From an optimization exercise on the open Yosys and OpenROAD flow, aimed at small area, a short achievable clock period and few clock cycles; shortcuts taken in it are not production practice.
At most, simulation tests tie the RTL to the original design; equivalence was not proved.
Some runs may be left out. An edit can pass the tests and still lose a function that they never use.
Only the layout flow was run in runs 2 to 7; the RTL was not checked for function there.

Run 1, final layout:
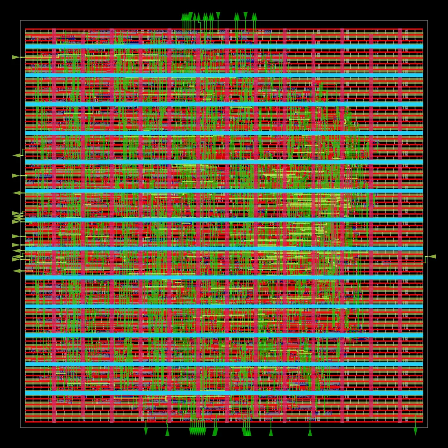
Run 1, supply network:
Scale: 2 px per um. Pins as bars on the die edge.
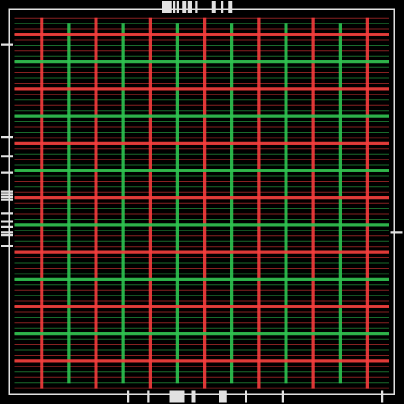
Run 1, gate-type map:
Scale: 3 px per um.
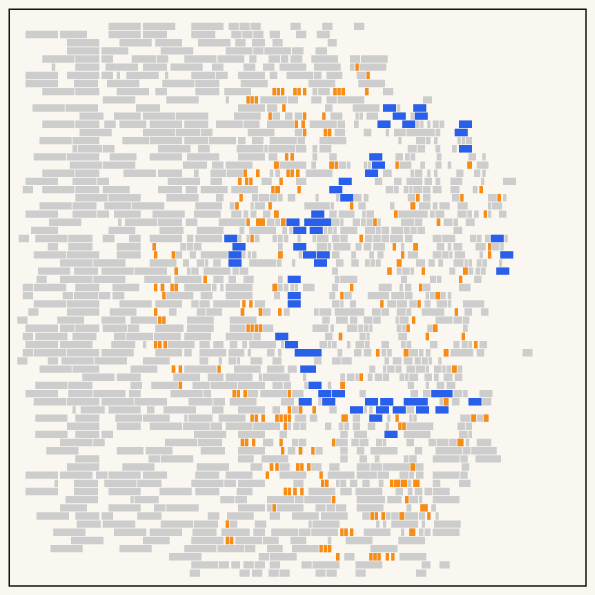
===== flow/config.mk =====
export PLATFORM = sky130hd
export DESIGN_NAME = RISC_V
export DESIGN_NICKNAME = RISC_V
export VERILOG_FILES = /design/flow/design.v
export SDC_FILE = /design/flow/constraint.sdc
export NUM_CORES = 4
export LEC_CHECK = 0
export CAP_MARGIN = 20
export CORE_MARGIN = 2
export CORE_UTILIZATION = 40
export SLEW_MARGIN = 20

===== flow/constraint.sdc =====
create_clock -name core_clock -period 8.0 [get_ports {clk}]
set_input_delay 1.6000 -clock core_clock [delete_from_list [all_inputs] [get_ports {clk}]]
set_output_delay 1.6000 -clock core_clock [all_outputs]
set_load 0.01 [all_outputs]

===== flow/design.v =====
`timescale 1ns/1ps
module ALU(ALUControl, a, b, zero, less_greater, w);
    parameter N = 16;
    input [2:0] ALUControl;
    input signed [N-1:0] a, b;
    output zero, less_greater;
    output reg signed [N-1:0] w;
    always @(a or b or ALUControl) begin
        case (ALUControl)
            3'b000   :  w = a + b;
            3'b001   :  w = a - b;
            3'b010   :  w = a & b;
            3'b011    :  w = a | b;
            3'b101   :  w = $signed(a) < $signed(b) ? 16'd1 : 16'd0;
            3'b100   :  w = a ^ b;
            default:  w = {N{1'bx}};
        endcase
    end
    assign zero = (~|w);
    assign less_greater = |w;
endmodule
`timescale 1ns/1ps
module ALU_Controller(func3, Branch_funct, ALUOp, ALUControl);
    input [2:0] func3;
    input [1:0] Branch_funct;
    input [1:0] ALUOp;  
    output reg [2:0] ALUControl;
    always @(ALUOp or func3 or Branch_funct)begin
        case (ALUOp)
            2'b00   : ALUControl <= 3'b000;
            2'b01   : ALUControl <= 
                        (Branch_funct == 2'b00) ? 3'b001:
                        (Branch_funct == 2'b01) ? 3'b001:
                        (Branch_funct == 2'b10) ? 3'b101: 3'bxxx;
            2'b10   : ALUControl <= 
                        (func3 == 3'b000) ? 3'b000:
                        (func3 == 3'b001)  ? 3'b001:
                        (func3 == 3'b111) ? 3'b010:
                        (func3 == 3'b110) ? 3'b011:
                        (func3 == 3'b010) ? 3'b101 : 3'bxxx;
            2'b11   : ALUControl <= 3'b000;
            default: ALUControl <= 3'b000;
        endcase
    end
endmodule
module BranchController(Branch_funct, branch, less_greater, zero, w);
    input branch, zero, less_greater;
    input [1:0] Branch_funct;
    output reg w;
    always @(Branch_funct, zero, less_greater, branch) begin
        case (Branch_funct)
            2'b00   : w <= branch && zero;
            2'b01   : w <= branch && ~zero;
            2'b10   : w <= branch && less_greater;
            default: w <= 1'b0;
        endcase
    end
endmodule
`timescale 1ns/1ps
module CRegister(in, en, rst, clk, out);
    parameter N = 16;
    input [N-1:0] in;
    input en, clk, rst;
    output reg [N-1:0] out;
    always @(posedge clk or posedge rst) begin
        if (rst)
            out <= {N{1'b0}};
        else if (en)
            out <= in;
    end
endmodule
`timescale 1ns/1ps
module ImmExtension(immSrc, data, w);
    input [2:0] immSrc;
    input [12:0] data;
    parameter [2:0] L_T = 3'b000, S_T = 3'b001,
                    B_T = 3'b010, J_T = 3'b011,
                    I_T = 3'b100;
    output reg [15:0] w;
    always @(immSrc, data) begin
        case (immSrc)
            L_T   : w <= {{9{data[12]}},data[12], data[8:6] , data[2:0]};
            S_T   : w <= {{19{data[12]}},data[12], data[5:0]};
            J_T   : w <= {{3{data[12]}},data[12], data[11:0]};
            B_T   : w <= {{11{data[12]}}, data[12], data[9], data[2:0]};
            I_T   : w <= {{9{data[12]}},data[12], data[8:6], data[2:0]};
            default: w <= 16'dx;
        endcase
    end
endmodule
`timescale 1ns/1ps
module Mux2to1(slc, a, b, w);
    parameter N = 16;
    input slc;
    input [N-1:0] a, b;
    output [N-1:0] w;
    assign w = ~slc ? a : b;
endmodule
`timescale 1ns/1ps
module Mux4to1(slc, a, b, c, d, w);
    parameter N = 16;
    input [1:0] slc;
    input [N-1:0] a, b, c, d;
    output reg [N-1:0] w;
    always @(a or b or c or d or slc) begin
        case (slc)
            2'b00  : w <= a;
            2'b01  : w <= b;
            2'b10  : w <= c;
            2'b11  : w <= d;
            default: w <= {N{1'bx}};
        endcase
    end
endmodule
`timescale 1ns/1ps
module RegisterFile(clk, regWrite,
                    readRegister1, readRegister2,
                    writeRegister, writeData,
                    readData1, readData2);
    parameter WordLen = 16;
    parameter WordCount = 16;
    input regWrite, clk;
    input [2:0] readRegister1, readRegister2, writeRegister;
    input [WordLen-1:0] writeData;
    output [WordLen-1:0] readData1, readData2;
    reg [WordLen-1:0] registerFile [0:(WordCount /2)-1];
    always @(posedge clk) begin
        if (regWrite)
            registerFile[writeRegister] <= writeData;
    end
    assign readData1 = registerFile[readRegister1];
    assign readData2 = registerFile[readRegister2];
endmodule
`timescale 1ns/1ps
module MainController(clk, rst, op,
                      PCUpdate, adrSrc, memWrite, branch,
                      IRWrite, resultSrc, ALUOp, 
                      ALUSrcA, ALUSrcB, immSrc, regWrite, jump);
    input [2:0] op;
    input clk, rst;
    output reg [1:0]  resultSrc, ALUSrcA, ALUSrcB, ALUOp;
    output reg [2:0] immSrc;
    output reg adrSrc, regWrite, memWrite, PCUpdate, branch, IRWrite, jump;
    parameter [2:0] R_T = 3'b000, L_T = 3'b001,
                    S_T = 3'b010, B_T = 3'b011,
                    J_T = 3'b100, I_T = 3'b101;
    reg [11:0] pstate;
    reg [11:0] nstate;
    always @(*) begin
        case (pstate)
            12'b000000000001   : nstate = 12'b000000000010;
            12'b000000000010  : nstate =  (op == L_T)    ? 12'b000000000100     :
                                 (op == R_T)    ? 12'b000000010000     :
                                 (op == B_T)    ? 12'b000001000000     :                                   
                                 (op == J_T)    ? 12'b000000001000     :
                                 (op == S_T)    ? 12'b000010000000     : 
                                 (op == I_T)    ? 12'b100000000001     :12'b000000000001;   
            12'b100000000001 : nstate = 12'b000000100000;
            12'b000000000100 : nstate = 12'b001000000001;
            12'b000000010000 : nstate = 12'b000000100000;
            12'b000000100000: nstate = 12'b000000000001;
            12'b000001000000 : nstate = 12'b000000000001;
            12'b000000001000 : nstate = 12'b000000000001;
            12'b000010000000 : nstate = 12'b000100000000;
            12'b000100000000: nstate = 12'b000000000001;
            12'b001000000001: nstate = 12'b010000000001;
            12'b010000000001 : nstate = 12'b000000000001;
            default: nstate = 12'b000000000001;
        endcase
    end
    always @(pstate) begin
        {resultSrc, memWrite, ALUOp, ALUSrcA, ALUSrcB, immSrc, 
                regWrite, PCUpdate, branch, IRWrite, jump, adrSrc} = 18'b0;
        case (pstate)
            12'b000000000001 : begin
                IRWrite   = 1'b1;
                adrSrc    = 1'b0;
                ALUSrcA   = 2'b00;
                ALUSrcB   = 2'b10;
                ALUOp     = 2'b00;
                resultSrc = 2'b10;
                PCUpdate  = 1'b1;
            end
            12'b000000000010: begin
                ALUSrcA   = 2'b01;
                ALUSrcB   = 2'b01;
                ALUOp     = 2'b00;
                immSrc    = 3'b010;
            end
            12'b100000000001: begin 
                ALUSrcA   = 2'b10;
                ALUSrcB   = 2'b01;
                immSrc    = 3'b100;
                ALUOp     = 2'b11;
            end
            12'b000000000100: begin 
                ALUSrcA   = 2'b10;
                ALUSrcB   = 2'b01;
                immSrc    = 3'b000;
                ALUOp     = 2'b11;
            end
            12'b001000000001: begin
                resultSrc = 2'b00;
                adrSrc    = 1'b1;
            end
            12'b010000000001: begin
                resultSrc = 2'b01;
                regWrite  = 1'b1;
            end
            12'b000000010000: begin
                ALUSrcA   = 2'b10;
                ALUSrcB   = 2'b00;
                ALUOp     = 2'b10;
            end
            12'b000001000000: begin
                ALUSrcA   = 2'b10;
                ALUSrcB   = 2'b00;
                ALUOp     = 2'b01;
                resultSrc = 2'b00;
                branch    = 1'b1;
            end
            12'b000000001000: begin
                ALUSrcA   = 2'b01;
                ALUSrcB   = 2'b01;
                ALUOp     = 2'b00;
                resultSrc = 2'b10;
                immSrc    = 3'b011;
                jump      = 1'b1;
            end
            12'b000010000000: begin
                ALUSrcA   = 2'b10;
                ALUSrcB   = 2'b01;
                ALUOp     = 2'b00;
                immSrc    = 3'b001;
            end
            12'b000100000000: begin
                resultSrc = 2'b00;
                adrSrc    = 1'b1;
                memWrite  = 1'b1;
            end
            12'b000000100000: begin
                resultSrc = 2'b00;
                regWrite  = 1'b1;
            end
        endcase
    end
    always @(posedge clk or posedge rst) begin
        if (rst)
            pstate <= 12'b000000000001;
        else
            pstate <= nstate;
    end
endmodule
`timescale 1ns/1ps
module RISC_V_Controller(clk, rst, op, func3, Branch_funct, zero,less_greater,
                    PCWrite, adrSrc, memWrite,
                    IRWrite, resultSrc, ALUControl,
                    ALUSrcA, ALUSrcB, immSrc, regWrite);
    input [2:0] op;
    input [2:0] func3;
    input [1:0] Branch_funct;
    input clk, rst, zero, less_greater;
    output PCWrite, adrSrc, memWrite, IRWrite, regWrite;
    output [1:0] resultSrc, ALUSrcA, ALUSrcB;
    output [2:0] ALUControl;
    output [2:0] immSrc;
    wire PCUpdate, branch, Branch_out, jump;
    wire[1:0] ALUOp;
    MainController mainController(
        .clk(clk), .rst(rst), .op(op),
        .PCUpdate(PCUpdate),
        .adrSrc(adrSrc), .memWrite(memWrite),
        .branch(branch), .resultSrc(resultSrc),
        .ALUSrcA(ALUSrcA), .ALUSrcB(ALUSrcB),
        .immSrc(immSrc), .regWrite(regWrite),
        .IRWrite(IRWrite), .ALUOp(ALUOp), .jump(jump)
    );
    ALU_Controller ALUController(
        .func3(func3),  .ALUOp(ALUOp), .ALUControl(ALUControl), .Branch_funct(Branch_funct)
    );    
    BranchController Branch_Control(
                                    .Branch_funct(Branch_funct), .branch(branch), .less_greater(less_greater), .zero(zero), .w(Branch_out)
                                    );
    assign PCWrite = (PCUpdate | Branch_out | jump); 
endmodule
`timescale 1ns/1ps
module RISC_V_Datapath(clk, rst, PCWrite, adrSrc, memWrite,
                    IRWrite, resultSrc, ALUControl,
                    ALUSrcA, ALUSrcB, immSrc, regWrite,
                    op, func3, Branch_funct, zero, less_greater, funct7,
                    mem_addr, mem_wdata, mem_we, mem_rdata);
    input clk, rst, PCWrite, adrSrc, memWrite, IRWrite, regWrite;
    input [1:0] resultSrc, ALUSrcA, ALUSrcB;
    input [2:0] ALUControl;
    input [2:0] immSrc;
    input  [15:0] mem_rdata;
    output [15:0] mem_addr, mem_wdata;
    output        mem_we;
    output [2:0] op;
    output [2:0] func3;
    output [1:0] Branch_funct;
    output  zero, less_greater, funct7;
    wire [15:0] Adr, PC, ReadData, OldPC;
    wire [15:0] ImmExt, instr, Data;
    wire [15:0] RD1, RD2, A, B, SrcA, SrcB;
    wire [15:0] ALUResult, ALUOut, Result;
    CRegister  PCR  (.in(Result),    .en(PCWrite), .rst(rst), .clk(clk), .out(PC));
    CRegister OldPCR(.in(PC),        .en(IRWrite), .rst(rst), .clk(clk), .out(OldPC));
    CRegister  IR   (.in(ReadData),  .en(IRWrite), .rst(rst), .clk(clk), .out(instr));
    CRegister MDR   (.in(ReadData),  .en(1'b1),    .rst(rst), .clk(clk), .out(Data));
    CRegister AR    (.in(RD1),       .en(1'b1),    .rst(rst), .clk(clk), .out(A));
    CRegister BR    (.in(RD2),       .en(1'b1),    .rst(rst), .clk(clk), .out(B));
    CRegister ALUR  (.in(ALUResult), .en(1'b1),    .rst(rst), .clk(clk), .out(ALUOut));
    Mux2to1 AdrMux(.slc(adrSrc),    .a(PC),     .b(Result), .w(Adr));
    Mux4to1 AMux     (.slc(ALUSrcA),   .a(PC),     .b(OldPC),  .c(A),         .d(16'd0),  .w(SrcA));
    Mux4to1 BMux     (.slc(ALUSrcB),   .a(B),      .b(ImmExt), .c(16'd2),     .d(16'd0),  .w(SrcB));
    Mux4to1 ResultMux(.slc(resultSrc), .a(ALUOut), .b(Data),   .c(ALUResult), .d(ImmExt), .w(Result));
    ImmExtension Extend(
        .immSrc(immSrc), .data({instr[15], instr[11:0]}), .w(ImmExt)
    );
    ALU ALU_Instance(
        .ALUControl(ALUControl), .a(SrcA), .b(SrcB), 
        .zero(zero), .less_greater(less_greater), .w(ALUResult)
    );
    assign mem_addr  = Adr;
    assign mem_wdata = B;
    assign mem_we    = memWrite;
    assign ReadData  = mem_rdata;
    RegisterFile RF(
        .clk(clk), 
        .regWrite(regWrite),
        .writeData(Result), 
        .readData1(RD1), .readData2(RD2),
        .readRegister1(instr[5:3]), 
        .readRegister2(instr[8:6]),
        .writeRegister(instr[11:9])
    );
    assign funct7 = instr[15]; 
    assign op = instr[14:12];
    assign func3 = instr[2:0];
    assign Branch_funct = instr[11:10];
endmodule
`timescale 1ns/1ps
module RISC_V(clk, rst, mem_addr, mem_wdata, mem_we, mem_rdata);
    input clk, rst;
    input  [15:0] mem_rdata;  
    output [15:0] mem_addr;   
    output [15:0] mem_wdata;  
    output        mem_we;     
    wire [2:0] func3, ALUControl;
    wire[2:0] immSrc;
    wire zero, less_greater, PCSrc, memWrite, 
         regWrite, ALUSrc, PCWrite, adrSrc, IRWrite, funct7;
    wire [1:0] resultSrc, ALUSrcA, ALUSrcB, Branch_funct;
    wire [2:0] op; 
    RISC_V_Controller CU(
        .clk(clk), .rst(rst), .op(op), 
        .func3(func3), .immSrc(immSrc), .zero(zero), 
        .less_greater(less_greater), .PCWrite(PCWrite),
        .adrSrc(adrSrc), .memWrite(memWrite), 
        .IRWrite(IRWrite), .resultSrc(resultSrc), 
        .ALUControl(ALUControl), .ALUSrcA(ALUSrcA),
        .ALUSrcB(ALUSrcB), .regWrite(regWrite),
        .Branch_funct(Branch_funct)
    );
    RISC_V_Datapath DP(
        .clk(clk), .rst(rst), .less_greater(less_greater),
        .PCWrite(PCWrite), .adrSrc(adrSrc),
        .memWrite(memWrite), .IRWrite(IRWrite), 
        .resultSrc(resultSrc), .immSrc(immSrc), 
        .ALUControl(ALUControl), .op(op),
        .ALUSrcA(ALUSrcA), .func3(func3),
        .ALUSrcB(ALUSrcB), .zero(zero),
        .regWrite(regWrite), .Branch_funct(Branch_funct), .funct7(funct7),
        .mem_addr(mem_addr), .mem_wdata(mem_wdata), .mem_we(mem_we), .mem_rdata(mem_rdata)
    );
endmodule

===== flow/run.sh =====
#!/bin/bash
# synth_recipe.tcl (not shown) runs the flow's synth.tcl, then flattens the netlist and writes it again
# the make line also repeats each setting of config.mk as NAME=value (left out here)
make -C /OpenROAD-flow-scripts/flow DESIGN_CONFIG=/design/flow/config.mk WORK_HOME=/design/flow/orfs CLKGATE_MAP_FILE= SYNTH_SCRIPT=/design/flow/synth_recipe.tcl finish

==> metrics.csv, run 1 <==
metric;value;unit
status;no timing/DRC/antenna violations;
global route overflow;0;
GPL Wtd Cong;0.947;
Reg clk slew, reported paths;70;ps
Post-Syn Area;14100;sq um
via count;10077;
Synth Net Count;1262;
CTS resizes;39;
max FFs per register;128;
Final Hold Fails;0;
Main synth FF type;edfxtp_1;
TritonRoute pass-1 iters;8;
Clock Path Buffers;3;
endpoints failing setup;0;
arrival time of the worst setup path;6240;ps
most numerous cell in the Yosys netlist;nand2_1;
later-pin clock latency in the skew report;530;ps
setup TNS after final layout;0;ps
Max-slew headroom;0.182;
layout cell share with drive strength beyond 1;0.236;
routed len/inst;23.4;um
top cells by area, synth;edfxtp_1, dfrtp_1, mux4_2, ha_1, nand2_1;
xor and xnor area share after synthesis;0.00435;
Root Buffer;clkbuf_16;
vias in the first global route;10031;
I/O pins;51;
HPWL reported at the end of detailed placement;28.4;mm
crit-path max FO;6;
initial antenna violation count;1;
kind of critical path;register to primary output;
max cap viols;0;
Min Clock Period, post-route;7840;ps
unrepaired setup endpoints after global routing;yes;
most frequent cells after synthesis;nand2_1, edfxtp_1, dfrtp_1;
clock skew;20.0;ps
most flop-heavy register;DP.RF.registerFile;
Synth cell types;78;
Seq cells post-synth;252;
Site Rows;68;
actual slew at the worst max-slew pin;1220;ps
DP Area;15300;sq um
Synth Area in Compound Gates;0.110;
Crit path required time;6400;ps
initial core utilization;0.407;
Post-Synth Adder-Cell Area;0.0499;
CP Launch Type;register;
CTS H-tree depth;1;
fmax;0.128;GHz
Total Routing Usage GR;0.223;
Ant. Diodes;0;
sequential area share after synthesis;0.493;
Area Growth Syn to Fin;17.0;%
Syn Inst Count;1189;
Crit. End Element;primary output;
PortBufs;50;
CTS Sinks;252;
vias per inst;5.80;
nets;1337;
HP Class;register to register;
multiplexer share of the synthesized area;0.181;
Testbench counts for the RTL of run 1, summed over its fixed seeds: cycles 115,935.
Back to the opening pictures, 'final layout':
cell area after layout: 16,500 sq um
WL final: 40.7 mm
Die H: 192 um
Die Wd: 192 um

Back to the opening pictures, 'supply network':
net	color
VDD	green
VSS	red
met5 straps	13
rows	68
signal pins	51
core area: 34,600 sq um

Back to the opening pictures, 'gate-type map':
family	color	cells
NAND gates	orange	197
adder and majority cells	blue	55
multi-input gate share of total cell area: 0.425
commonest non-fill, non-tap cell in the layout: nand2_1
Post-Layout Cell Count: 1,737

## run 1: critical path: stages, from the launching register on
cell and delay, ps:
dfrtp_1 380, or4_4 560, nor3_4 170, nand2_2 110, or3_4 370, nor3b_4 230, nand2b_1 160, buf_4 150
nor4_2 70, and3_1 210, a21o_1 180, ha_1 220, inv_1 90, fa_2 230, nor2b_1 190, o21ai_1 100
buf_4 170, a211o_1 330, a21boi_2 190, buf_4 140, o211ai_1 120, a31oi_1 290, a21boi_2 230, buf_4 150
nand2_1 50, o211ai_1 160, mux2_4 200, dlygate4sd2_1 260
## run 1: cells in the final DEF (no fill, tap or decap), drive strengths merged, types with 14 or more instances in the layout
cell type	count
mux2	67
clkdlybuf4s50	46
a211oi	14
dfrtp	123
o21ai	39
a21oi	49
mux4	64
mux2i	32
nor3	29
clkbuf	36
nand3	24
inv	55
nand2	166
o21a	19
ha	53
buf	66
edfxtp	128
nor2	65
## run 1: worst paths after layout
| check | start | endpoint | slack [ps] | cells past startpoint |
|---|---|---|---|---|
| max reg2reg | CU.mainController.pstate[7] | DP.PCR.out[10] | 880 | 27 |
| max | CU.mainController.pstate[7] | mem_addr[14] | 160 | 27 |
| max in group asynchronous | rst | DP.IR.out[6] | 5190 | 3 |
| min in group asynchronous | rst | CU.mainController.pstate[4] | 1500 | 2 |
| min reg2reg | DP.OldPCR.out[11] | DP.OldPCR.out[11] | 470 | 2 |
| min | DP.OldPCR.out[11] | DP.OldPCR.out[11] | 470 | 2 |
## run 1: through the flow
stage          std cells   util
2_1_floorplan       1189      -
3_3_place_gp        1680  0.442
3_5_place_dp        1680  0.442
4_1_cts             1730  0.469
5_1_grt             1737  0.476
6_report            1737  0.476
## run 1: cell type report
cell class,count,area (sq um)
Clock buffer,36,697
Clock inverter,9,41.3
Fill cell,3089,18100
Inverter,55,211
Multi-Input combinational cell,814,7010
Sequential cell,252,6950
Tap cell,455,569
Timing Repair Buffer,116,1020
## run 1: routing by layer
layer | track usage | part of all wire
met3 | 0.0248 | 0.051
met2 | 0.369 | 0.48
met1 | 0.311 | 0.44
met4 | 0.0621 | 0.029
met5 | 0 | 0
Run 1, the routed nets:
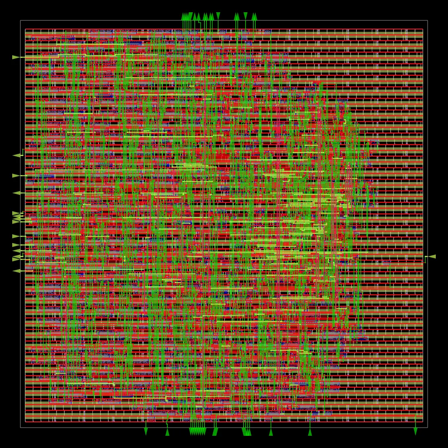

--- run 2 (diff from run 1) ---
==> flow/design.v (replaced) <==
`timescale 1ns/1ps
module RISC_V(clk, rst, mem_addr, mem_wdata, mem_we, mem_rdata);
    input clk, rst;
    input  [15:0] mem_rdata;
    output [15:0] mem_addr;
    output [15:0] mem_wdata;
    output        mem_we;
    reg  [15:0] fa;         
    reg  [15:0] ir;         
    reg         iv;         
    reg  [15:0] alt;        
    reg         mem;        
    reg  [15:0] ea;         
    reg  [2:0]  midx;       
    reg         mst;        
    reg  [15:0] rf [0:7];
    wire [15:0] w      = mem_rdata;
    wire        w_jump = (w[14:12] == 3'b100);
    wire        w_br   = (w[14:12] == 3'b011);
    wire        w_pt   = w_br & w[15];                  
    wire [15:0] w_imm  = w_jump ? {{4{w[15]}}, w[11:0]}
                                : {{12{w[15]}}, w[9], w[2:0]};
    wire [15:0] tcomb  = fa + w_imm;
    wire [15:0] fa2    = fa + 16'd2;
    wire [2:0] op  = ir[14:12];
    wire [2:0] f3  = ir[2:0];
    wire       exv = iv & ~mem;
    wire is_r  = (op == 3'b000);
    wire is_l  = (op == 3'b001);
    wire is_s  = (op == 3'b010);
    wire is_b  = (op == 3'b011);
    wire is_i  = (op == 3'b101);
    wire [2:0]  ra2 = mem ? midx : ir[8:6];
    wire [15:0] a   = rf[ir[5:3]];
    wire [15:0] b   = rf[ra2];
    wire [15:0] immI = {{10{ir[15]}}, ir[8:6], ir[2:0]};
    wire [15:0] immS = {{10{ir[15]}}, ir[5:0]};
    wire        sub  = is_b | (is_r & ~f3[2] & (f3[1] | f3[0]));
    wire [15:0] op2  = (is_r | is_b) ? (sub ? ~b : b) : (is_s ? immS : immI);
    wire [15:0] sum  = a + op2 + {15'd0, sub};
    wire        lt   = (a[15] ^ b[15]) ? a[15] : sum[15];
    wire        eq   = (a == b);
    reg [15:0] res;
    always @(*) begin
        if (is_r & (f3 == 3'b111))      res = a & b;
        else if (is_r & (f3 == 3'b110)) res = a | b;
        else if (is_r & (f3 == 3'b010)) res = {15'd0, lt};
        else                            res = sum;
    end
    wire taken    = ir[11] ? lt : (eq ^ ir[10]);
    wire redirect = exv & is_b & (taken ^ ir[15]);
    wire        ex_we = exv & (is_r | is_i);
    wire        wen   = mem ? ~mst : ex_we;
    wire [2:0]  wa    = mem ? midx : ir[11:9];
    wire [15:0] wd    = mem ? mem_rdata : res;
    always @(posedge clk)
        if (wen) rf[wa] <= wd;
    always @(posedge clk or posedge rst) begin
        if (rst) begin
            fa  <= 16'd0;
            iv  <= 1'b0;
            mem <= 1'b0;
        end else begin
            mem <= exv & (is_l | is_s);
            if (~mem) begin
                if (redirect) begin
                    fa <= alt;
                    iv <= 1'b0;
                end else begin
                    fa <= (w_jump | w_pt) ? tcomb : fa2;
                    iv <= 1'b1;
                end
            end
        end
    end
    always @(posedge clk) begin
        if (~mem) begin
            ir  <= w;
            alt <= w_pt ? fa2 : tcomb;
        end
        ea   <= sum;
        midx <= is_s ? ir[8:6] : ir[11:9];
        mst  <= is_s;
    end
    assign mem_addr  = mem ? ea : fa;
    assign mem_wdata = b;
    assign mem_we    = mem & mst;
endmodule
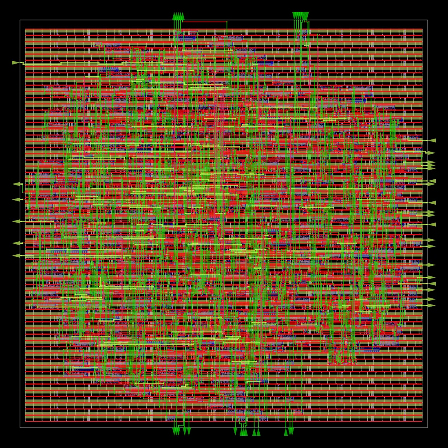
Run 2: the routed nets
metal2 WL: 14.7 mm
routed len/inst: 22.2 um
top sig layer: met4
WL final: 32.3 mm

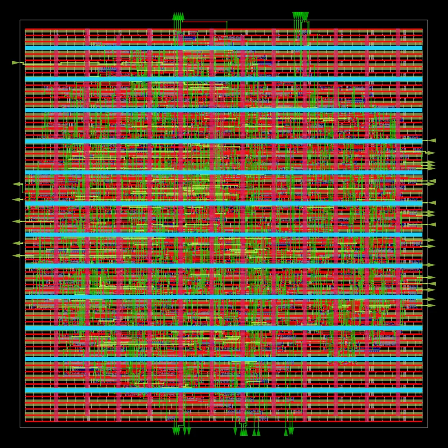
Run 2: final layout
Die H: 178 um
Die Wd: 178 um
Die Area: 31,700 sq um

==> run 2 against run 1 <==
Still clean; first-iteration DRC count decreased by 14%; clock skew increased by 0.69 ps; area after synthesis decreased by 14%.
==> metrics.csv, run 2 <==
metric;value;unit
total CTS buffers;24;
Post-Layout Cell Count;1459;
PortBufs;50;
Crit. End Element;register;
crit path max-delay cell type;buf_4;
Detail Route Antenna Nets;0;
vias per inst;5.68;
top cell type's share of synthesized area;0.396;
nets;1134;
arrival time of the worst setup path;6520;ps
Ant. Diodes;0;
fmax;0.159;GHz
crit-path most repeated cell;a21oi_1;
Min Clock Period, post-route;6280;ps
crit-path max FO;61;
Synth Net Count;1087;
CTS resizes;0;
Total Routing Usage GR;0.208;
global route overflow;0;
most frequent cells after synthesis;edfxtp_1, nand2_1, o21ai_0;
via count;8292;
Syn Inst Count;1004;
top cells by area, synth;edfxtp_1, mux4_2, ha_1, dfxtp_1, dfrtp_1;
Critical Path, Cell by Cell;buf_4 -> mux2i_4 -> buf_4 -> mux2i_1 -> xor2_1 -> a21oi_1 -> ha_1 -> or4b_4 -> o221ai_4 -> fa_1 -> a21o_1 -> a21oi_1 -> o21bai_1 -> a21oi_1 -> o21ba_2 -> o21ai_0 -> a21oi_1 -> xnor2_1 -> a221oi_1 -> a21oi_1;
GPL Wtd Cong;0.871;
Reg clk slew, reported paths;60;ps
Main synth FF type;edfxtp_1;
sequential area share after synthesis;0.471;
Seq cells post-synth;201;
clock skew;20.7;ps
Worst Hold Launch;alt[3];
endpoints failing setup;0;
actual slew at the worst max-slew pin;938;ps
initial core utilization;0.408;
FILL cells;2705;
pre-CTS WS;1830;ps
worst setup margin;1720;ps
core area;29700;sq um
Pins Over Slew Limit;0;
R2R Path Start;mem;
Post-synth EDFFs;160;
max cap viols;0;
most numerous cell in the Yosys netlist;edfxtp_1;
cts hold-fix bufs;0;
cell area after layout;13900;sq um
Syn Area/Cell;12.1;sq um
CP Launch Type;register;
Clock Path Buffers;3;
unrepaired setup endpoints after global routing;no;
Post-Syn Area;12100;sq um
Yosys top cell by area;edfxtp_1;
initial antenna violation count;0;
later-pin clock latency in the skew report;530;ps
final hold slack;463;ps
CP Buf/Inv Count;2;
HP Class;register to register;
TritonRoute pass-1 iters;5;
Largest delay share family, worst path;compound AO/OA/AOI/OAI gates;
DP Area;13100;sq um
most flop-heavy register;rf;
final worst-path cycle share;0.785;
vias in the first global route;8253;
HPWL reported at the end of detailed placement;22.3;mm
Final Hold Fails;0;
total setup buffers inserted after CTS;0;
DR iter-0 viols;756;
Synth async-reset ratio;0.0896;
setup TNS after final layout;0;ps
largest net degree at the start of global routing;62;
I/O pins;51;
yosys warns;1;
Root Buffer;clkbuf_16;
Area Growth Syn to Fin;14.3;%
Crit path largest cell delay;650;ps
Site Rows;63;
CTS Sinks;201;
kind of critical path;register to register;
most frequent cells in the layout;edfxtp_1, nand2_1, o21ai_0, a21oi_1, ha_1;
commonest non-fill, non-tap cell in the layout;edfxtp_1;
layout cell share with drive strength beyond 1;0.172;
Synth cell types;73;
Util after Layout;0.467;
Max-slew headroom;0.374;
CTS tree;yes;
status;no timing/DRC/antenna violations;
Placed Cells;1415;
CTS H-tree depth;1;
first-pass GRT wire length;49.8;mm
CP Launch Point;mem;
Crit path required time;8240;ps
DRC violations left;0;
max FFs per register;128;
## run 2: changes by cell type in the layout (fill, tap and decap cells not counted), moves of 22 or more
cell      before  now
nand2_1      165   73
xor2_1         2   26
buf_4         60   24
edfxtp_1     128  160
dfxtp_1        0   22
xnor2_1        5   29
dfrtp_1      121   17
o21ai_0       27   64
## run 2: cells by family after synthesis
kind of cell | count (synthesis) | synth area share
AO/OA/AOI/OAI | 221 | 0.118
AND/OR/NAND/NOR | 216 | 0.0882
flip-flops | 201 | 0.471
multiplexers | 129 | 0.174
buffers and inverters | 117 | 0.0404
adder cells (fa/ha/maj) | 65 | 0.0683
XOR/XNOR | 55 | 0.0397
## run 2: cell type report
cell class | count | area [sq um] | area share
Multi-Input combinational cell | 686 | 5950 | 0.429
Sequential cell | 201 | 5720 | 0.413
Timing Repair Buffer | 74 | 681 | 0.0491
Clock buffer | 30 | 623 | 0.0449
Tap cell | 390 | 488 | 0.0352
Inverter | 64 | 240 | 0.0173
Clock inverter | 14 | 164 | 0.0118
## run 2: worst paths after layout
path | to | slack (ps) | cells past startpoint
max | rf[6][10] | 1720 | 20
min | fa[3] | 460 | 2
max in group asynchronous | mem | 5790 | 2
min in group asynchronous | fa[0] | 1570 | 2
min reg2reg | fa[3] | 460 | 2
max reg2reg | rf[6][10] | 1720 | 20
## run 2: worst register-to-register path, delay by kind of cell (launching register included)
kind | cells | cell delay [ps]
compound gates | 11 | 2150
xor+xnor | 2 | 330
fa+ha+maj | 2 | 820
buf+inv | 2 | 1030
flops | 1 | 620
mux | 2 | 810
simple gates | 1 | 230
## run 2: routing by layer
layer | GRT usage | up-vias | share of wire
li1 | - | 3887 | -
met3 | 0.0256 | 51 | 0.065
met4 | 0.0516 | 0 | 0.025
met1 | 0.300 | 4084 | 0.45
met5 | 0 | - | 0
met2 | 0.335 | 270 | 0.46
Run 2, supply network:
Scale: 2 px per um. Pins as bars on the die edge.
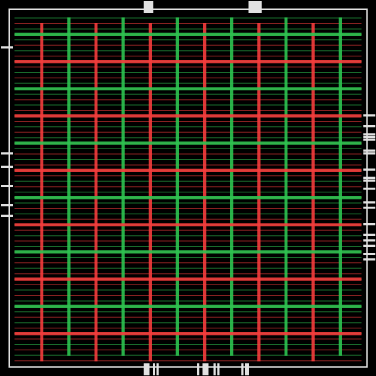

--- run 3 (diff from run 2) ---
--- a/flow/design.v
+++ b/flow/design.v
@@ -8,11 +8,14 @@
     reg  [15:0] fa;         
     reg  [15:0] ir;         
+    reg  [7:0]  sa, sb;     
     reg         iv;         
     reg  [15:0] alt;        
     reg         mem;        
     reg  [15:0] ea;         
-    reg  [2:0]  midx;       
+    reg  [15:0] wdata;      
+    reg  [2:0]  mrd;        
     reg         mst;        
     reg  [15:0] rf [0:7];
+    integer k;
     wire [15:0] w      = mem_rdata;
     wire        w_jump = (w[14:12] == 3'b100);
@@ -31,7 +34,13 @@
     wire is_b  = (op == 3'b011);
     wire is_i  = (op == 3'b101);
-    wire [2:0]  ra2 = mem ? midx : ir[8:6];
-    wire [15:0] a   = rf[ir[5:3]];
-    wire [15:0] b   = rf[ra2];
+    reg [15:0] a, b;
+    always @(*) begin
+        a = 16'd0;
+        b = 16'd0;
+        for (k = 0; k < 8; k = k + 1) begin
+            a = a | ({16{sa[k]}} & rf[k]);
+            b = b | ({16{sb[k]}} & rf[k]);
+        end
+    end
     wire [15:0] immI = {{10{ir[15]}}, ir[8:6], ir[2:0]};
     wire [15:0] immS = {{10{ir[15]}}, ir[5:0]};
@@ -52,5 +61,5 @@
     wire        ex_we = exv & (is_r | is_i);
     wire        wen   = mem ? ~mst : ex_we;
-    wire [2:0]  wa    = mem ? midx : ir[11:9];
+    wire [2:0]  wa    = mem ? mrd : ir[11:9];
     wire [15:0] wd    = mem ? mem_rdata : res;
     always @(posedge clk)
@@ -78,11 +87,16 @@
             ir  <= w;
             alt <= w_pt ? fa2 : tcomb;
+            for (k = 0; k < 8; k = k + 1) begin
+                sa[k] <= (w[5:3] == k);
+                sb[k] <= (w[8:6] == k);
+            end
         end
-        ea   <= sum;
-        midx <= is_s ? ir[8:6] : ir[11:9];
-        mst  <= is_s;
+        ea    <= sum;
+        wdata <= b;
+        mrd   <= ir[11:9];
+        mst   <= is_s;
     end
     assign mem_addr  = mem ? ea : fa;
-    assign mem_wdata = b;
+    assign mem_wdata = wdata;
     assign mem_we    = mem & mst;
 endmodule
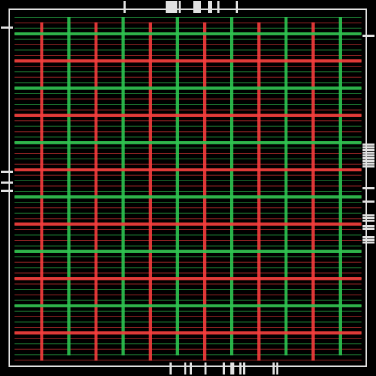
Run 3: supply network
Scale: 2 px per um. Pins as bars on the die edge.
net	color
VSS	red
VDD	green
met4 straps	12
met5 straps	12
Die Wd: 178 um
core area: 29,700 sq um
Die H: 178 um

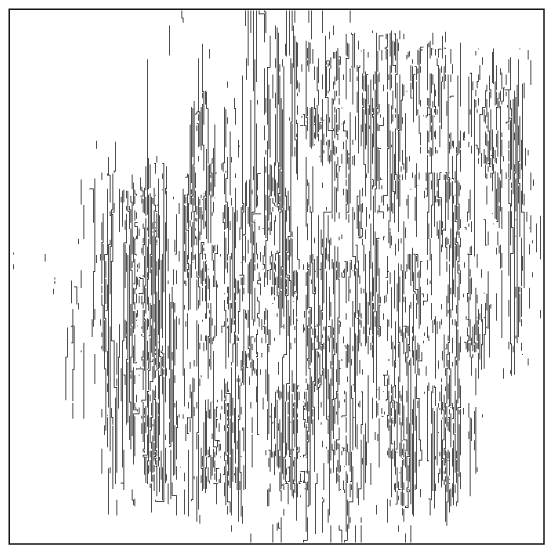
Run 3: the metal 2 layer
Scale: 3 px per um.
share of all routed wire	46%
longest straight run	86.0 um
main direction	vertical
wire length on this layer	16,800 um
via count: 9,132
met2 usage: 0.371

==> run 3 against run 2 <==
Critical endpoint is now fa[15]; first-iteration DRC count grew 43%; cell count up 4.1%; sequential share of layout area rose by 4.9 points; critical path depth decreased by 6; via count increased by 10%; die area decreased by 0.35%.
==> metrics.csv, run 3 <==
metric;value;unit
crit path max-delay cell type;a2111oi_0;
initial core utilization;0.407;
Final Hold Fails;0;
pre-CTS WS;2020;ps
Worst Hold Launch;ir[9];
fmax;0.179;GHz
most frequent cells after synthesis;edfxtp_1, a22oi_1, o21ai_0;
Root Buffer;clkbuf_16;
routed len/inst;23.8;um
Crit path required time;8430;ps
CTS tree;yes;
TritonRoute pass-1 iters;5;
top cells by area, synth;edfxtp_1, a22oi_1, ha_1, dfxtp_1, dfrtp_1;
Yosys top cell by area;edfxtp_1;
Total Routing Usage GR;0.231;
Reg clk slew, reported paths;60;ps
Main synth FF type;edfxtp_1;
kind of critical path;input pin to register;
Min Clock Period, post-route;5580;ps
nets;1190;
Post-Syn Area;12100;sq um
cts hold-fix bufs;0;
CTS Sinks;230;
DRC violations left;0;
HPWL reported at the end of detailed placement;24.1;mm
first-pass GRT wire length;54.5;mm
CP Launch Point;mem_rdata[14];
largest net degree at the start of global routing;77;
CP Launch Type;input pin;
Synth cell types;68;
R2R Path Start;sb[7];
Crit. End Element;register;
WL final;36.2;mm
Syn Inst Count;1071;
layout cell share with drive strength beyond 1;0.0948;
final worst-path cycle share;0.697;
commonest non-fill, non-tap cell in the layout;edfxtp_1;
max FFs per register;128;
status;no timing/DRC/antenna violations;
I/O pins;51;
arrival time of the worst setup path;6000;ps
DP Area;13000;sq um
Clock Path Buffers;3;
vias per inst;6.01;
total CTS buffers;28;
later-pin clock latency in the skew report;540;ps
Post-synth EDFFs;176;
CTS resizes;0;
DR iter-0 viols;1079;
worst setup margin;2420;ps
vias in the first global route;8856;
unrepaired setup endpoints after global routing;no;
FILL cells;2610;
Site Rows;63;
Util after Layout;0.471;
Die Area;31600;sq um
endpoints failing setup;0;
most numerous cell in the Yosys netlist;edfxtp_1;
top cell type's share of synthesized area;0.437;
global route overflow;0;
HP Class;register to register;
yosys warns;1;
most frequent cells in the layout;edfxtp_1, a22oi_1, o21ai_0, inv_1, ha_1;
cell area after layout;14000;sq um
Synth Net Count;1154;
Synth async-reset ratio;0.0783;
crit-path max FO;13;
CTS H-tree depth;1;
Syn Area/Cell;11.3;sq um
total setup buffers inserted after CTS;0;
Pins Over Slew Limit;0;
Crit path largest cell delay;870;ps
actual slew at the worst max-slew pin;1100;ps
sequential area share after synthesis;0.534;
most flop-heavy register;rf;
GPL Wtd Cong;0.856;
Area Growth Syn to Fin;15.8;%
Ant. Diodes;0;
Seq cells post-synth;230;
Critical Path, Cell by Cell;clkdlybuf4s50_1 -> and3_1 -> nor2b_1 -> a21o_1 -> ha_1 -> a21o_1 -> a21oi_1 -> nor2b_1 -> a2111oi_0 -> o21ai_0 -> a31oi_1 -> xnor2_1 -> mux2i_1 -> a221o_1;
setup TNS after final layout;0;ps
Max-slew headroom;0.261;
Detail Route Antenna Nets;0;
PortBufs;50;
initial antenna violation count;0;
clock skew;12.0;ps
max cap viols;0;
run 3: cell types whose count changed after synthesis, sizes merged, moves of 10 or more:
cell,change
a22oi,+131
mux4,-62
clkbuf,+27
mux2i,-27
nand4,+24
mux2,-17
edfxtp,+16
a21oi,-15
buf,-13
dfxtp,+13
nand2,-13
nor3,+13
xnor2,+11
and4,+10
run 3: metrics by stage:
step,instances,hold slack [ps]
after detailed placement,1467,376
after global routing,1519,412
after global placement,1467,373
after CTS,1519,391
after floorplan,1071,344
final,1519,382
run 3: worst paths after layout:
path / end / slack, ps / cells after the start
worst max register to register: rf[0][12] / 2550 / 15
worst min-delay path: mrd[0] / 380 / 0
worst max-delay path: fa[15] / 2420 / 14
worst min register to register: mrd[0] / 380 / 0
max in group asynchronous: mem / 5920 / 2
min in group asynchronous: fa[11] / 1520 / 2
run 3: routing by layer:
metal | share of wire | track usage | wire (um)
met1 | 0.42 | 0.317 | 15300
met2 | 0.46 | 0.371 | 16800
met3 | 0.083 | 0.0375 | 3010
met4 | 0.031 | 0.0741 | 1130
met5 | 0 | 0 | 0
run 3: layout make-up:
cell class | count | area [sq um] | area share
Clock buffer | 37 | 816 | 0.0583
Clock inverter | 15 | 196 | 0.0140
Inverter | 63 | 236 | 0.0169
Multi-Input combinational cell | 711 | 5130 | 0.366
Sequential cell | 230 | 6460 | 0.461
Tap cell | 390 | 488 | 0.0349
Timing Repair Buffer | 73 | 673 | 0.0481
run 3: cell families after synthesis:
family / share of synthesized area
flops: 0.534
buf+inv: 0.0419
fa+ha+maj: 0.0692
simple gates: 0.0960
xor+xnor: 0.0428
compound gates: 0.195
mux: 0.0209
run 3: worst max-delay path, delay by kind of cell:
kind / cells / cell delay [ps]
xor gates and xnor gates: 1 / 170
muxes: 1 / 110
AOI/OAI and AO/OA: 7 / 2330
adders and majority gates: 1 / 340
and+or+nand+nor: 3 / 890
buffers and inverters: 1 / 540
Run 3, clock distribution:
Scale: 3 px per um.
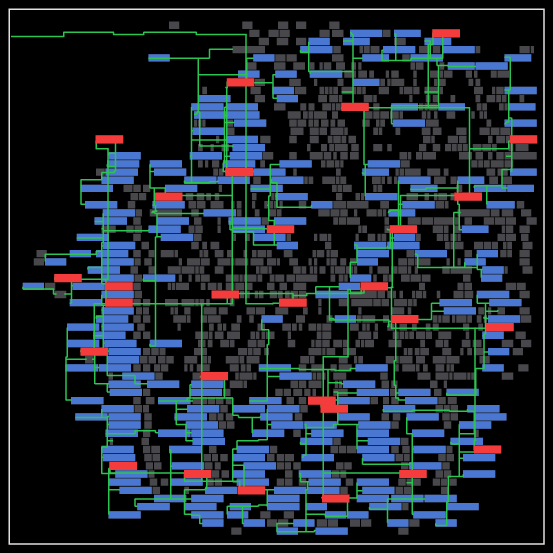

--- run 4 (diff from run 3) ---
--- a/flow/config.mk
+++ b/flow/config.mk
@@ -9,3 +9,4 @@
 export CORE_MARGIN = 2
 export CORE_UTILIZATION = 40
+export SETUP_SLACK_MARGIN = 4
 export SLEW_MARGIN = 20
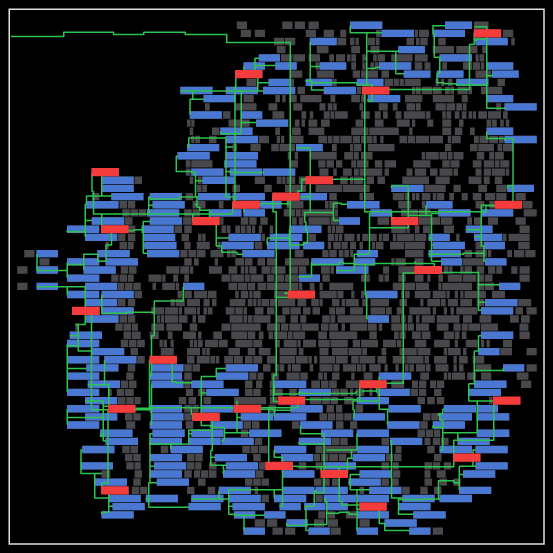
Run 4: clock distribution
Scale: 3 px per um.
[clock wires] green | length: 2,920 um
[cells driving clock nets] red | count: 26
[flip-flops] blue | count: 230
flops lie	all over the die
clock skew: 27.6 ps

==> run 4 against run 3 <==
Still clean on timing, DRC and antenna; non-clock buffer count is 92 higher; count of clock-buffer cells in the layout is 5 lower; maximum frequency is 35% higher; utilization is 5.1 points higher; global-route usage is 1.7 points higher; wire length is 12% higher; first-iteration DRC count is 9.7% higher; cell count is 6.0% higher; synthesized cell count stayed put; flip-flop and latch count stayed put; register-to-register slack better by 1300 ps.
==> metrics.csv, run 4 <==
metric;value;unit
status;no timing/DRC/antenna violations;
main combinational cell family by area after synthesis;compound AO/OA/AOI/OAI gates;
initial antenna violation count;2;
worst setup margin;3880;ps
Detail Route Antenna Nets;0;
Yosys top cell by area;edfxtp_1;
final hold slack;369;ps
FILL cells;2523;
Post-Syn Area;12100;sq um
CTS H-tree depth;1;
Syn Inst Count;1071;
arrival time of the worst setup path;4400;ps
Syn Area/Cell;11.3;sq um
Util after Layout;0.522;
DRC violations left;0;
vias in the first global route;9397;
vias per inst;6.15;
CP Launch Type;register;
worst setup path end;rf[1][12];
max cap viols;0;
Clock Path Buffers;3;
Final Hold Fails;0;
Total Routing Usage GR;0.247;
reg2reg path depth;16;
xor and xnor area share after synthesis;0.0428;
Reg clk slew, reported paths;70;ps
Site Rows;63;
Die Wd;178;um
crit-path max FO;8;
Synth async-reset ratio;0.0783;
CTS Sinks;230;
most frequent cells after synthesis;edfxtp_1, a22oi_1, o21ai_0;
nets;1283;
top cells by area, synth;edfxtp_1, a22oi_1, ha_1, dfxtp_1, dfrtp_1;
unrepaired setup endpoints after global routing;yes;
Post-synth EDFFs;176;
Crit. End Element;register;
Main synth FF type;edfxtp_1;
layout cell share with drive strength beyond 1;0.242;
Ant. Diodes;0;
Die H;178;um
CTS tree;yes;
Area Growth Syn to Fin;28.4;%
routed len/inst;25.1;um
TritonRoute pass-1 iters;6;
Root Buffer;clkbuf_16;
cell area after layout;15500;sq um
Synth Net Count;1154;
most flop-heavy register;rf;
top cell type's share of synthesized area;0.437;
largest net degree at the start of global routing;77;
Synth Area in Compound Gates;0.195;
DP Area;13100;sq um
fmax;0.242;GHz
kind of critical path;register to register;
commonest non-fill, non-tap cell in the layout;edfxtp_1;
setup TNS after final layout;0;ps
HPWL reported at the end of detailed placement;24.4;mm
CP Launch Point;ir[13];
yosys warns;1;
worst reg2reg endpoint;rf[1][12];
most numerous cell in the Yosys netlist;edfxtp_1;
most frequent cells in the layout;edfxtp_1, a22oi_1, buf_4, inv_1, nand2_1;
R2R Path Start;ir[13];
GPL Wtd Cong;0.894;
Seq cells post-synth;230;
Post-Synth Adder-Cell Area;0.0692;
core area;29700;sq um
Min Clock Period, post-route;4120;ps
DR iter-0 viols;1184;
Simple-Gate Fraction of Synth Area;0.0960;
Crit path required time;8270;ps
later-pin clock latency in the skew report;550;ps
first-pass GRT wire length;57.7;mm
global route overflow;0;
sequential area share after synthesis;0.534;
total CTS buffers;26;
Die Area;31600;sq um
PortBufs;50;
cts hold-fix bufs;0;
endpoints failing setup;0;
multiplexer share of the synthesized area;0.0209;
max FFs per register;128;
Max-slew headroom;0.191;
actual slew at the worst max-slew pin;1210;ps
R2R Setup Slk;3880;ps
Pins Over Slew Limit;0;
pre-CTS WS;2800;ps
I/O pins;51;
HP Class;register to register;
Synth cell types;68;
final worst-path cycle share;0.516;
initial core utilization;0.407;
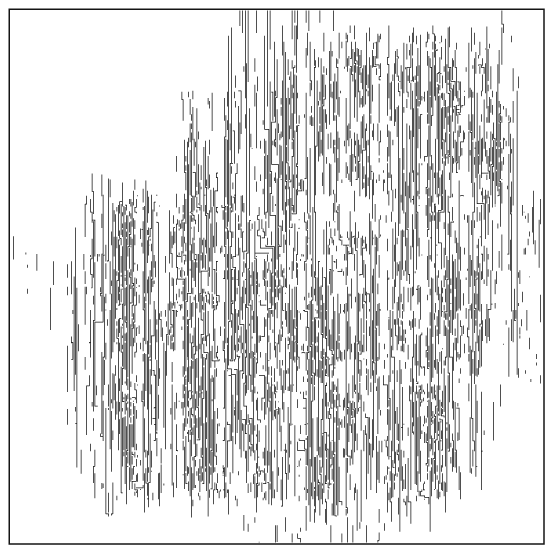
Run 4: the metal 2 layer
Scale: 3 px per um.
nets with wire on the layer	1,103
wire length on this layer	18,600 um
WL final: 40.4 mm
via count: 9,903
met2 usage: 0.402

## run 4: worst max-delay path, stage by stage, from the launching register on
cell and delay (ps):
edfxtp_1 400, or3_4 410, a211oi_4 330, buf_12 160, xnor2_2 120, o21ai_2 80
fa_2 370, fa_2 360, a21o_1 190, a21oi_2 140, o21bai_1 80, a21o_1 210
a21oi_4 220, o21ai_2 100, xor2_2 170, a221oi_2 370, a21oi_4 110
## run 4: kinds of logic (layout without fill, tap and decap cells)
logic type,count (synthesis),in the layout
XOR/XNOR,59,59
buffers and inverters,130,276
adder cells (fa/ha/maj),65,65
AO/OA/AOI/OAI,339,340
AND/OR/NAND/NOR,225,227
multiplexers,23,23
flip-flops,230,230
## run 4: how the worst min path moves through the flow
stage,startpoint,to,slack (ps),cells past startpoint
floorplan,ir[9],mrd[0],340,0
global placement,ir[9],mrd[0],350,0
detailed placement,ir[9],mrd[0],360,0
CTS,ir[9],mrd[0],370,0
global route,ir[9],mrd[0],390,0
finish,ir[9],mrd[0],370,0
## run 4: layout make-up
class	count	area, sq um	area share
Sequential cell	230	6460	0.416
Multi-Input combinational cell	714	5900	0.380
Timing Repair Buffer	165	1570	0.101
Clock buffer	32	683	0.0440
Tap cell	390	488	0.0314
Inverter	63	236	0.0152
Clock inverter	16	183	0.0118
## run 4: per-stage QoR
stage | std cells
floorplan | 1071
global placement | 1461
detailed placement | 1461
CTS | 1581
global route | 1610
finish | 1610
## run 4: routing by layer
| layer | part of all wire | vias up | global-route usage |
|---|---|---|---|
| li1 | - | 4366 | - |
| met1 | 0.41 | 4937 | 0.329 |
| met2 | 0.46 | 486 | 0.402 |
| met3 | 0.086 | 112 | 0.0401 |
| met4 | 0.044 | 2 | 0.100 |
| met5 | 0.00032 | - | 0 |
## run 4: repair_timing
item | 4_1_cts | 5_1_grt
gates cloned | 1 | 3
buffers inserted | 71 | 26
pin swaps | 29 | 46
resized for setup | 71 | 92
endpoints found under the setup margin | 155 | 116
Run 4, the routed nets:
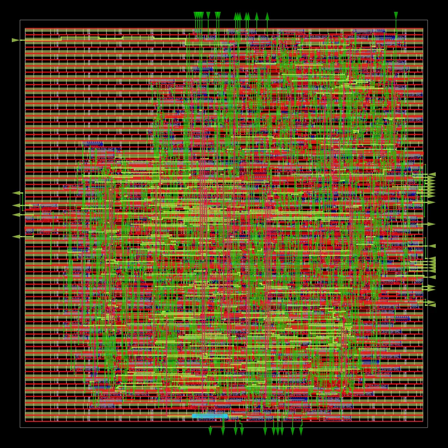

--- run 5 (diff from run 4) ---
--- a/flow/config.mk
+++ b/flow/config.mk
@@ -9,4 +9,4 @@
 export CORE_MARGIN = 2
 export CORE_UTILIZATION = 40
-export SETUP_SLACK_MARGIN = 4
+export SETUP_SLACK_MARGIN = 3
 export SLEW_MARGIN = 20
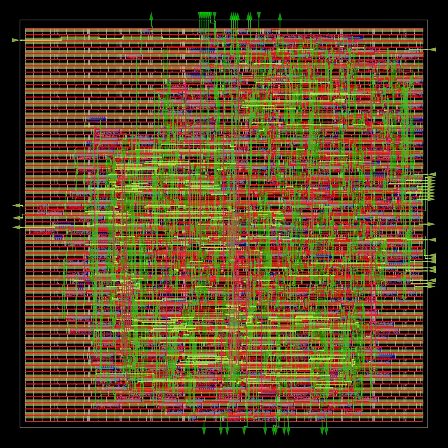
Run 5: the routed nets
Total Routing Usage GR: 0.233
met3 WL: 2.87 mm
wl on met1: 15.5 mm

==> run 5 against run 4 <==
Cell count is 4.5% lower; hold slack improved by 18 ps; flip-flop and latch count unchanged; wire length down 9.0%; area after synthesis unchanged; highest routed layer is now met4; still clean; cell area down 8.5%; count of clock-buffer cells in the layout is 5 higher; critical path depth stayed put; utilization fell by 4.5 points; register-to-register slack got worse by 650 ps.
==> metrics.csv, run 5 <==
metric;value;unit
CTS Sinks;230;
Post-Synth Adder-Cell Area;0.0692;
TritonRoute pass-1 iters;6;
Die Area;31600;sq um
max cap viols;0;
arrival time of the worst setup path;5000;ps
nets;1208;
layout cell share with drive strength beyond 1;0.121;
Synth cell types;68;
Crit. End Element;register;
multiplexer share of the synthesized area;0.0209;
Crit path required time;8230;ps
setup TNS after final layout;0;ps
routed len/inst;23.9;um
sequential area share after synthesis;0.534;
PortBufs;50;
DR iter-0 viols;1073;
CP Launch Type;register;
vias in the first global route;8961;
CTS H-tree depth;1;
status;no timing/DRC/antenna violations;
Ant. Diodes;0;
Synth Net Count;1154;
Reg clk slew, reported paths;60;ps
Root Buffer;clkbuf_16;
initial antenna violation count;0;
I/O pins;51;
most frequent cells in the layout;edfxtp_1, a22oi_1, o21ai_0, inv_1, ha_1;
Main synth FF type;edfxtp_1;
Die H;178;um
largest net degree at the start of global routing;77;
commonest non-fill, non-tap cell in the layout;edfxtp_1;
core area;29700;sq um
yosys warns;1;
DRC violations left;0;
Min Clock Period, post-route;4770;ps
actual slew at the worst max-slew pin;1130;ps
HP Class;register to register;
Hold Path Sink;mrd[0];
Yosys top cell by area;edfxtp_1;
Seq cells post-synth;230;
Final Hold Fails;0;
Syn Inst Count;1071;
Syn Area/Cell;11.3;sq um
crit-path max FO;17;
Synth async-reset ratio;0.0783;
Util after Layout;0.478;
fmax;0.209;GHz
xor and xnor area share after synthesis;0.0428;
top cell type's share of synthesized area;0.437;
via count;9303;
top cells by area, synth;edfxtp_1, a22oi_1, ha_1, dfxtp_1, dfrtp_1;
Max-slew headroom;0.243;
Hold Path Depth;0;
Pins Over Slew Limit;0;
vias per inst;6.05;
endpoints failing setup;0;
most frequent cells after synthesis;edfxtp_1, a22oi_1, o21ai_0;
worst reg2reg endpoint;rf[0][12];
global route overflow;0;
GPL Wtd Cong;0.856;
R2R Path Start;ir[12];
most flop-heavy register;rf;
Critical Path, Cell by Cell;or3_1 -> a211oi_4 -> buf_12 -> xnor2_1 -> o21ai_0 -> fa_2 -> fa_1 -> a21o_1 -> a21oi_1 -> o21bai_1 -> a21o_1 -> a21oi_2 -> o21ai_0 -> xor2_1 -> a221oi_1 -> a21oi_2;
crit path max-delay cell type;fa_2;
Crit path largest cell delay;470;ps
Synth Area in Compound Gates;0.195;
Area Growth Syn to Fin;17.5;%
unrepaired setup endpoints after global routing;no;
kind of critical path;register to register;
Detail Route Antenna Nets;0;
Worst Hold Launch;ir[9];
WL final;36.8;mm
Post-synth EDFFs;176;
HPWL reported at the end of detailed placement;24.1;mm
Clock Path Buffers;3;
reg2reg path depth;16;
Die Wd;178;um
main combinational cell family by area after synthesis;compound AO/OA/AOI/OAI gates;
final worst-path cycle share;0.597;
Site Rows;63;
initial core utilization;0.407;
cts hold-fix bufs;0;
first-pass GRT wire length;55.2;mm
CTS tree;yes;
Simple-Gate Fraction of Synth Area;0.0960;
total CTS buffers;28;
Post-Syn Area;12100;sq um
max FFs per register;128;
R2R Setup Slk;3230;ps
most numerous cell in the Yosys netlist;edfxtp_1;
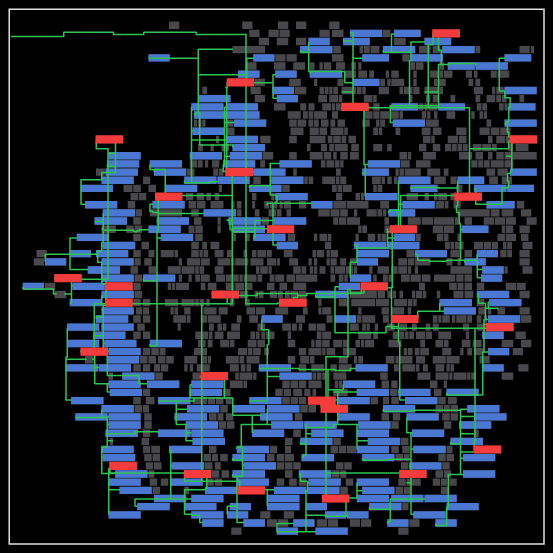
Run 5: clock distribution
Scale: 3 px per um.
[flip-flops] blue | count: 230
[clock wires] green | length: 3,030 um
[cells driving clock nets] red | count: 28
flops lie	all over the die
later-pin clock latency in the skew report: 550 ps
clock skew: 17.1 ps

[run 5: worst max-delay path by stage]
stage / slack (ps) / cells after the start / to / startpoint
finish: 3230 / 16 / rf[0][12] / ir[12]
detailed placement: 2020 / 14 / fa[15] / mem_rdata[14]
floorplan: 3620 / 14 / fa[15] / mem_rdata[13]
CTS: 2960 / 16 / rf[7][10] / ir[12]
global route: 3000 / 14 / fa[15] / mem_rdata[12]
global placement: 2050 / 14 / fa[15] / mem_rdata[13]
[run 5: final cells by class]
type                       count  area, sq um
clock buffer                  37          816
inverter                      63          236
multi-input combinational    711         5180
timing repair buffer          91          821
sequential                   230         6460
clock inverter                15          196
tap                          390          488
fill                        2600        15500
[run 5: critical path: cells and delay by family (launching register included)]
| family | cells | cell delay [ps] |
|---|---|---|
| compound gates | 10 | 2090 |
| fa+ha+maj | 2 | 930 |
| flops | 1 | 450 |
| simple gates | 1 | 450 |
| xor+xnor | 2 | 310 |
| buf+inv | 1 | 220 |
[run 5: cell families after synthesis]
group,count (synthesis)
multiplexers,23
AND/OR/NAND/NOR,225
buffers and inverters,130
AO/OA/AOI/OAI,339
flip-flops,230
adder cells (fa/ha/maj),65
XOR/XNOR,59
[run 5: timing repair]
| item | CTS | global route |
|---|---|---|
| gates cloned | 0 | 0 |
| resized for setup | 9 | 10 |
| endpoints found under the setup margin | 60 | 52 |
| buffers inserted | 14 | 4 |
[run 5: metrics by stage]
step	std cells	cell area, sq um	hold WS, ps	setup slack, ps
2_1_floorplan	1071	12100	344	3620
3_3_place_gp	1467	13000	373	2050
3_5_place_dp	1467	13000	376	2020
4_1_cts	1533	14100	391	2960
5_1_grt	1537	14200	412	3000
6_report	1537	14200	387	3230
[run 5: routing by layer]
metal | up-vias | routed length, um | track usage
met5 | - | 0 | 0
met4 | 0 | 1400 | 0.0803
met3 | 99 | 2870 | 0.0317
met2 | 466 | 17000 | 0.378
met1 | 4542 | 15500 | 0.322
li1 | 4196 | - | -
Run 5, final layout:
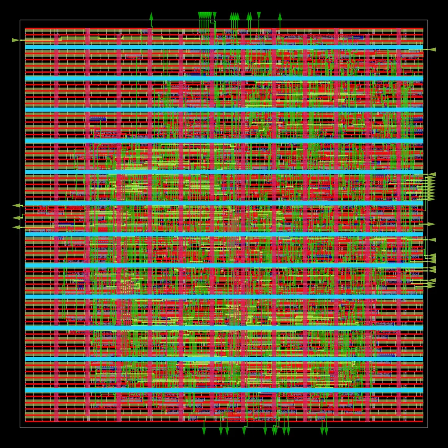

--- run 6 (diff from run 5) ---
--- a/flow/design.v
+++ b/flow/design.v
@@ -6,12 +6,10 @@
     output [15:0] mem_wdata;
     output        mem_we;
-    reg  [15:0] fa;         
+    reg  [15:1] fa;         
     reg  [15:0] ir;         
     reg  [7:0]  sa, sb;     
     reg         iv;         
-    reg  [15:0] alt;        
     reg         mem;        
     reg  [15:0] ea;         
-    reg  [15:0] wdata;      
     reg  [2:0]  mrd;        
     reg         mst;        
@@ -20,10 +18,8 @@
     wire [15:0] w      = mem_rdata;
     wire        w_jump = (w[14:12] == 3'b100);
-    wire        w_br   = (w[14:12] == 3'b011);
-    wire        w_pt   = w_br & w[15];                  
-    wire [15:0] w_imm  = w_jump ? {{4{w[15]}}, w[11:0]}
-                                : {{12{w[15]}}, w[9], w[2:0]};
-    wire [15:0] tcomb  = fa + w_imm;
-    wire [15:0] fa2    = fa + 16'd2;
+    wire        w_pt   = (w[14:12] == 3'b011) & w[15];   
+    wire [15:1] inc    = w_jump ? {{4{w[15]}}, w[11:1]} :
+                         w_pt   ? {{12{w[15]}}, w[9], w[2:1]} : 15'd1;
+    wire [15:1] fnext  = fa + inc;
     wire [2:0] op  = ir[14:12];
     wire [2:0] f3  = ir[2:0];
@@ -57,4 +53,7 @@
         else                            res = sum;
     end
+    wire [4:0]  bimm  = {ir[15], ir[15], ir[9], ir[2:1]};         
+    wire [4:0]  boff  = ir[15] ? (5'd1 - bimm) : (bimm - 5'd1);
+    wire [15:1] alt   = fa + {{10{boff[4]}}, boff};
     wire taken    = ir[11] ? lt : (eq ^ ir[10]);
     wire redirect = exv & is_b & (taken ^ ir[15]);
@@ -67,5 +66,5 @@
     always @(posedge clk or posedge rst) begin
         if (rst) begin
-            fa  <= 16'd0;
+            fa  <= 15'd0;
             iv  <= 1'b0;
             mem <= 1'b0;
@@ -73,30 +72,23 @@
             mem <= exv & (is_l | is_s);
             if (~mem) begin
-                if (redirect) begin
-                    fa <= alt;
-                    iv <= 1'b0;
-                end else begin
-                    fa <= (w_jump | w_pt) ? tcomb : fa2;
-                    iv <= 1'b1;
-                end
+                fa <= redirect ? alt : fnext;
+                iv <= ~redirect;
             end
         end
     end
+    wire keep_b = mem | (exv & is_s);
     always @(posedge clk) begin
-        if (~mem) begin
-            ir  <= w;
-            alt <= w_pt ? fa2 : tcomb;
-            for (k = 0; k < 8; k = k + 1) begin
-                sa[k] <= (w[5:3] == k);
-                sb[k] <= (w[8:6] == k);
-            end
+        if (~mem)
+            ir <= w;
+        for (k = 0; k < 8; k = k + 1) begin
+            sa[k] <= mem ? (ir[5:3] == k) : (w[5:3] == k);
+            sb[k] <= keep_b ? (ir[8:6] == k) : (w[8:6] == k);
         end
-        ea    <= sum;
-        wdata <= b;
-        mrd   <= ir[11:9];
-        mst   <= is_s;
+        ea  <= sum;
+        mrd <= ir[11:9];
+        mst <= is_s;
     end
-    assign mem_addr  = mem ? ea : fa;
-    assign mem_wdata = wdata;
+    assign mem_addr  = mem ? ea : {fa, 1'b0};
+    assign mem_wdata = b;
     assign mem_we    = mem & mst;
 endmodule
--- a/flow/config.mk
+++ b/flow/config.mk
@@ -9,4 +9,4 @@
 export CORE_MARGIN = 2
 export CORE_UTILIZATION = 40
-export SETUP_SLACK_MARGIN = 3
+export SETUP_SLACK_MARGIN = 5
 export SLEW_MARGIN = 20
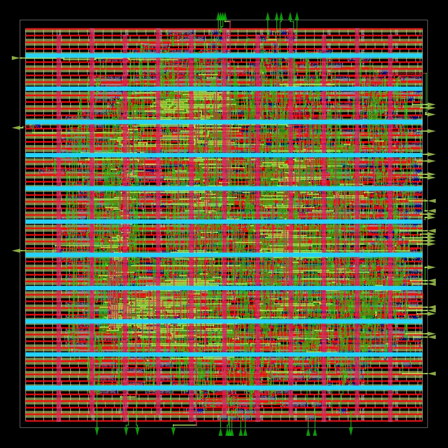
Run 6: final layout
WL final: 36.9 mm
Util after Layout: 0.557

==> run 6 against run 5 <==
Count of clock-buffer cells in the layout down 20; wire length up 0.35%; via count barely moved; maximum frequency is 21% lower; flip-flop and latch count fell by 33; setup slack lost 1300 ps; utilization increased by 7.9 points; critical path type unchanged.
==> metrics.csv, run 6 <==
metric;value;unit
most flop-heavy register;rf;
Worst Hold Launch;ir[9];
Max-slew headroom;0.344;
routed len/inst;24.4;um
commonest non-fill, non-tap cell in the layout;edfxtp_1;
final hold slack;493;ps
max cap viols;0;
worst reg2reg endpoint;fa[15];
Crit path largest cell delay;440;ps
top cells by area, synth;edfxtp_1, a22oi_1, ha_1, dfxtp_1, dfrtp_1;
unrepaired setup endpoints after global routing;yes;
CTS tree;yes;
Reg clk slew, reported paths;80;ps
actual slew at the worst max-slew pin;982;ps
R2R Path Start;ir[2];
TritonRoute pass-1 iters;7;
Die Wd;167;um
Yosys top cell by area;edfxtp_1;
CTS resizes;281;
HP Class;register to register;
max FFs per register;128;
sequential area share after synthesis;0.516;
Total Routing Usage GR;0.256;
Post-synth EDFFs;144;
global route overflow;0;
DR iter-0 viols;1297;
initial antenna violation count;0;
Crit. End Element;register;
pre-CTS WS;1480;ps
worst setup margin;1930;ps
Synth Net Count;1064;
Syn Inst Count;981;
status;no timing/DRC/antenna violations;
Area Growth Syn to Fin;36.7;%
Hold Path Depth;0;
DP Area;11600;sq um
Seq cells post-synth;197;
Site Rows;59;
Min Clock Period, post-route;6070;ps
yosys warns;1;
Post-Syn Area;10600;sq um
vias per inst;6.14;
PortBufs;50;
top cell type's share of synthesized area;0.408;
CTS Sinks;197;
final worst-path cycle share;0.759;
reg2reg path depth;34;
Largest regs;rf (128), ea (16), ir (16);
cell area after layout;14500;sq um
GPL Wtd Cong;0.850;
layout cell share with drive strength beyond 1;0.348;
kind of critical path;register to register;
Ant. Diodes;0;
total CTS buffers;17;
later-pin clock latency in the skew report;450;ps
HPWL reported at the end of detailed placement;22.0;mm
cts hold-fix bufs;0;
setup TNS after final layout;0;ps
Placed Cells;1320;
core area;26100;sq um
Die Area;27800;sq um
nets;1250;
most frequent cells in the layout;edfxtp_1, buf_4, a22oi_1, buf_6, inv_1;
Syn Area/Cell;10.8;sq um
Post-Layout Cell Count;1515;
total setup buffers inserted after CTS;128;
Detail Route Antenna Nets;0;
I/O pins;51;
Synth cell types;62;
arrival time of the worst setup path;6390;ps
Final Hold Fails;0;
R2R Setup Slk;1930;ps
Crit path required time;8320;ps
DRC violations left;0;
Main synth FF type;edfxtp_1;
first-pass GRT wire length;54.1;mm
vias in the first global route;9058;
most frequent cells after synthesis;edfxtp_1, a22oi_1, o21ai_0;
Clock Path Buffers;2;
crit-path most repeated cell;o21ai_2;
largest net degree at the start of global routing;37;
fmax;0.165;GHz
CTS H-tree depth;4;
clock skew;26.0;ps
CP Launch Type;register;
endpoints failing setup;0;
Hold Path Sink;mrd[0];
Die H;167;um
initial core utilization;0.407;
crit path max-delay cell type;edfxtp_1;
crit-path max FO;7;
Synth async-reset ratio;0.0863;
Pins Over Slew Limit;0;
most numerous cell in the Yosys netlist;edfxtp_1;
Root Buffer;clkbuf_16;
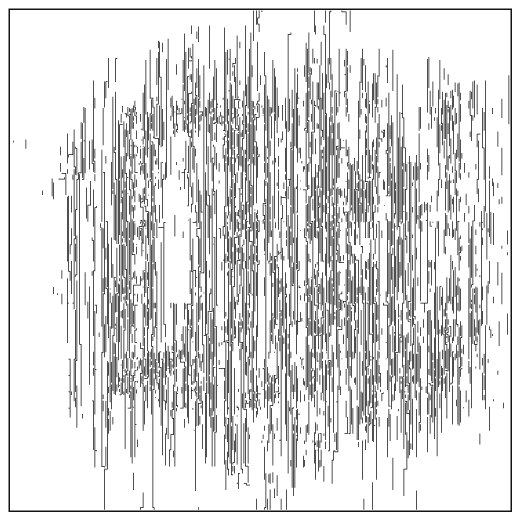
Run 6: the metal 2 layer
Scale: 3 px per um.
main direction	vertical
wire length on this layer	17,600 um
share of all routed wire	48%
via count: 9,299
met2 usage: 0.421

==> run 6: cell count changes after synthesis, moves of 6 or more <==
| cell | before | now |
|---|---|---|
| a21o_1 | 20 | 11 |
| a21oi_1 | 49 | 33 |
| a221oi_1 | 15 | 0 |
| and4_1 | 10 | 4 |
| edfxtp_1 | 176 | 144 |
| inv_1 | 62 | 72 |
| nand2_1 | 60 | 53 |
| nand2b_1 | 9 | 16 |
| nor2_1 | 43 | 51 |
| nor3_1 | 22 | 9 |
| o21ai_0 | 64 | 73 |
| o22ai_1 | 1 | 8 |
| xnor2_1 | 40 | 30 |
==> run 6: layout make-up <==
cell class                      count  area (sq um)
Fill cell                        2085         11600
Inverter                           72           273
Tap cell                          335           419
Clock buffer                       17           425
Timing Repair Buffer              227          2320
Sequential cell                   197          5500
Multi-Input combinational cell    652          5390
Clock inverter                     15           179
==> run 6: how the worst max path moves through the flow <==
stage          slack [ps]      to    from
3_5_place_dp         1480  fa[15]  ir[12]
6_report             1930  fa[15]   ir[2]
2_1_floorplan        2310  fa[15]  ir[13]
5_1_grt              1690  fa[15]   ir[2]
4_1_cts              2010  fa[15]   ir[2]
3_3_place_gp         1630  fa[15]  ir[12]
==> run 6: cells by family (layout without fill, tap and decap cells) <==
family                   count (synthesis)  count (layout)  share of synthesized area
multiplexers                            28              28                     0.0289
AO/OA/AOI/OAI                          306             306                      0.193
adder cells (fa/ha/maj)                 65              65                     0.0788
flip-flops                             197             197                      0.516
XOR/XNOR                                47              47                     0.0395
buffers and inverters                  132             331                     0.0479
AND/OR/NAND/NOR                        206             206                     0.0963
==> run 6: critical path: cells and delay by family (launching register included) <==
kind | cells | cell delay [ps]
flip-flops | 1 | 440
XOR/XNOR | 4 | 710
buffers and inverters | 4 | 460
AO/OA/AOI/OAI | 16 | 2530
adder cells (fa/ha/maj) | 3 | 850
AND/OR/NAND/NOR | 7 | 950
==> run 6: layer usage <==
layer / GRT usage / routed length (um) / vias to the layer above
li1: - / - / 4058
met1: 0.321 / 14300 / 4472
met2: 0.421 / 17600 / 616
met3: 0.0530 / 3140 / 153
met4: 0.126 / 1880 / 0
met5: 0 / 0 / -
Run 6, supply network:
Scale: 2 px per um. Pins as bars on the die edge.
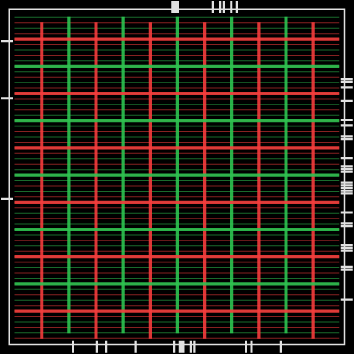

--- run 7 (diff from run 6) ---
--- a/flow/config.mk
+++ b/flow/config.mk
@@ -9,4 +9,4 @@
 export CORE_MARGIN = 2
 export CORE_UTILIZATION = 40
-export SETUP_SLACK_MARGIN = 5
+export SETUP_SLACK_MARGIN = 4
 export SLEW_MARGIN = 20
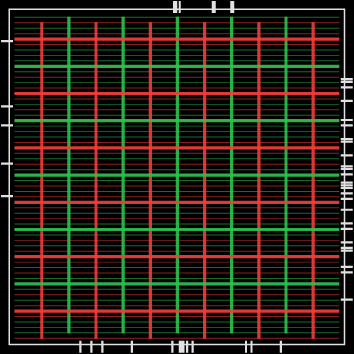
Run 7: supply network
Scale: 2 px per um. Pins as bars on the die edge.
net	color
VDD	green
VSS	red
met1 rails	60
met4 straps	11
met5 straps	11
signal pins	51
Die Wd: 167 um
core area: 26,100 sq um
Die H: 167 um

==> run 7 against run 6 <==
Area after synthesis unchanged; non-clock buffer count down 122; wire length down 11%; highest routed layer unchanged; die area stayed put; first-iteration DRC count is 39% lower; cell area decreased by 12%; utilization down 6.8 points.
==> metrics.csv, run 7 <==
metric;value;unit
GPL Wtd Cong;0.823;
vias in the first global route;8069;
crit-path max FO;5;
Synth cell types;62;
layout cell share with drive strength beyond 1;0.168;
initial antenna violation count;0;
Clock Path Buffers;2;
R2R Path Start;ir[13];
Reg clk slew, reported paths;80;ps
PortBufs;50;
unrepaired setup endpoints after global routing;yes;
Detail Route Antenna Nets;0;
CTS H-tree depth;4;
Main synth FF type;edfxtp_1;
vias per inst;6.01;
FILL cells;2332;
TritonRoute pass-1 iters;5;
Syn Area/Cell;10.8;sq um
Synth async-reset ratio;0.0863;
CP Launch Point;ir[13];
Die Area;27800;sq um
I/O pins;51;
nets;1128;
later-pin clock latency in the skew report;440;ps
DR iter-0 viols;794;
initial core utilization;0.407;
pre-CTS WS;1500;ps
Post-Syn Area;10600;sq um
top cell type's share of synthesized area;0.408;
Crit path largest cell delay;450;ps
clock skew;18.9;ps
commonest non-fill, non-tap cell in the layout;edfxtp_1;
top cells by area, synth;edfxtp_1, a22oi_1, ha_1, dfxtp_1, dfrtp_1;
kind of critical path;register to register;
CTS Sinks;197;
status;no timing/DRC/antenna violations;
max FFs per register;128;
Max-slew headroom;0.312;
setup TNS after final layout;0;ps
Crit path required time;8320;ps
arrival time of the worst setup path;6260;ps
crit path max-delay cell type;edfxtp_1;
crit-path most repeated cell;o21ai_2;
via count;8375;
Final Hold Fails;0;
Crit. End Element;register;
Site Rows;59;
yosys warns;1;
HPWL reported at the end of detailed placement;22.0;mm
Worst Hold Launch;ir[9];
CP Launch Type;register;
HP Class;register to register;
total CTS buffers;17;
final worst-path cycle share;0.742;
CP Buf/Inv Count;2;
worst reg2reg endpoint;fa[15];
Yosys top cell by area;edfxtp_1;
Seq cells post-synth;197;
max cap viols;0;
Synth Net Count;1064;
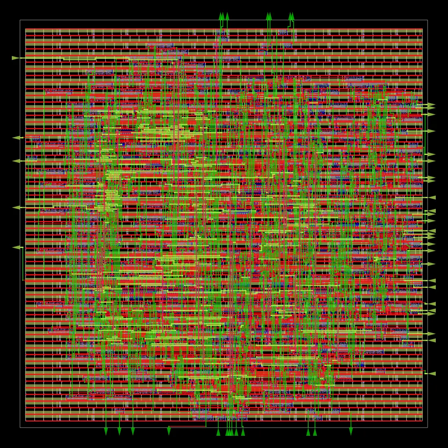
Run 7: the routed nets
met3 WL: 2.55 mm
Total Routing Usage GR: 0.233
wl on met1: 13.8 mm
routed len/inst: 23.5 um
WL final: 32.7 mm

[run 7: worst max path at each step]
stage / end / slack (ps) / cells past startpoint
after floorplan: fa[15] / 2300 / 32
after global placement: fa[15] / 1630 / 29
after detailed placement: fa[15] / 1500 / 32
after CTS: fa[15] / 2110 / 32
after global routing: fa[15] / 1720 / 31
final: fa[15] / 2060 / 31
[run 7: cell type report]
| class | count | area, sq um | share of cell area |
|---|---|---|---|
| sequential | 197 | 5480 | 0.430 |
| multi-input combinational | 652 | 4980 | 0.391 |
| timing repair buffer | 105 | 972 | 0.0763 |
| clock buffer | 18 | 429 | 0.0337 |
| tap | 335 | 419 | 0.0329 |
| inverter | 72 | 270 | 0.0212 |
| clock inverter | 14 | 191 | 0.0150 |
[run 7: worst register-to-register path, delay by kind of cell (launching register included)]
kind	cells	cell delay, ps
compound gates	14	2440
xor+xnor	4	640
fa+ha+maj	3	770
buf+inv	2	200
flops	1	450
mux	1	300
simple gates	7	1020
[run 7: metrics by stage]
stage	hold slack, ps	utilization	instance area [sq um]	instances
after floorplan	412	-	10700	981
after CTS	463	0.482	12600	1385
final	463	0.489	12700	1393
after detailed placement	445	0.442	11500	1319
after global placement	438	0.442	11500	1319
after global routing	477	0.489	12700	1393
[run 7: kinds of logic (layout without fill, tap and decap cells)]
kind of cell / after synthesis / after routing / synth area share
AO/OA/AOI/OAI: 306 / 306 / 0.193
XOR/XNOR: 47 / 47 / 0.0395
adder cells (fa/ha/maj): 65 / 65 / 0.0788
buffers and inverters: 132 / 209 / 0.0479
flip-flops: 197 / 197 / 0.516
multiplexers: 28 / 28 / 0.0289
AND/OR/NAND/NOR: 206 / 206 / 0.0963
[run 7: repair_timing]
item / CTS / global route
cloned: 1 / 0
endpoints found under the setup margin: 150 / 136
hold buffers: 0 / 0
pin swaps: 31 / 30
resized for setup: 45 / 28
buffers inserted: 33 / 8
[run 7: routing by layer]
metal  wire (um)  GRT usage
met1       13800      0.312
met2       15200      0.372
met3        2550     0.0456
met4        1210     0.0941
met5           0          0
Run 7, final layout:
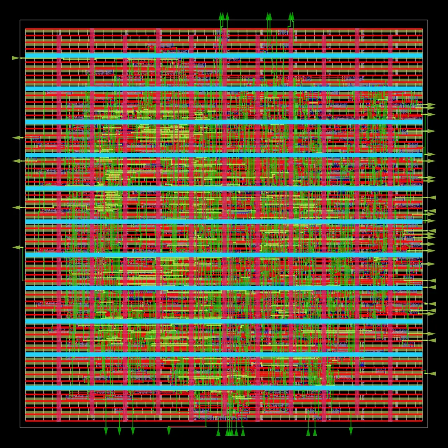

--- run 8 (diff from run 7) ---
--- a/flow/design.v
+++ b/flow/design.v
@@ -72,5 +72,5 @@
             mem <= exv & (is_l | is_s);
             if (~mem) begin
-                fa <= redirect ? alt : fnext;
+                fa <= ({15{redirect}} & alt) | ({15{~redirect}} & fnext);
                 iv <= ~redirect;
             end
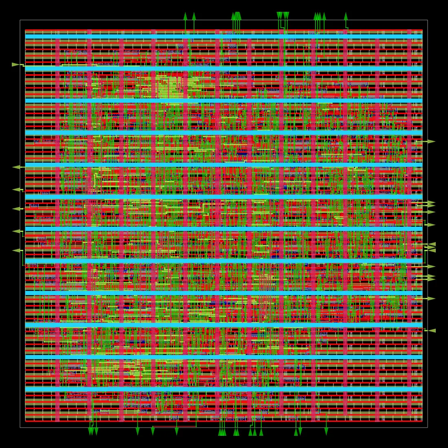
Run 8: final layout
Die H: 173 um
cell area after layout: 13,700 sq um
Die Area: 29,900 sq um
I/O pins: 51

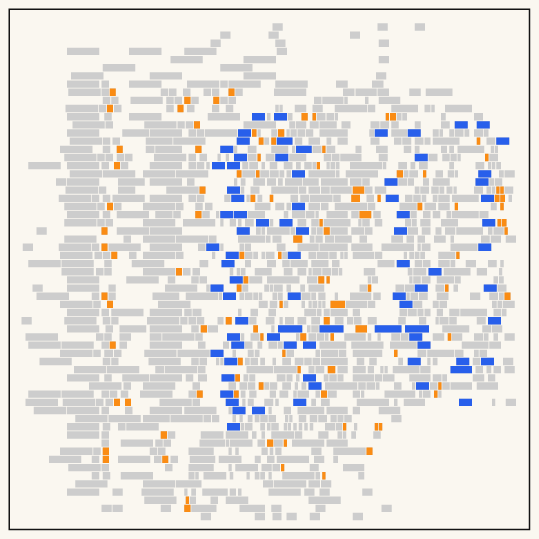
Run 8: gate-type map
Scale: 3 px per um.
family	color	cells
NAND gates	orange	105
adder and majority cells	blue	80
multi-input gate share of total cell area: 0.428
commonest non-fill, non-tap cell in the layout: edfxtp_1
Post-Layout Cell Count: 1,530

==> run 8 against run 7 <==
Highest routed layer unchanged; still clean on timing, DRC and antenna; first-iteration DRC count increased by 31%; clock skew about the same; cell count increased by 9.8%; die area increased by 7.4%; synthesized cell count increased by 9.4%; via count increased by 11%; sequential share of layout area decreased by 2.7 points.
==> metrics.csv, run 8 <==
metric;value;unit
most frequent cells in the layout;edfxtp_1, a22oi_1, ha_1, inv_1;
endpoints failing setup;0;
Post-synth EDFFs;144;
via count;9300;
Post-Syn Area;11400;sq um
CTS Sinks;197;
max cap viols;0;
Min Clock Period, post-route;4300;ps
kind of critical path;register to register;
DP Area;12300;sq um
TritonRoute pass-1 iters;7;
Total Routing Usage GR;0.232;
register area;5510;sq um
largest net degree at the start of global routing;63;
HP Class;register to register;
Seq cells;197;
met2 usage;0.380;
CTS tree;yes;
Inverters, non-clock;70;
Root Buffer;clkbuf_16;
Pins Over Slew Limit;0;
Final Hold Fails;0;
clock network area share;0.0452;
multi-input combinational cell count;746;
final worst-path cycle share;0.537;
WL final;35.6;mm
Syn Inst Count;1073;
Crit. End Element;register;
Crit path required time;8180;ps
Yosys top cell by area;edfxtp_1;
layout cell share with drive strength beyond 1;0.182;
first-pass GRT wire length;53.0;mm
status;no timing/DRC/antenna violations;
Clock Path Buffers;2;
DRC violations left;0;
Reg clk slew, reported paths;80;ps
Synth Net Count;1171;
initial core utilization;0.409;
vias per inst;6.08;
Largest regs;rf (128), ea (16), ir (16);
max FFs per register;128;
Die Wd;173;um
met3 WL;2.31;mm
CP Launch Type;register;
largest class;multi-input gates;
Non-clock buffer share;0.0695;
wl on met1;14.9;mm
total CTS buffers;17;
top cells by area, synth;edfxtp_1, a22oi_1, ha_1, dfxtp_1, dfrtp_1;
nets;1237;
crit-path max FO;12;
Main synth FF type;edfxtp_1;
Multi-input gate area;5850;sq um
GPL Wtd Cong;0.853;
Placed Cells;1448;
fmax;0.233;GHz
sequential area share after synthesis;0.479;
Syn Area/Cell;10.6;sq um
Site Rows;61;
setup TNS after final layout;0;ps
most frequent cells after synthesis;edfxtp_1, a22oi_1, ha_1;
vias in the first global route;9034;
yosys warns;1;
final hold slack;450;ps
Detail Route Antenna Nets;0;
Tapcells;378;
unrepaired setup endpoints after global routing;yes;
met1 Use GR;0.298;
PortBufs;50;
global route overflow;0;
worst setup margin;3700;ps
routed len/inst;23.3;um
top cell type's share of synthesized area;0.379;
Max-slew headroom;0.502;
Synth async-reset ratio;0.0863;
fraction of area in registers;0.403;
Synth cell types;72;
clock skew;18.4;ps
top sig layer;met4;
core area;27900;sq um
arrival time of the worst setup path;4470;ps
Ant. Diodes;0;
Testbench counts for the RTL of run 8, summed over its fixed seeds: cycles 40,390.
[run 8: changes by cell type in the layout (fill, tap and decap cells not counted), moves of 7 or more]
| cell | before | now |
|---|---|---|
| a21oi_1 | 23 | 31 |
| a31oi_1 | 5 | 13 |
| buf_4 | 46 | 54 |
| dfxtp_1 | 28 | 20 |
| dfxtp_4 | 0 | 8 |
| ha_1 | 57 | 73 |
| nand2_1 | 52 | 39 |
| nor3_1 | 9 | 20 |
| nor3b_1 | 1 | 8 |
| o21a_1 | 2 | 14 |
| o21ai_0 | 55 | 40 |
| xor2_1 | 15 | 25 |
[run 8: cell families after synthesis]
family / count (synthesis) / share of synthesized area
compound gates: 342 / 0.210
simple gates: 235 / 0.106
flops: 197 / 0.479
buf+inv: 136 / 0.0452
fa+ha+maj: 80 / 0.0903
xor+xnor: 59 / 0.0459
mux: 24 / 0.0227
[run 8: critical path, stage by stage (launching register included)]
cell	delay, ps
edfxtp_1	520
buf_4	210
xnor2_4	250
nand2b_4	150
a21oi_2	180
fa_2	220
inv_2	40
fa_2	330
a21o_1	170
a21oi_2	160
o21bai_2	90
a2111oi_2	390
nor3_2	120
a221oi_2	320
o21bai_2	120
a21oi_2	200
mux2i_1	100
o32a_2	460
[run 8: final timing paths]
kind	startpoint	end	slack (ps)	cells past startpoint
min in group asynchronous	rst	fa[2]	1570	2
max reg2reg	ir[12]	rf[6][14]	3700	17
min	ir[10]	mrd[1]	450	0
max	ir[12]	rf[6][14]	3700	17
max in group asynchronous	rst	mem	5910	2
min reg2reg	ir[10]	mrd[1]	450	0
[run 8: metrics by stage]
stage,utilization
4_1_cts,0.477
2_1_floorplan,-
5_1_grt,0.489
3_5_place_dp,0.441
3_3_place_gp,0.441
6_report,0.489
[run 8: what timing repair did]
action	4_1_cts	5_1_grt
hold buffers	0	0
buffers inserted	26	18
cloned	4	2
resized for setup	74	42
endpoints found under the setup margin	167	131
pin swaps	10	19
endpoints found under the hold margin	0	0
--- run 9 (diff from run 8) ---
==> flow/flow/run.sh (new file) <==
#!/bin/bash
# Standard layout, unchanged.
bash standard.sh > standard.log 2>&1
==> flow/standard.sh (new file) <==
#!/bin/bash
# synth_recipe.tcl (not shown) runs the flow's synth.tcl, then flattens the netlist and writes it again
# the make line also repeats each setting of config.mk as NAME=value (left out here)
make -C /OpenROAD-flow-scripts/flow DESIGN_CONFIG=/design/flow/config.mk WORK_HOME=/design/flow/orfs CLKGATE_MAP_FILE= SYNTH_SCRIPT=/design/flow/synth_recipe.tcl "${@:-finish}"
removed: flow/run.sh
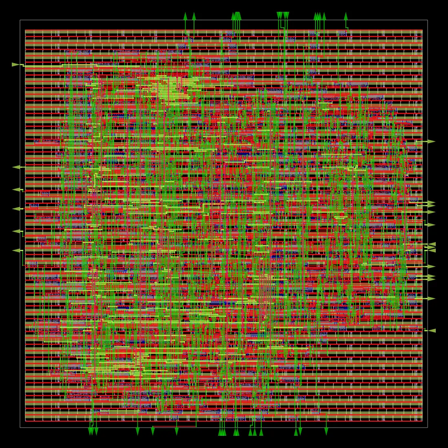
Run 9: the routed nets
routed len/inst: 23.3 um
Total Routing Usage GR: 0.232
via count: 9,300

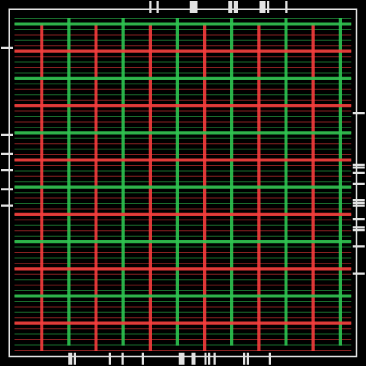
Run 9: supply network
Scale: 2 px per um. Pins as bars on the die edge.
net	color
VDD	green
VSS	red
met4 straps	12
met5 straps	12
met1 rails	62
rows	61
Die Wd: 173 um
core area: 27,900 sq um

==> run 9 against run 8 <==
Clock skew unchanged; hold slack stayed put; cell count unchanged; first-iteration DRC count stayed put; global-route usage stayed put; count of clock-buffer cells in the layout unchanged; non-clock buffer count stayed put; largest cell class unchanged.
==> metrics.csv, run 9 <==
metric;value;unit
largest net degree at the start of global routing;63;
later-pin clock latency in the skew report;450;ps
Post-Syn Area;11400;sq um
Reg clk slew, reported paths;80;ps
Largest delay share family, worst path;compound AO/OA/AOI/OAI gates;
most flop-heavy register;rf;
top cells by area, synth;edfxtp_1, a22oi_1, ha_1, dfxtp_1, dfrtp_1;
Worst Hold Launch;ir[10];
CTS H-tree depth;4;
Crit path required time;8180;ps
top cell type's share of synthesized area;0.379;
total CTS buffers;17;
TritonRoute pass-1 iters;7;
clock skew;18.4;ps
actual slew at the worst max-slew pin;747;ps
Crit. End Element;register;
commonest non-fill, non-tap cell in the layout;edfxtp_1;
Main synth FF type;edfxtp_1;
endpoints failing setup;0;
sequential area share after synthesis;0.479;
Max-slew headroom;0.502;
vias per inst;6.08;
unrepaired setup endpoints after global routing;yes;
GR Util met3;0.0405;
Die Area;29900;sq um
Yosys top cell by area;edfxtp_1;
Syn Area/Cell;10.6;sq um
Synth cell types;72;
DRC violations left;0;
Syn Inst Count;1073;
final worst-path cycle share;0.537;
vias in the first global route;9034;
Root Buffer;clkbuf_16;
HP Class;register to register;
crit-path most repeated cell;a21oi_2;
max FFs per register;128;
arrival time of the worst setup path;4470;ps
fmax;0.233;GHz
Seq cells post-synth;197;
GPL Wtd Cong;0.853;
crit-path max FO;12;
CP Launch Type;register;
nets;1237;
R2R Path Start;ir[12];
cts hold-fix bufs;0;
Largest regs;rf (128), ea (16), ir (16);
Synth Net Count;1171;
global route overflow;0;
I/O pins;51;
worst setup margin;3700;ps
DR iter-0 viols;1044;
Synth async-reset ratio;0.0863;
Final Hold Fails;0;
initial core utilization;0.409;
PortBufs;50;
Pins Over Slew Limit;0;
status;no timing/DRC/antenna violations;
yosys warns;1;
max cap viols;0;
Critical Path, Cell by Cell;buf_4 -> xnor2_4 -> nand2b_4 -> a21oi_2 -> fa_2 -> inv_2 -> fa_2 -> a21o_1 -> a21oi_2 -> o21bai_2 -> a2111oi_2 -> nor3_2 -> a221oi_2 -> o21bai_2 -> a21oi_2 -> mux2i_1 -> o32a_2;
cell area after layout;13700;sq um
Min Clock Period, post-route;4300;ps
Crit path largest cell delay;520;ps
CP Launch Point;ir[12];
Site Rows;61;
Area Growth Syn to Fin;19.8;%
CP Buf/Inv Count;2;
FILL cells;2495;
most frequent cells after synthesis;edfxtp_1, a22oi_1, ha_1;
met1 Use GR;0.298;
most numerous cell in the Yosys netlist;edfxtp_1;
met2 usage;0.380;
pre-CTS WS;2850;ps
first-pass GRT wire length;53.0;mm
most frequent cells in the layout;edfxtp_1, a22oi_1, ha_1, inv_1;
Detail Route Antenna Nets;0;
crit path max-delay cell type;edfxtp_1;
kind of critical path;register to register;
initial antenna violation count;0;
global route hottest layer;met2;
Post-synth EDFFs;144;
DP Area;12300;sq um
CTS Sinks;197;
CTS tree;yes;
HPWL reported at the end of detailed placement;23.2;mm
setup TNS after final layout;0;ps
WL final;35.6;mm
Clock Path Buffers;2;
layout cell share with drive strength beyond 1;0.182;
Ant. Diodes;0;
==> run 9: cell counts after synthesis <==
Identical to the previous run, type by type.
==> run 9: final cells by class <==
type                       instances  area [sq um]  area share
clock buffer                      17           425      0.0311
sequential                       197          5510       0.403
multi-input combinational        746          5850       0.428
clock inverter                    15           193      0.0141
tap                              378           473      0.0346
timing repair buffer             107           950      0.0695
inverter                          70           265      0.0194
==> run 9: worst paths after layout <==
path                                   to  slack, ps  depth (start not counted)
worst max-delay path            rf[6][14]       3700                         17
worst min-delay path               mrd[1]        450                          0
worst min register to register     mrd[1]        450                          0
worst max register to register  rf[6][14]       3700                         17
min in group asynchronous           fa[2]       1570                          2
max in group asynchronous             mem       5910                          2
==> run 9: metrics by stage <==
stage               hold slack (ps)  utilization  cells
floorplan                       394            -   1073
global placement                419        0.441   1448
detailed placement              425        0.441   1448
CTS                             453        0.477   1510
global route                    468        0.489   1530
finish                          450        0.489   1530
==> run 9: routing by layer <==
metal / wire length, um / vias to the layer above / part of all wire
met4: 1260 / 0 / 0.035
met2: 17200 / 432 / 0.48
li1: - / 4245 / -
met3: 2310 / 104 / 0.065
met1: 14900 / 4519 / 0.42
met5: 0 / - / 0
==> run 9: what timing repair did <==
item | 4_1_cts | 5_1_grt
endpoints found under the setup margin | 167 | 131
endpoints found under the hold margin | 0 | 0
pin swaps | 10 | 19
gates cloned | 4 | 2
gates resized for setup | 74 | 42
buffers inserted | 26 | 18
==> run 9: logic make-up after synthesis <==
logic type | count (synthesis) | share of synthesized area
buffers and inverters | 136 | 0.0452
muxes | 24 | 0.0227
and+or+nand+nor | 235 | 0.106
adders and majority gates | 80 | 0.0903
AOI/OAI and AO/OA | 342 | 0.210
DFF | 197 | 0.479
xor gates and xnor gates | 59 | 0.0459
Run 9, the metal 2 layer:
Scale: 3 px per um.
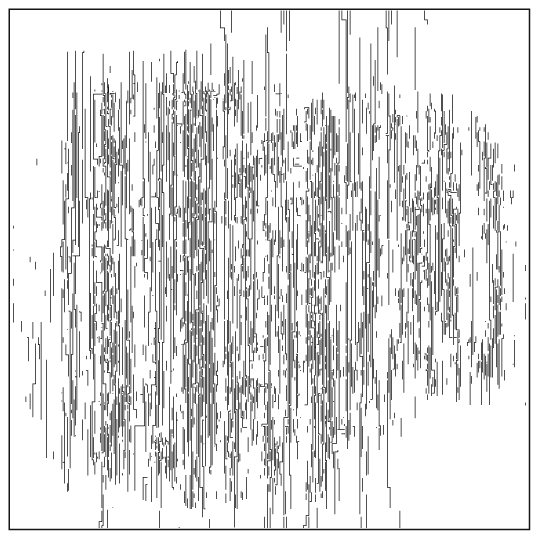

--- run 10 (diff from run 9) ---
==> flow/run.sh (new file) <==
#!/bin/bash
# synth_recipe.tcl (not shown) runs the flow's synth.tcl, then flattens the netlist and writes it again
# the make line also repeats each setting of config.mk as NAME=value (left out here)
make -C /OpenROAD-flow-scripts/flow DESIGN_CONFIG=/design/flow/config.mk WORK_HOME=/design/flow/orfs CLKGATE_MAP_FILE= SYNTH_SCRIPT=/design/flow/synth_recipe.tcl finish
--- a/flow/config.mk
+++ b/flow/config.mk
@@ -8,5 +8,5 @@
 export CAP_MARGIN = 20
 export CORE_MARGIN = 2
-export CORE_UTILIZATION = 40
+export CORE_UTILIZATION = 60
 export SETUP_SLACK_MARGIN = 4
 export SLEW_MARGIN = 20
removed: flow/flow/run.sh
removed: flow/standard.sh
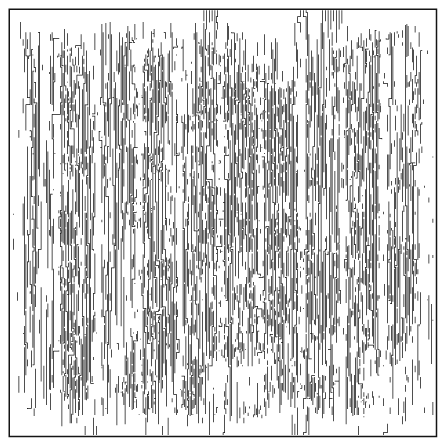
Run 10: the metal 2 layer
Scale: 3 px per um.
longest straight run	64.6 um
wire length on this layer	16,800 um
nets with wire on the layer	1,054
share of all routed wire	47%
met2 usage: 0.565
WL final: 35.5 mm
via count: 9,540

==> run 10 against run 9 <==
Flip-flop and latch count is the same; via count increased by 2.6%; utilization up 24 points; area after synthesis stayed put; cell count fell by 8.5%; global-route usage up 12 points; hold slack gained 1.2 ps; maximum frequency shrank 2.0%; clock skew shrank 6.9 ps; sequential share of layout area fell by 0.19 points; non-clock buffer count increased by 14.
==> metrics.csv, run 10 <==
metric;value;unit
main combinational cell family by area after synthesis;compound AO/OA/AOI/OAI gates;
commonest non-fill, non-tap cell in the layout;edfxtp_1;
first-pass GRT wire length;52.1;mm
cell area after layout;13700;sq um
Die H;142;um
Site Rows;50;
DR iter-0 viols;1049;
later-pin clock latency in the skew report;440;ps
CTS Sinks;197;
Seq cells post-synth;197;
vias per inst;6.81;
endpoints failing setup;0;
Min Clock Period, post-route;4390;ps
layout cell share with drive strength beyond 1;0.200;
register area;5510;sq um
Crit path required time;8100;ps
Detail Route Antenna Nets;0;
Post-synth EDFFs;144;
crit-path max FO;8;
final worst-path cycle share;0.548;
nets;1251;
largest net degree at the start of global routing;88;
Synth Net Count;1171;
DRC violations left;0;
status;no timing/DRC/antenna violations;
HP Class;register to register;
top cells by area, synth;edfxtp_1, a22oi_1, ha_1, dfxtp_1, dfrtp_1;
actual slew at the worst max-slew pin;1030;ps
max FFs per register;128;
Reg clk slew, reported paths;80;ps
I/O pins;51;
Die Area;20100;sq um
fmax;0.228;GHz
TritonRoute pass-1 iters;6;
Die Wd;142;um
most flop-heavy register;rf;
Synth Area in Compound Gates;0.210;
Root Buffer;clkbuf_16;
Multi-input gate area;6010;sq um
Main synth FF type;edfxtp_1;
pre-CTS WS;2780;ps
Largest regs;rf (128), ea (16), ir (16);
arrival time of the worst setup path;4480;ps
Simple-Gate Fraction of Synth Area;0.106;
yosys warns;1;
Crit. End Element;register;
FILL cells;1270;
Synth cell types;72;
most frequent cells after synthesis;edfxtp_1, a22oi_1, ha_1;
Syn Inst Count;1073;
HPWL reported at the end of detailed placement;22.0;mm
setup TNS after final layout;0;ps
Area Growth Syn to Fin;20.2;%
unrepaired setup endpoints after global routing;yes;
CP Launch Type;register;
CTS tree;yes;
multiplexer share of the synthesized area;0.0227;
xor and xnor area share after synthesis;0.0459;
max cap viols;0;
total CTS buffers;17;
vias in the first global route;9041;
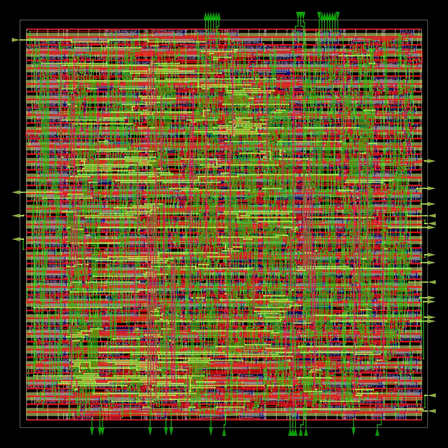
Run 10: the routed nets
routed len/inst: 25.4 um
wl on met1: 13.8 mm

-- run 10: through the flow --
step	instances	utilization
after detailed placement	1304	0.649
after global routing	1400	0.733
after floorplan	1073	-
after global placement	1304	0.649
after CTS	1378	0.709
final	1400	0.733
-- run 10: path summary, 6_finish.rpt --
kind	depth (start not counted)	slack [ps]	end	from
setup reg to reg	19	3610	rf[1][0]	ir[14]
min in group asynchronous	2	1570	fa[4]	rst
max in group asynchronous	2	5930	mem	rst
hold / removal	0	450	mrd[1]	ir[10]
setup / recovery	19	3610	rf[1][0]	ir[14]
hold reg to reg	0	450	mrd[1]	ir[10]
-- run 10: logic make-up after synthesis --
group | count (synthesis)
adder cells (fa/ha/maj) | 80
XOR/XNOR | 59
AND/OR/NAND/NOR | 235
flip-flops | 197
multiplexers | 24
AO/OA/AOI/OAI | 342
buffers and inverters | 136
-- run 10: worst max-delay path: stages, from the launching register on --
cell and delay (ps):
edfxtp_1 500, buf_4 200, nor2_4 150, a31oi_4 130, buf_6 140, buf_12 130, xnor2_2 120, nor2_1 100
a21oi_1 60, ha_2 220, or3_1 370, o211ai_1 280, a21oi_2 120, o211ai_1 260, a21oi_2 100, buf_4 160
o311ai_1 460, o21ai_0 170, a21oi_1 180, o21ai_1 190
-- run 10: area by class of cell --
type | instances | share of cell area
clock buffer | 18 | 0.0313
clock inverter | 14 | 0.0109
inverter | 70 | 0.0192
multi-input combinational | 746 | 0.438
sequential | 197 | 0.402
tap | 234 | 0.0213
timing repair buffer | 121 | 0.0776
-- run 10: timing repair --
action | in CTS | in global routing
endpoints found under the setup margin | 169 | 121
hold buffers | 0 | 0
cloned | 5 | 1
pin swaps | 28 | 23
setup buffers | 37 | 21
resized for setup | 85 | 59
-- run 10: per-layer routing --
metal	part of all wire	vias up	wire length, um	global-route usage
li1	-	4271	-	-
met1	0.39	4602	13800	0.464
met2	0.47	535	16800	0.565
met3	0.090	132	3180	0.0525
met4	0.049	0	1730	0.172
met5	0	-	0	0
Run 10, gate-type map:
Scale: 4 px per um.
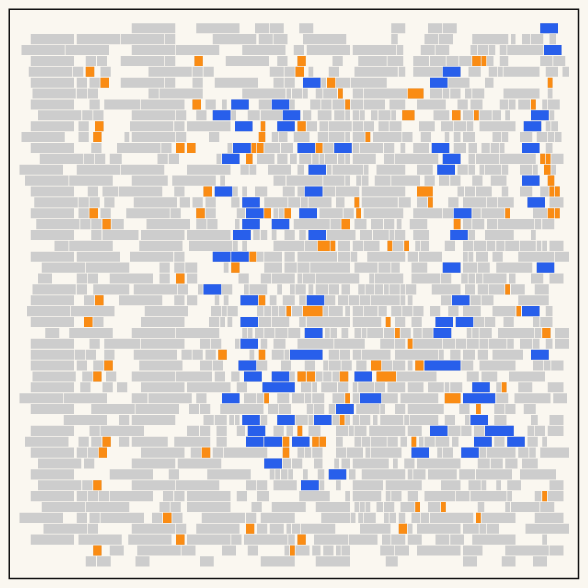

--- run 11 (diff from run 10) ---
--- a/flow/config.mk
+++ b/flow/config.mk
@@ -6,7 +6,9 @@
 export NUM_CORES = 4
 export LEC_CHECK = 0
+export ABC_AREA = 1
 export CAP_MARGIN = 20
 export CORE_MARGIN = 2
-export CORE_UTILIZATION = 60
+export CORE_UTILIZATION = 40
+export CTS_BUF_LIST = sky130_fd_sc_hd__clkbuf_8
 export SETUP_SLACK_MARGIN = 4
 export SLEW_MARGIN = 20
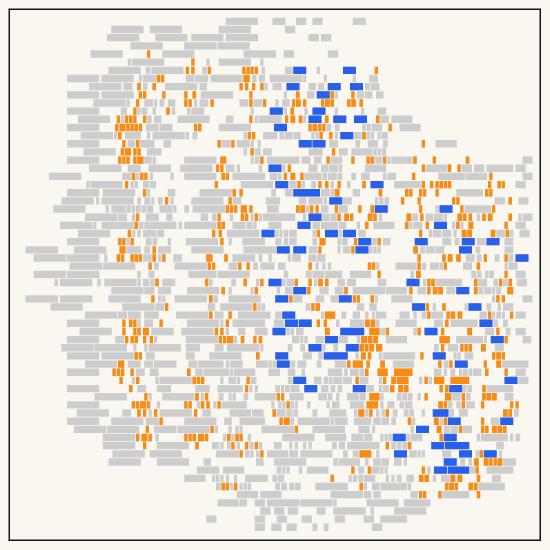
Run 11: gate-type map
Scale: 3 px per um.
family	color	cells
adder and majority cells	blue	80
NAND gates	orange	495
commonest non-fill, non-tap cell in the layout: nand2_1
Post-Layout Cell Count: 1,894
multi-input gate share of total cell area: 0.419

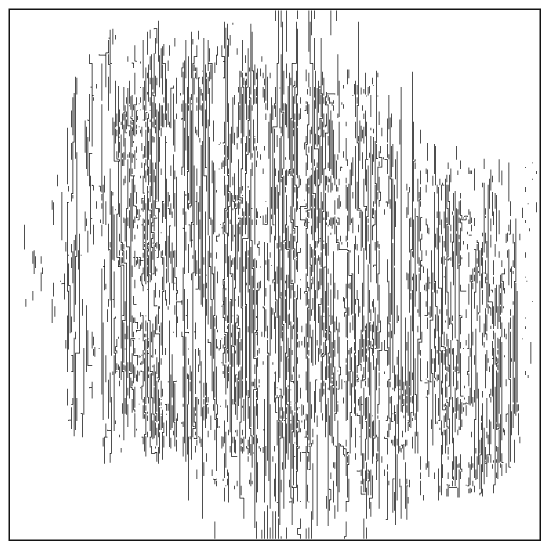
Run 11: the metal 2 layer
Scale: 3 px per um.
longest straight run	108 um
wire length on this layer	18,100 um
nets with wire on the layer	1,269
main direction	vertical
via count: 10,333
WL final: 38.1 mm
met2 usage: 0.412

==> run 11 against run 10 <==
Wire length up 7.2%; maximum frequency up 12%; clock skew up 14 ps; flip-flop and latch count unchanged; hold slack better by 5.5 ps; register-to-register slack better by 490 ps; setup slack better by 460 ps; count of clock-buffer cells in the layout down 1.
==> metrics.csv, run 11 <==
metric;value;unit
Seq cells post-synth;197;
Syn Area/Cell;8.37;sq um
most flop-heavy register;rf;
initial antenna violation count;0;
Site Rows;63;
final worst-path cycle share;0.490;
Crit path largest cell delay;570;ps
Total Routing Usage GR;0.242;
cell area after layout;13900;sq um
I/O pins;51;
Area Growth Syn to Fin;16.8;%
kind of critical path;register to primary output;
R2R Path Start;sa[6];
DR iter-0 viols;1156;
Critical Path, Cell by Cell;clkinvlp_4 -> o21ai_1 -> nor4_2 -> buf_4 -> inv_1 -> clkdlybuf4s50_1;
Synth Net Count;1521;
Detail Route Antenna Nets;0;
Die Wd;177;um
Crit path required time;6400;ps
Root Buffer;clkbuf_8;
CP Launch Type;register;
Pins Over Slew Limit;0;
Synth cell types;46;
Syn Inst Count;1423;
GPL Wtd Cong;0.904;
yosys warns;1;
nets;1589;
reg2reg path depth;14;
DRC violations left;0;
total CTS buffers;17;
Hold Path Sink;mrd[1];
worst reg2reg endpoint;fa[11];
Largest regs;rf (128), ea (16), ir (16);
most frequent cells in the layout;nand2_1, inv_1, edfxtp_1, ha_1, o21ai_0;
actual slew at the worst max-slew pin;1090;ps
R2R Setup Slk;4100;ps
vias in the first global route;9890;
layout cell share with drive strength beyond 1;0.126;
CTS Sinks;197;
sequential area share after synthesis;0.460;
vias per inst;5.46;
Ant. Diodes;0;
TritonRoute pass-1 iters;5;
Synth async-reset ratio;0.0863;
endpoints failing setup;0;
top cells by area, synth;edfxtp_1, nand2_1, ha_1, inv_1, dfxtp_1;
most numerous cell in the Yosys netlist;nand2_1;
CTS H-tree depth;4;
Placed Cells;1828;
most frequent cells after synthesis;nand2_1, inv_1, edfxtp_1;
CTS tree;yes;
fmax;0.255;GHz
Post-synth EDFFs;144;
Reg clk slew, reported paths;120;ps
PortBufs;50;
HP Class;register to register;
initial core utilization;0.404;
status;no timing/DRC/antenna violations;
Clock Path Buffers;2;
arrival time of the worst setup path;2320;ps
Final Hold Fails;0;
Hold Path Depth;0;
-- run 11: cells by family (layout without fill, tap and decap cells) --
group,after synthesis,count (layout),synth area share
AO/OA/AOI/OAI,219,219,0.115
XOR/XNOR,45,45,0.0331
adder cells (fa/ha/maj),80,80,0.0866
AND/OR/NAND/NOR,602,604,0.215
flip-flops,197,197,0.460
buffers and inverters,280,359,0.0911
-- run 11: through the flow --
step           setup WS (ps)   util
2_1_floorplan           4010      -
3_3_place_gp            3040  0.433
3_5_place_dp            2740  0.433
4_1_cts                 4000  0.460
5_1_grt                 3930  0.472
6_report                4080  0.472
-- run 11: worst max path at each step --
stage	slack (ps)	start	to	depth (start not counted)
detailed placement	2740	sb[6]	rf[5][10]	19
finish	4080	sb[1]	mem_wdata[12]	6
global route	3930	ir[0]	fa[11]	23
CTS	4000	sb[1]	mem_wdata[12]	6
floorplan	4010	mem_rdata[15]	fa[15]	19
global placement	3040	sb[6]	rf[2][10]	19
-- run 11: area by class of cell --
cell class	count	area, sq um
fillers	2862	15600
multi-input cells	948	5830
flip-flops and latches	197	5490
inverters	231	883
repair buffers	96	853
well taps	390	488
clock buffers	17	234
clock inverters	15	124
-- run 11: metal layers --
layer | track usage | wire (um) | vias to the layer above
met3 | 0.0301 | 2390 | 109
met5 | 0 | 0 | -
met4 | 0.104 | 1680 | 0
li1 | - | - | 4881
met1 | 0.311 | 15900 | 4919
met2 | 0.412 | 18100 | 424
-- run 11: timing repair --
action / CTS / global route
gates cloned: 0 / 2
pin swaps: 14 / 19
setup buffers: 19 / 13
resized for setup: 78 / 69
endpoints found under the setup margin: 162 / 116
-- run 11: critical path, delay by kind of cell, from the launching register on --
kind / cells / cell delay [ps]
DFF: 1 / 430
AOI/OAI and AO/OA: 1 / 250
and+or+nand+nor: 1 / 80
buffers and inverters: 4 / 1080
Run 11, the routed nets:
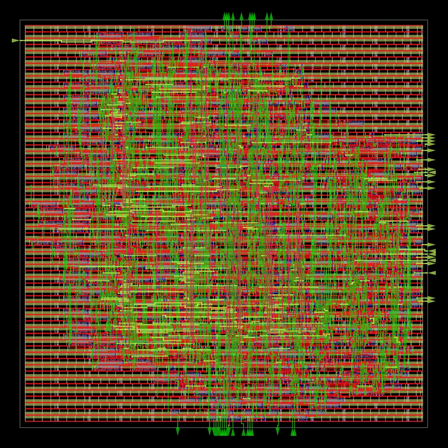

--- run 12 (diff from run 11) ---
--- a/flow/config.mk
+++ b/flow/config.mk
@@ -10,5 +10,4 @@
 export CORE_MARGIN = 2
 export CORE_UTILIZATION = 40
-export CTS_BUF_LIST = sky130_fd_sc_hd__clkbuf_8
-export SETUP_SLACK_MARGIN = 4
+export SETUP_SLACK_MARGIN = 4.5
 export SLEW_MARGIN = 20
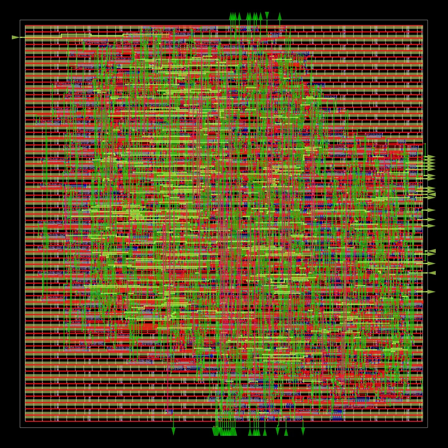
Run 12: the routed nets
routed len/inst: 21.0 um
metal2 WL: 20.0 mm
WL final: 41.7 mm
Total Routing Usage GR: 0.268
met3 WL: 3.03 mm

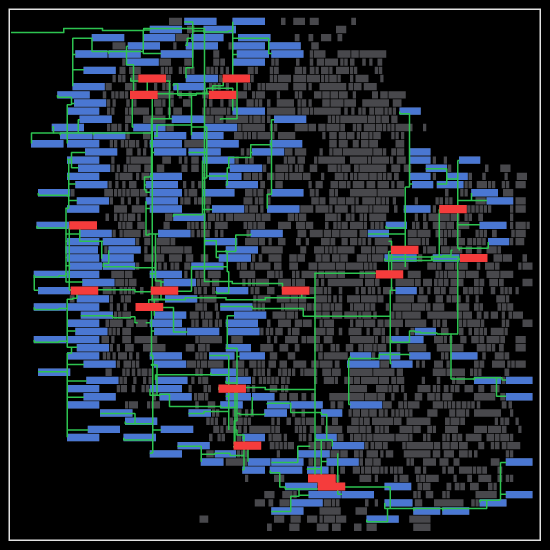
Run 12: clock distribution
Scale: 3 px per um.
[flip-flops] blue | count: 197
[cells driving clock nets] red | count: 17
[clock wires] green | length: 2,640 um
routed clock nets	18
flops lie	all over the die
clock skew: 22.0 ps

==> run 12 against run 11 <==
Flip-flop and latch count unchanged; highest routed layer unchanged; first-iteration DRC count up 1.8%; hold slack worse by 25 ps; still clean on timing, DRC and antenna; critical path type is now register to register; area after synthesis unchanged; wire length up 9.6%; die area unchanged; register-to-register slack better by 270 ps; synthesized cell count unchanged; critical endpoint is now rf[6][13]; clock skew down 3.4 ps.
==> metrics.csv, run 12 <==
metric;value;unit
crit-path max FO;12;
Critical Path, Cell by Cell;inv_2 -> o22ai_1 -> a221o_1 -> nor4_4 -> inv_1 -> ha_2 -> buf_4 -> nand3_2 -> o21ai_4 -> inv_2 -> nor3_4 -> nor2_2 -> o21ai_2 -> xor2_1 -> a21o_1 -> nand2_1 -> o21ai_1 -> buf_4;
largest net degree at the start of global routing;31;
Pins Over Slew Limit;0;
unrepaired setup endpoints after global routing;yes;
register area;5510;sq um
crit path max-delay cell type;dfxtp_2;
vias per inst;5.53;
core area;29500;sq um
TritonRoute pass-1 iters;9;
Yosys top cell by area;edfxtp_1;
most flop-heavy register;rf;
Min Clock Period, post-route;3630;ps
HP Class;register to register;
Seq cells post-synth;197;
setup TNS after final layout;0;ps
Largest delay share family, worst path;compound AO/OA/AOI/OAI gates;
layout cell share with drive strength beyond 1;0.261;
max cap viols;0;
kind of critical path;register to register;
Area Growth Syn to Fin;31.9;%
DR iter-0 viols;1177;
Final Hold Fails;0;
final hold slack;432;ps
first-pass GRT wire length;62.1;mm
worst setup margin;4370;ps
most frequent cells in the layout;nand2_1, inv_1, edfxtp_1, buf_4, ha_1;
top cell type's share of synthesized area;0.363;
R2R Path Start;sa[0];
reg2reg path depth;18;
Synth cell types;46;
via count;10972;
Largest regs;rf (128), ea (16), ir (16);
Hold Path Sink;mrd[0];
HPWL reported at the end of detailed placement;26.3;mm
initial antenna violation count;0;
Reg clk slew, reported paths;80;ps
Clock Path Buffers;2;
max FFs per register;128;
pre-CTS WS;3260;ps
R2R Setup Slk;4370;ps
CTS H-tree depth;4;
GPL Wtd Cong;0.882;
DRC violations left;0;
Die H;177;um
Detail Route Antenna Nets;0;
top cells by area, synth;edfxtp_1, nand2_1, ha_1, inv_1, dfxtp_1;
CTS tree;yes;
Ant. Diodes;0;
Crit path depth;18;
yosys warns;1;
Crit. End Element;register;
status;no timing/DRC/antenna violations;
final worst-path cycle share;0.454;
total CTS buffers;17;
Multi-input gate area;6480;sq um
Root Buffer;clkbuf_16;
initial core utilization;0.404;
Syn Area/Cell;8.37;sq um
Post-Syn Area;11900;sq um
most numerous cell in the Yosys netlist;nand2_1;
arrival time of the worst setup path;3950;ps
actual slew at the worst max-slew pin;1050;ps
most frequent cells after synthesis;nand2_1, inv_1, edfxtp_1;
CP Buf/Inv Count;5;
Max-slew headroom;0.302;
Worst Hold Launch;ir[9];
FILL cells;2600;
worst reg2reg endpoint;rf[6][13];
Main synth FF type;edfxtp_1;
commonest non-fill, non-tap cell in the layout;nand2_1;
sequential area share after synthesis;0.460;
global route overflow;0;
Crit path required time;8320;ps
Syn Inst Count;1423;
nets;1678;
endpoints failing setup;0;
vias in the first global route;10712;
Hold Path Depth;0;
Die Area;31200;sq um
PortBufs;50;
Synth Net Count;1521;
Site Rows;63;
Post-synth EDFFs;144;
Synth async-reset ratio;0.0863;
Die Wd;177;um
CTS Sinks;197;
later-pin clock latency in the skew report;470;ps
Crit path largest cell delay;460;ps
I/O pins;51;
CP Launch Type;register;
fmax;0.275;GHz
run 12: layout make-up:
type,instances,area share
flip-flops and latches,197,0.351
repair inverters,1,0.000398
inverters,231,0.0595
well taps,390,0.0311
repair buffers,184,0.108
multi-input cells,948,0.413
clock buffers,18,0.0273
clock inverters,14,0.00996
run 12: cell families after synthesis:
family          after synthesis  synth area share
buf+inv                     280            0.0911
fa+ha+maj                    80            0.0866
xor+xnor                     45            0.0331
flops                       197             0.460
simple gates                602             0.215
compound gates              219             0.115
run 12: how the worst max path moves through the flow:
stage	slack, ps	endpoint	startpoint
finish	4370	rf[6][13]	sa[0]
global route	4190	fa[10]	sb[0]
CTS	4390	mem_wdata[5]	sb[0]
detailed placement	3260	fa[15]	mem_rdata[12]
global placement	3330	fa[15]	mem_rdata[15]
floorplan	4180	fa[15]	mem_rdata[15]
run 12: layer usage:
layer | global-route usage | wire length [um] | vias to the layer above
li1 | - | - | 5066
met1 | 0.329 | 16100 | 5213
met2 | 0.444 | 20000 | 549
met3 | 0.0392 | 3030 | 144
met4 | 0.166 | 2630 | 0
met5 | 0 | 0 | -
run 12: what timing repair did:
action / CTS / global route
setup buffers: 86 / 33
hold buffers: 0 / 0
cloned: 6 / 0
endpoints found under the setup margin: 185 / 159
pin swaps: 49 / 43
endpoints found under the hold margin: 0 / 0
gates resized for setup: 276 / 118
run 12: per-stage QoR:
stage / cell area, sq um / std cells / util
finish: 15700 / 1983 / 0.533
global route: 15700 / 1983 / 0.533
CTS: 15000 / 1950 / 0.509
detailed placement: 12900 / 1826 / 0.436
global placement: 12900 / 1826 / 0.436
floorplan: 12000 / 1423 / -

==> screenshots <==
Final layout.
Plate I
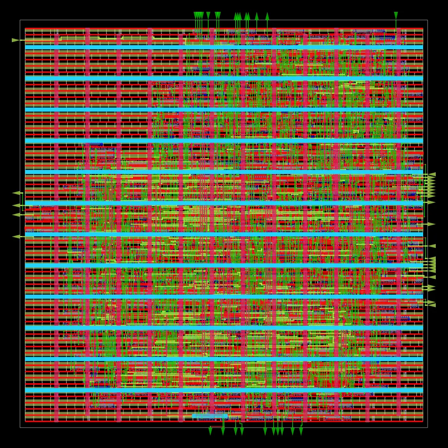
Plate II
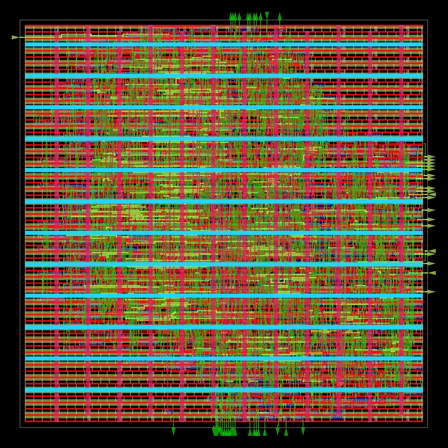
Plate III
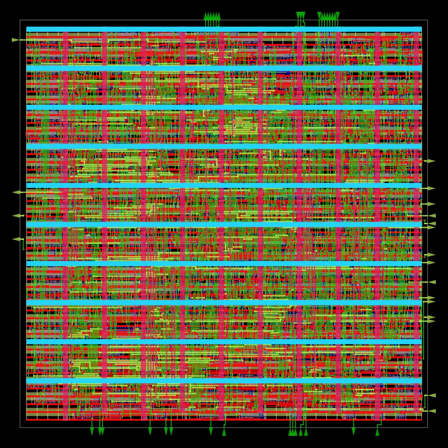
- run 4 = Plate I
- run 10 = Plate III
- run 12 = Plate II
The one with the smallest die is Plate III.


==> screenshots <==
Supply network.
panel A
Scale: 2 px per um. Pins as bars on the die edge.
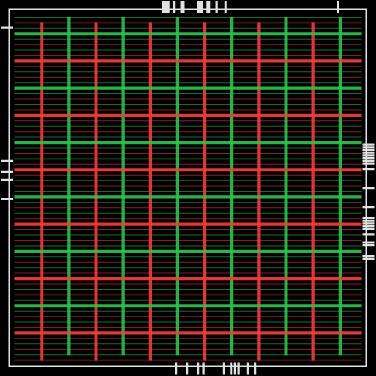
panel B
Scale: 3 px per um. Pins as bars on the die edge.
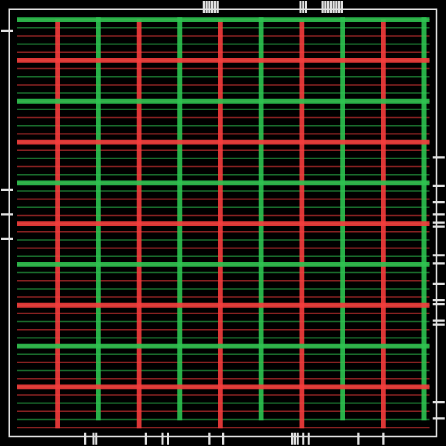
panel C
Scale: 2 px per um. Pins as bars on the die edge.
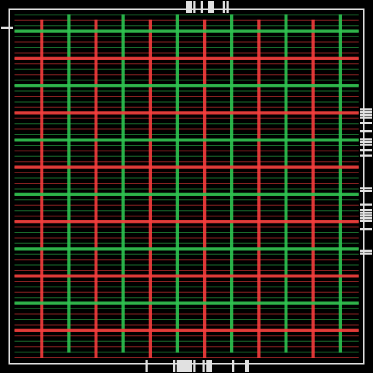
The one with the smallest die is panel B.
run 11 -> panel C
run 4 -> panel A
run 10 -> panel B

[static timing again, ports no longer ideal]
The results above use ideal ports. As a check the final layouts listed here were re-extracted and re-timed, cells and wires unchanged. Step 1: set_driving_cell puts a clkbuf_16 on clk and a buf_2 on each other input, an assumption about the parent block. Step 2 times the ports against the registers' clock, not the clock port: input delays grow and output delays shrink by t, the midpoint of the rising clock arrivals with the driver on. Slacks: ideal / step 1 / step 2; pairs: ideal / step 1.
| run | shift t [ns] | setup slack, ns | hold slack, ns | worst setup path at the end | latest minus earliest clock arrival (ns) |
|---|---|---|---|---|---|
| run 1 | 0.577 | 0.162 / 0.111 / 0.687 | 0.468 / 0.468 / 0.468 | register to output | 0.021 / 0.021 |
| run 2 | 0.572 | 1.721 / 1.721 / 1.721 | 0.463 / 0.463 / 0.463 | register to register | 0.021 / 0.021 |
| run 3 | 0.588 | 2.423 / 2.446 / 1.858 | 0.382 / 0.382 / 0.382 | input to register | 0.012 / 0.012 |
| run 4 | 0.591 | 3.876 / 3.876 / 3.355 | 0.369 / 0.369 / 0.369 | input to register | 0.027 / 0.028 |
| run 5 | 0.591 | 3.226 / 3.226 / 2.687 | 0.387 / 0.387 / 0.387 | input to register | 0.017 / 0.017 |
| run 6 | 0.487 | 1.932 / 1.932 / 1.932 | 0.493 / 0.493 / 0.493 | register to register | 0.026 / 0.026 |
| run 7 | 0.482 | 2.065 / 2.065 / 2.065 | 0.463 / 0.463 / 0.463 | register to register | 0.018 / 0.019 |
| run 8 | 0.491 | 3.704 / 3.704 / 3.428 | 0.450 / 0.450 / 0.450 | input to register | 0.019 / 0.019 |
| run 9 | 0.491 | 3.704 / 3.704 / 3.428 | 0.450 / 0.450 / 0.450 | input to register | 0.019 / 0.019 |
| run 10 | 0.489 | 3.614 / 3.614 / 3.468 | 0.451 / 0.451 / 0.451 | input to register | 0.012 / 0.012 |
| run 11 | 0.528 | 4.077 / 4.030 / 3.630 | 0.457 / 0.457 / 0.457 | input to register | 0.025 / 0.026 |
| run 12 | 0.514 | 4.367 / 4.367 / 3.875 | 0.432 / 0.432 / 0.432 | input to register | 0.022 / 0.022 |
After both steps every run listed still meets setup and hold. For run 3, which loses most, drivers alone change the setup slack by +0.023 ns; drivers and shift together by -0.565 ns.
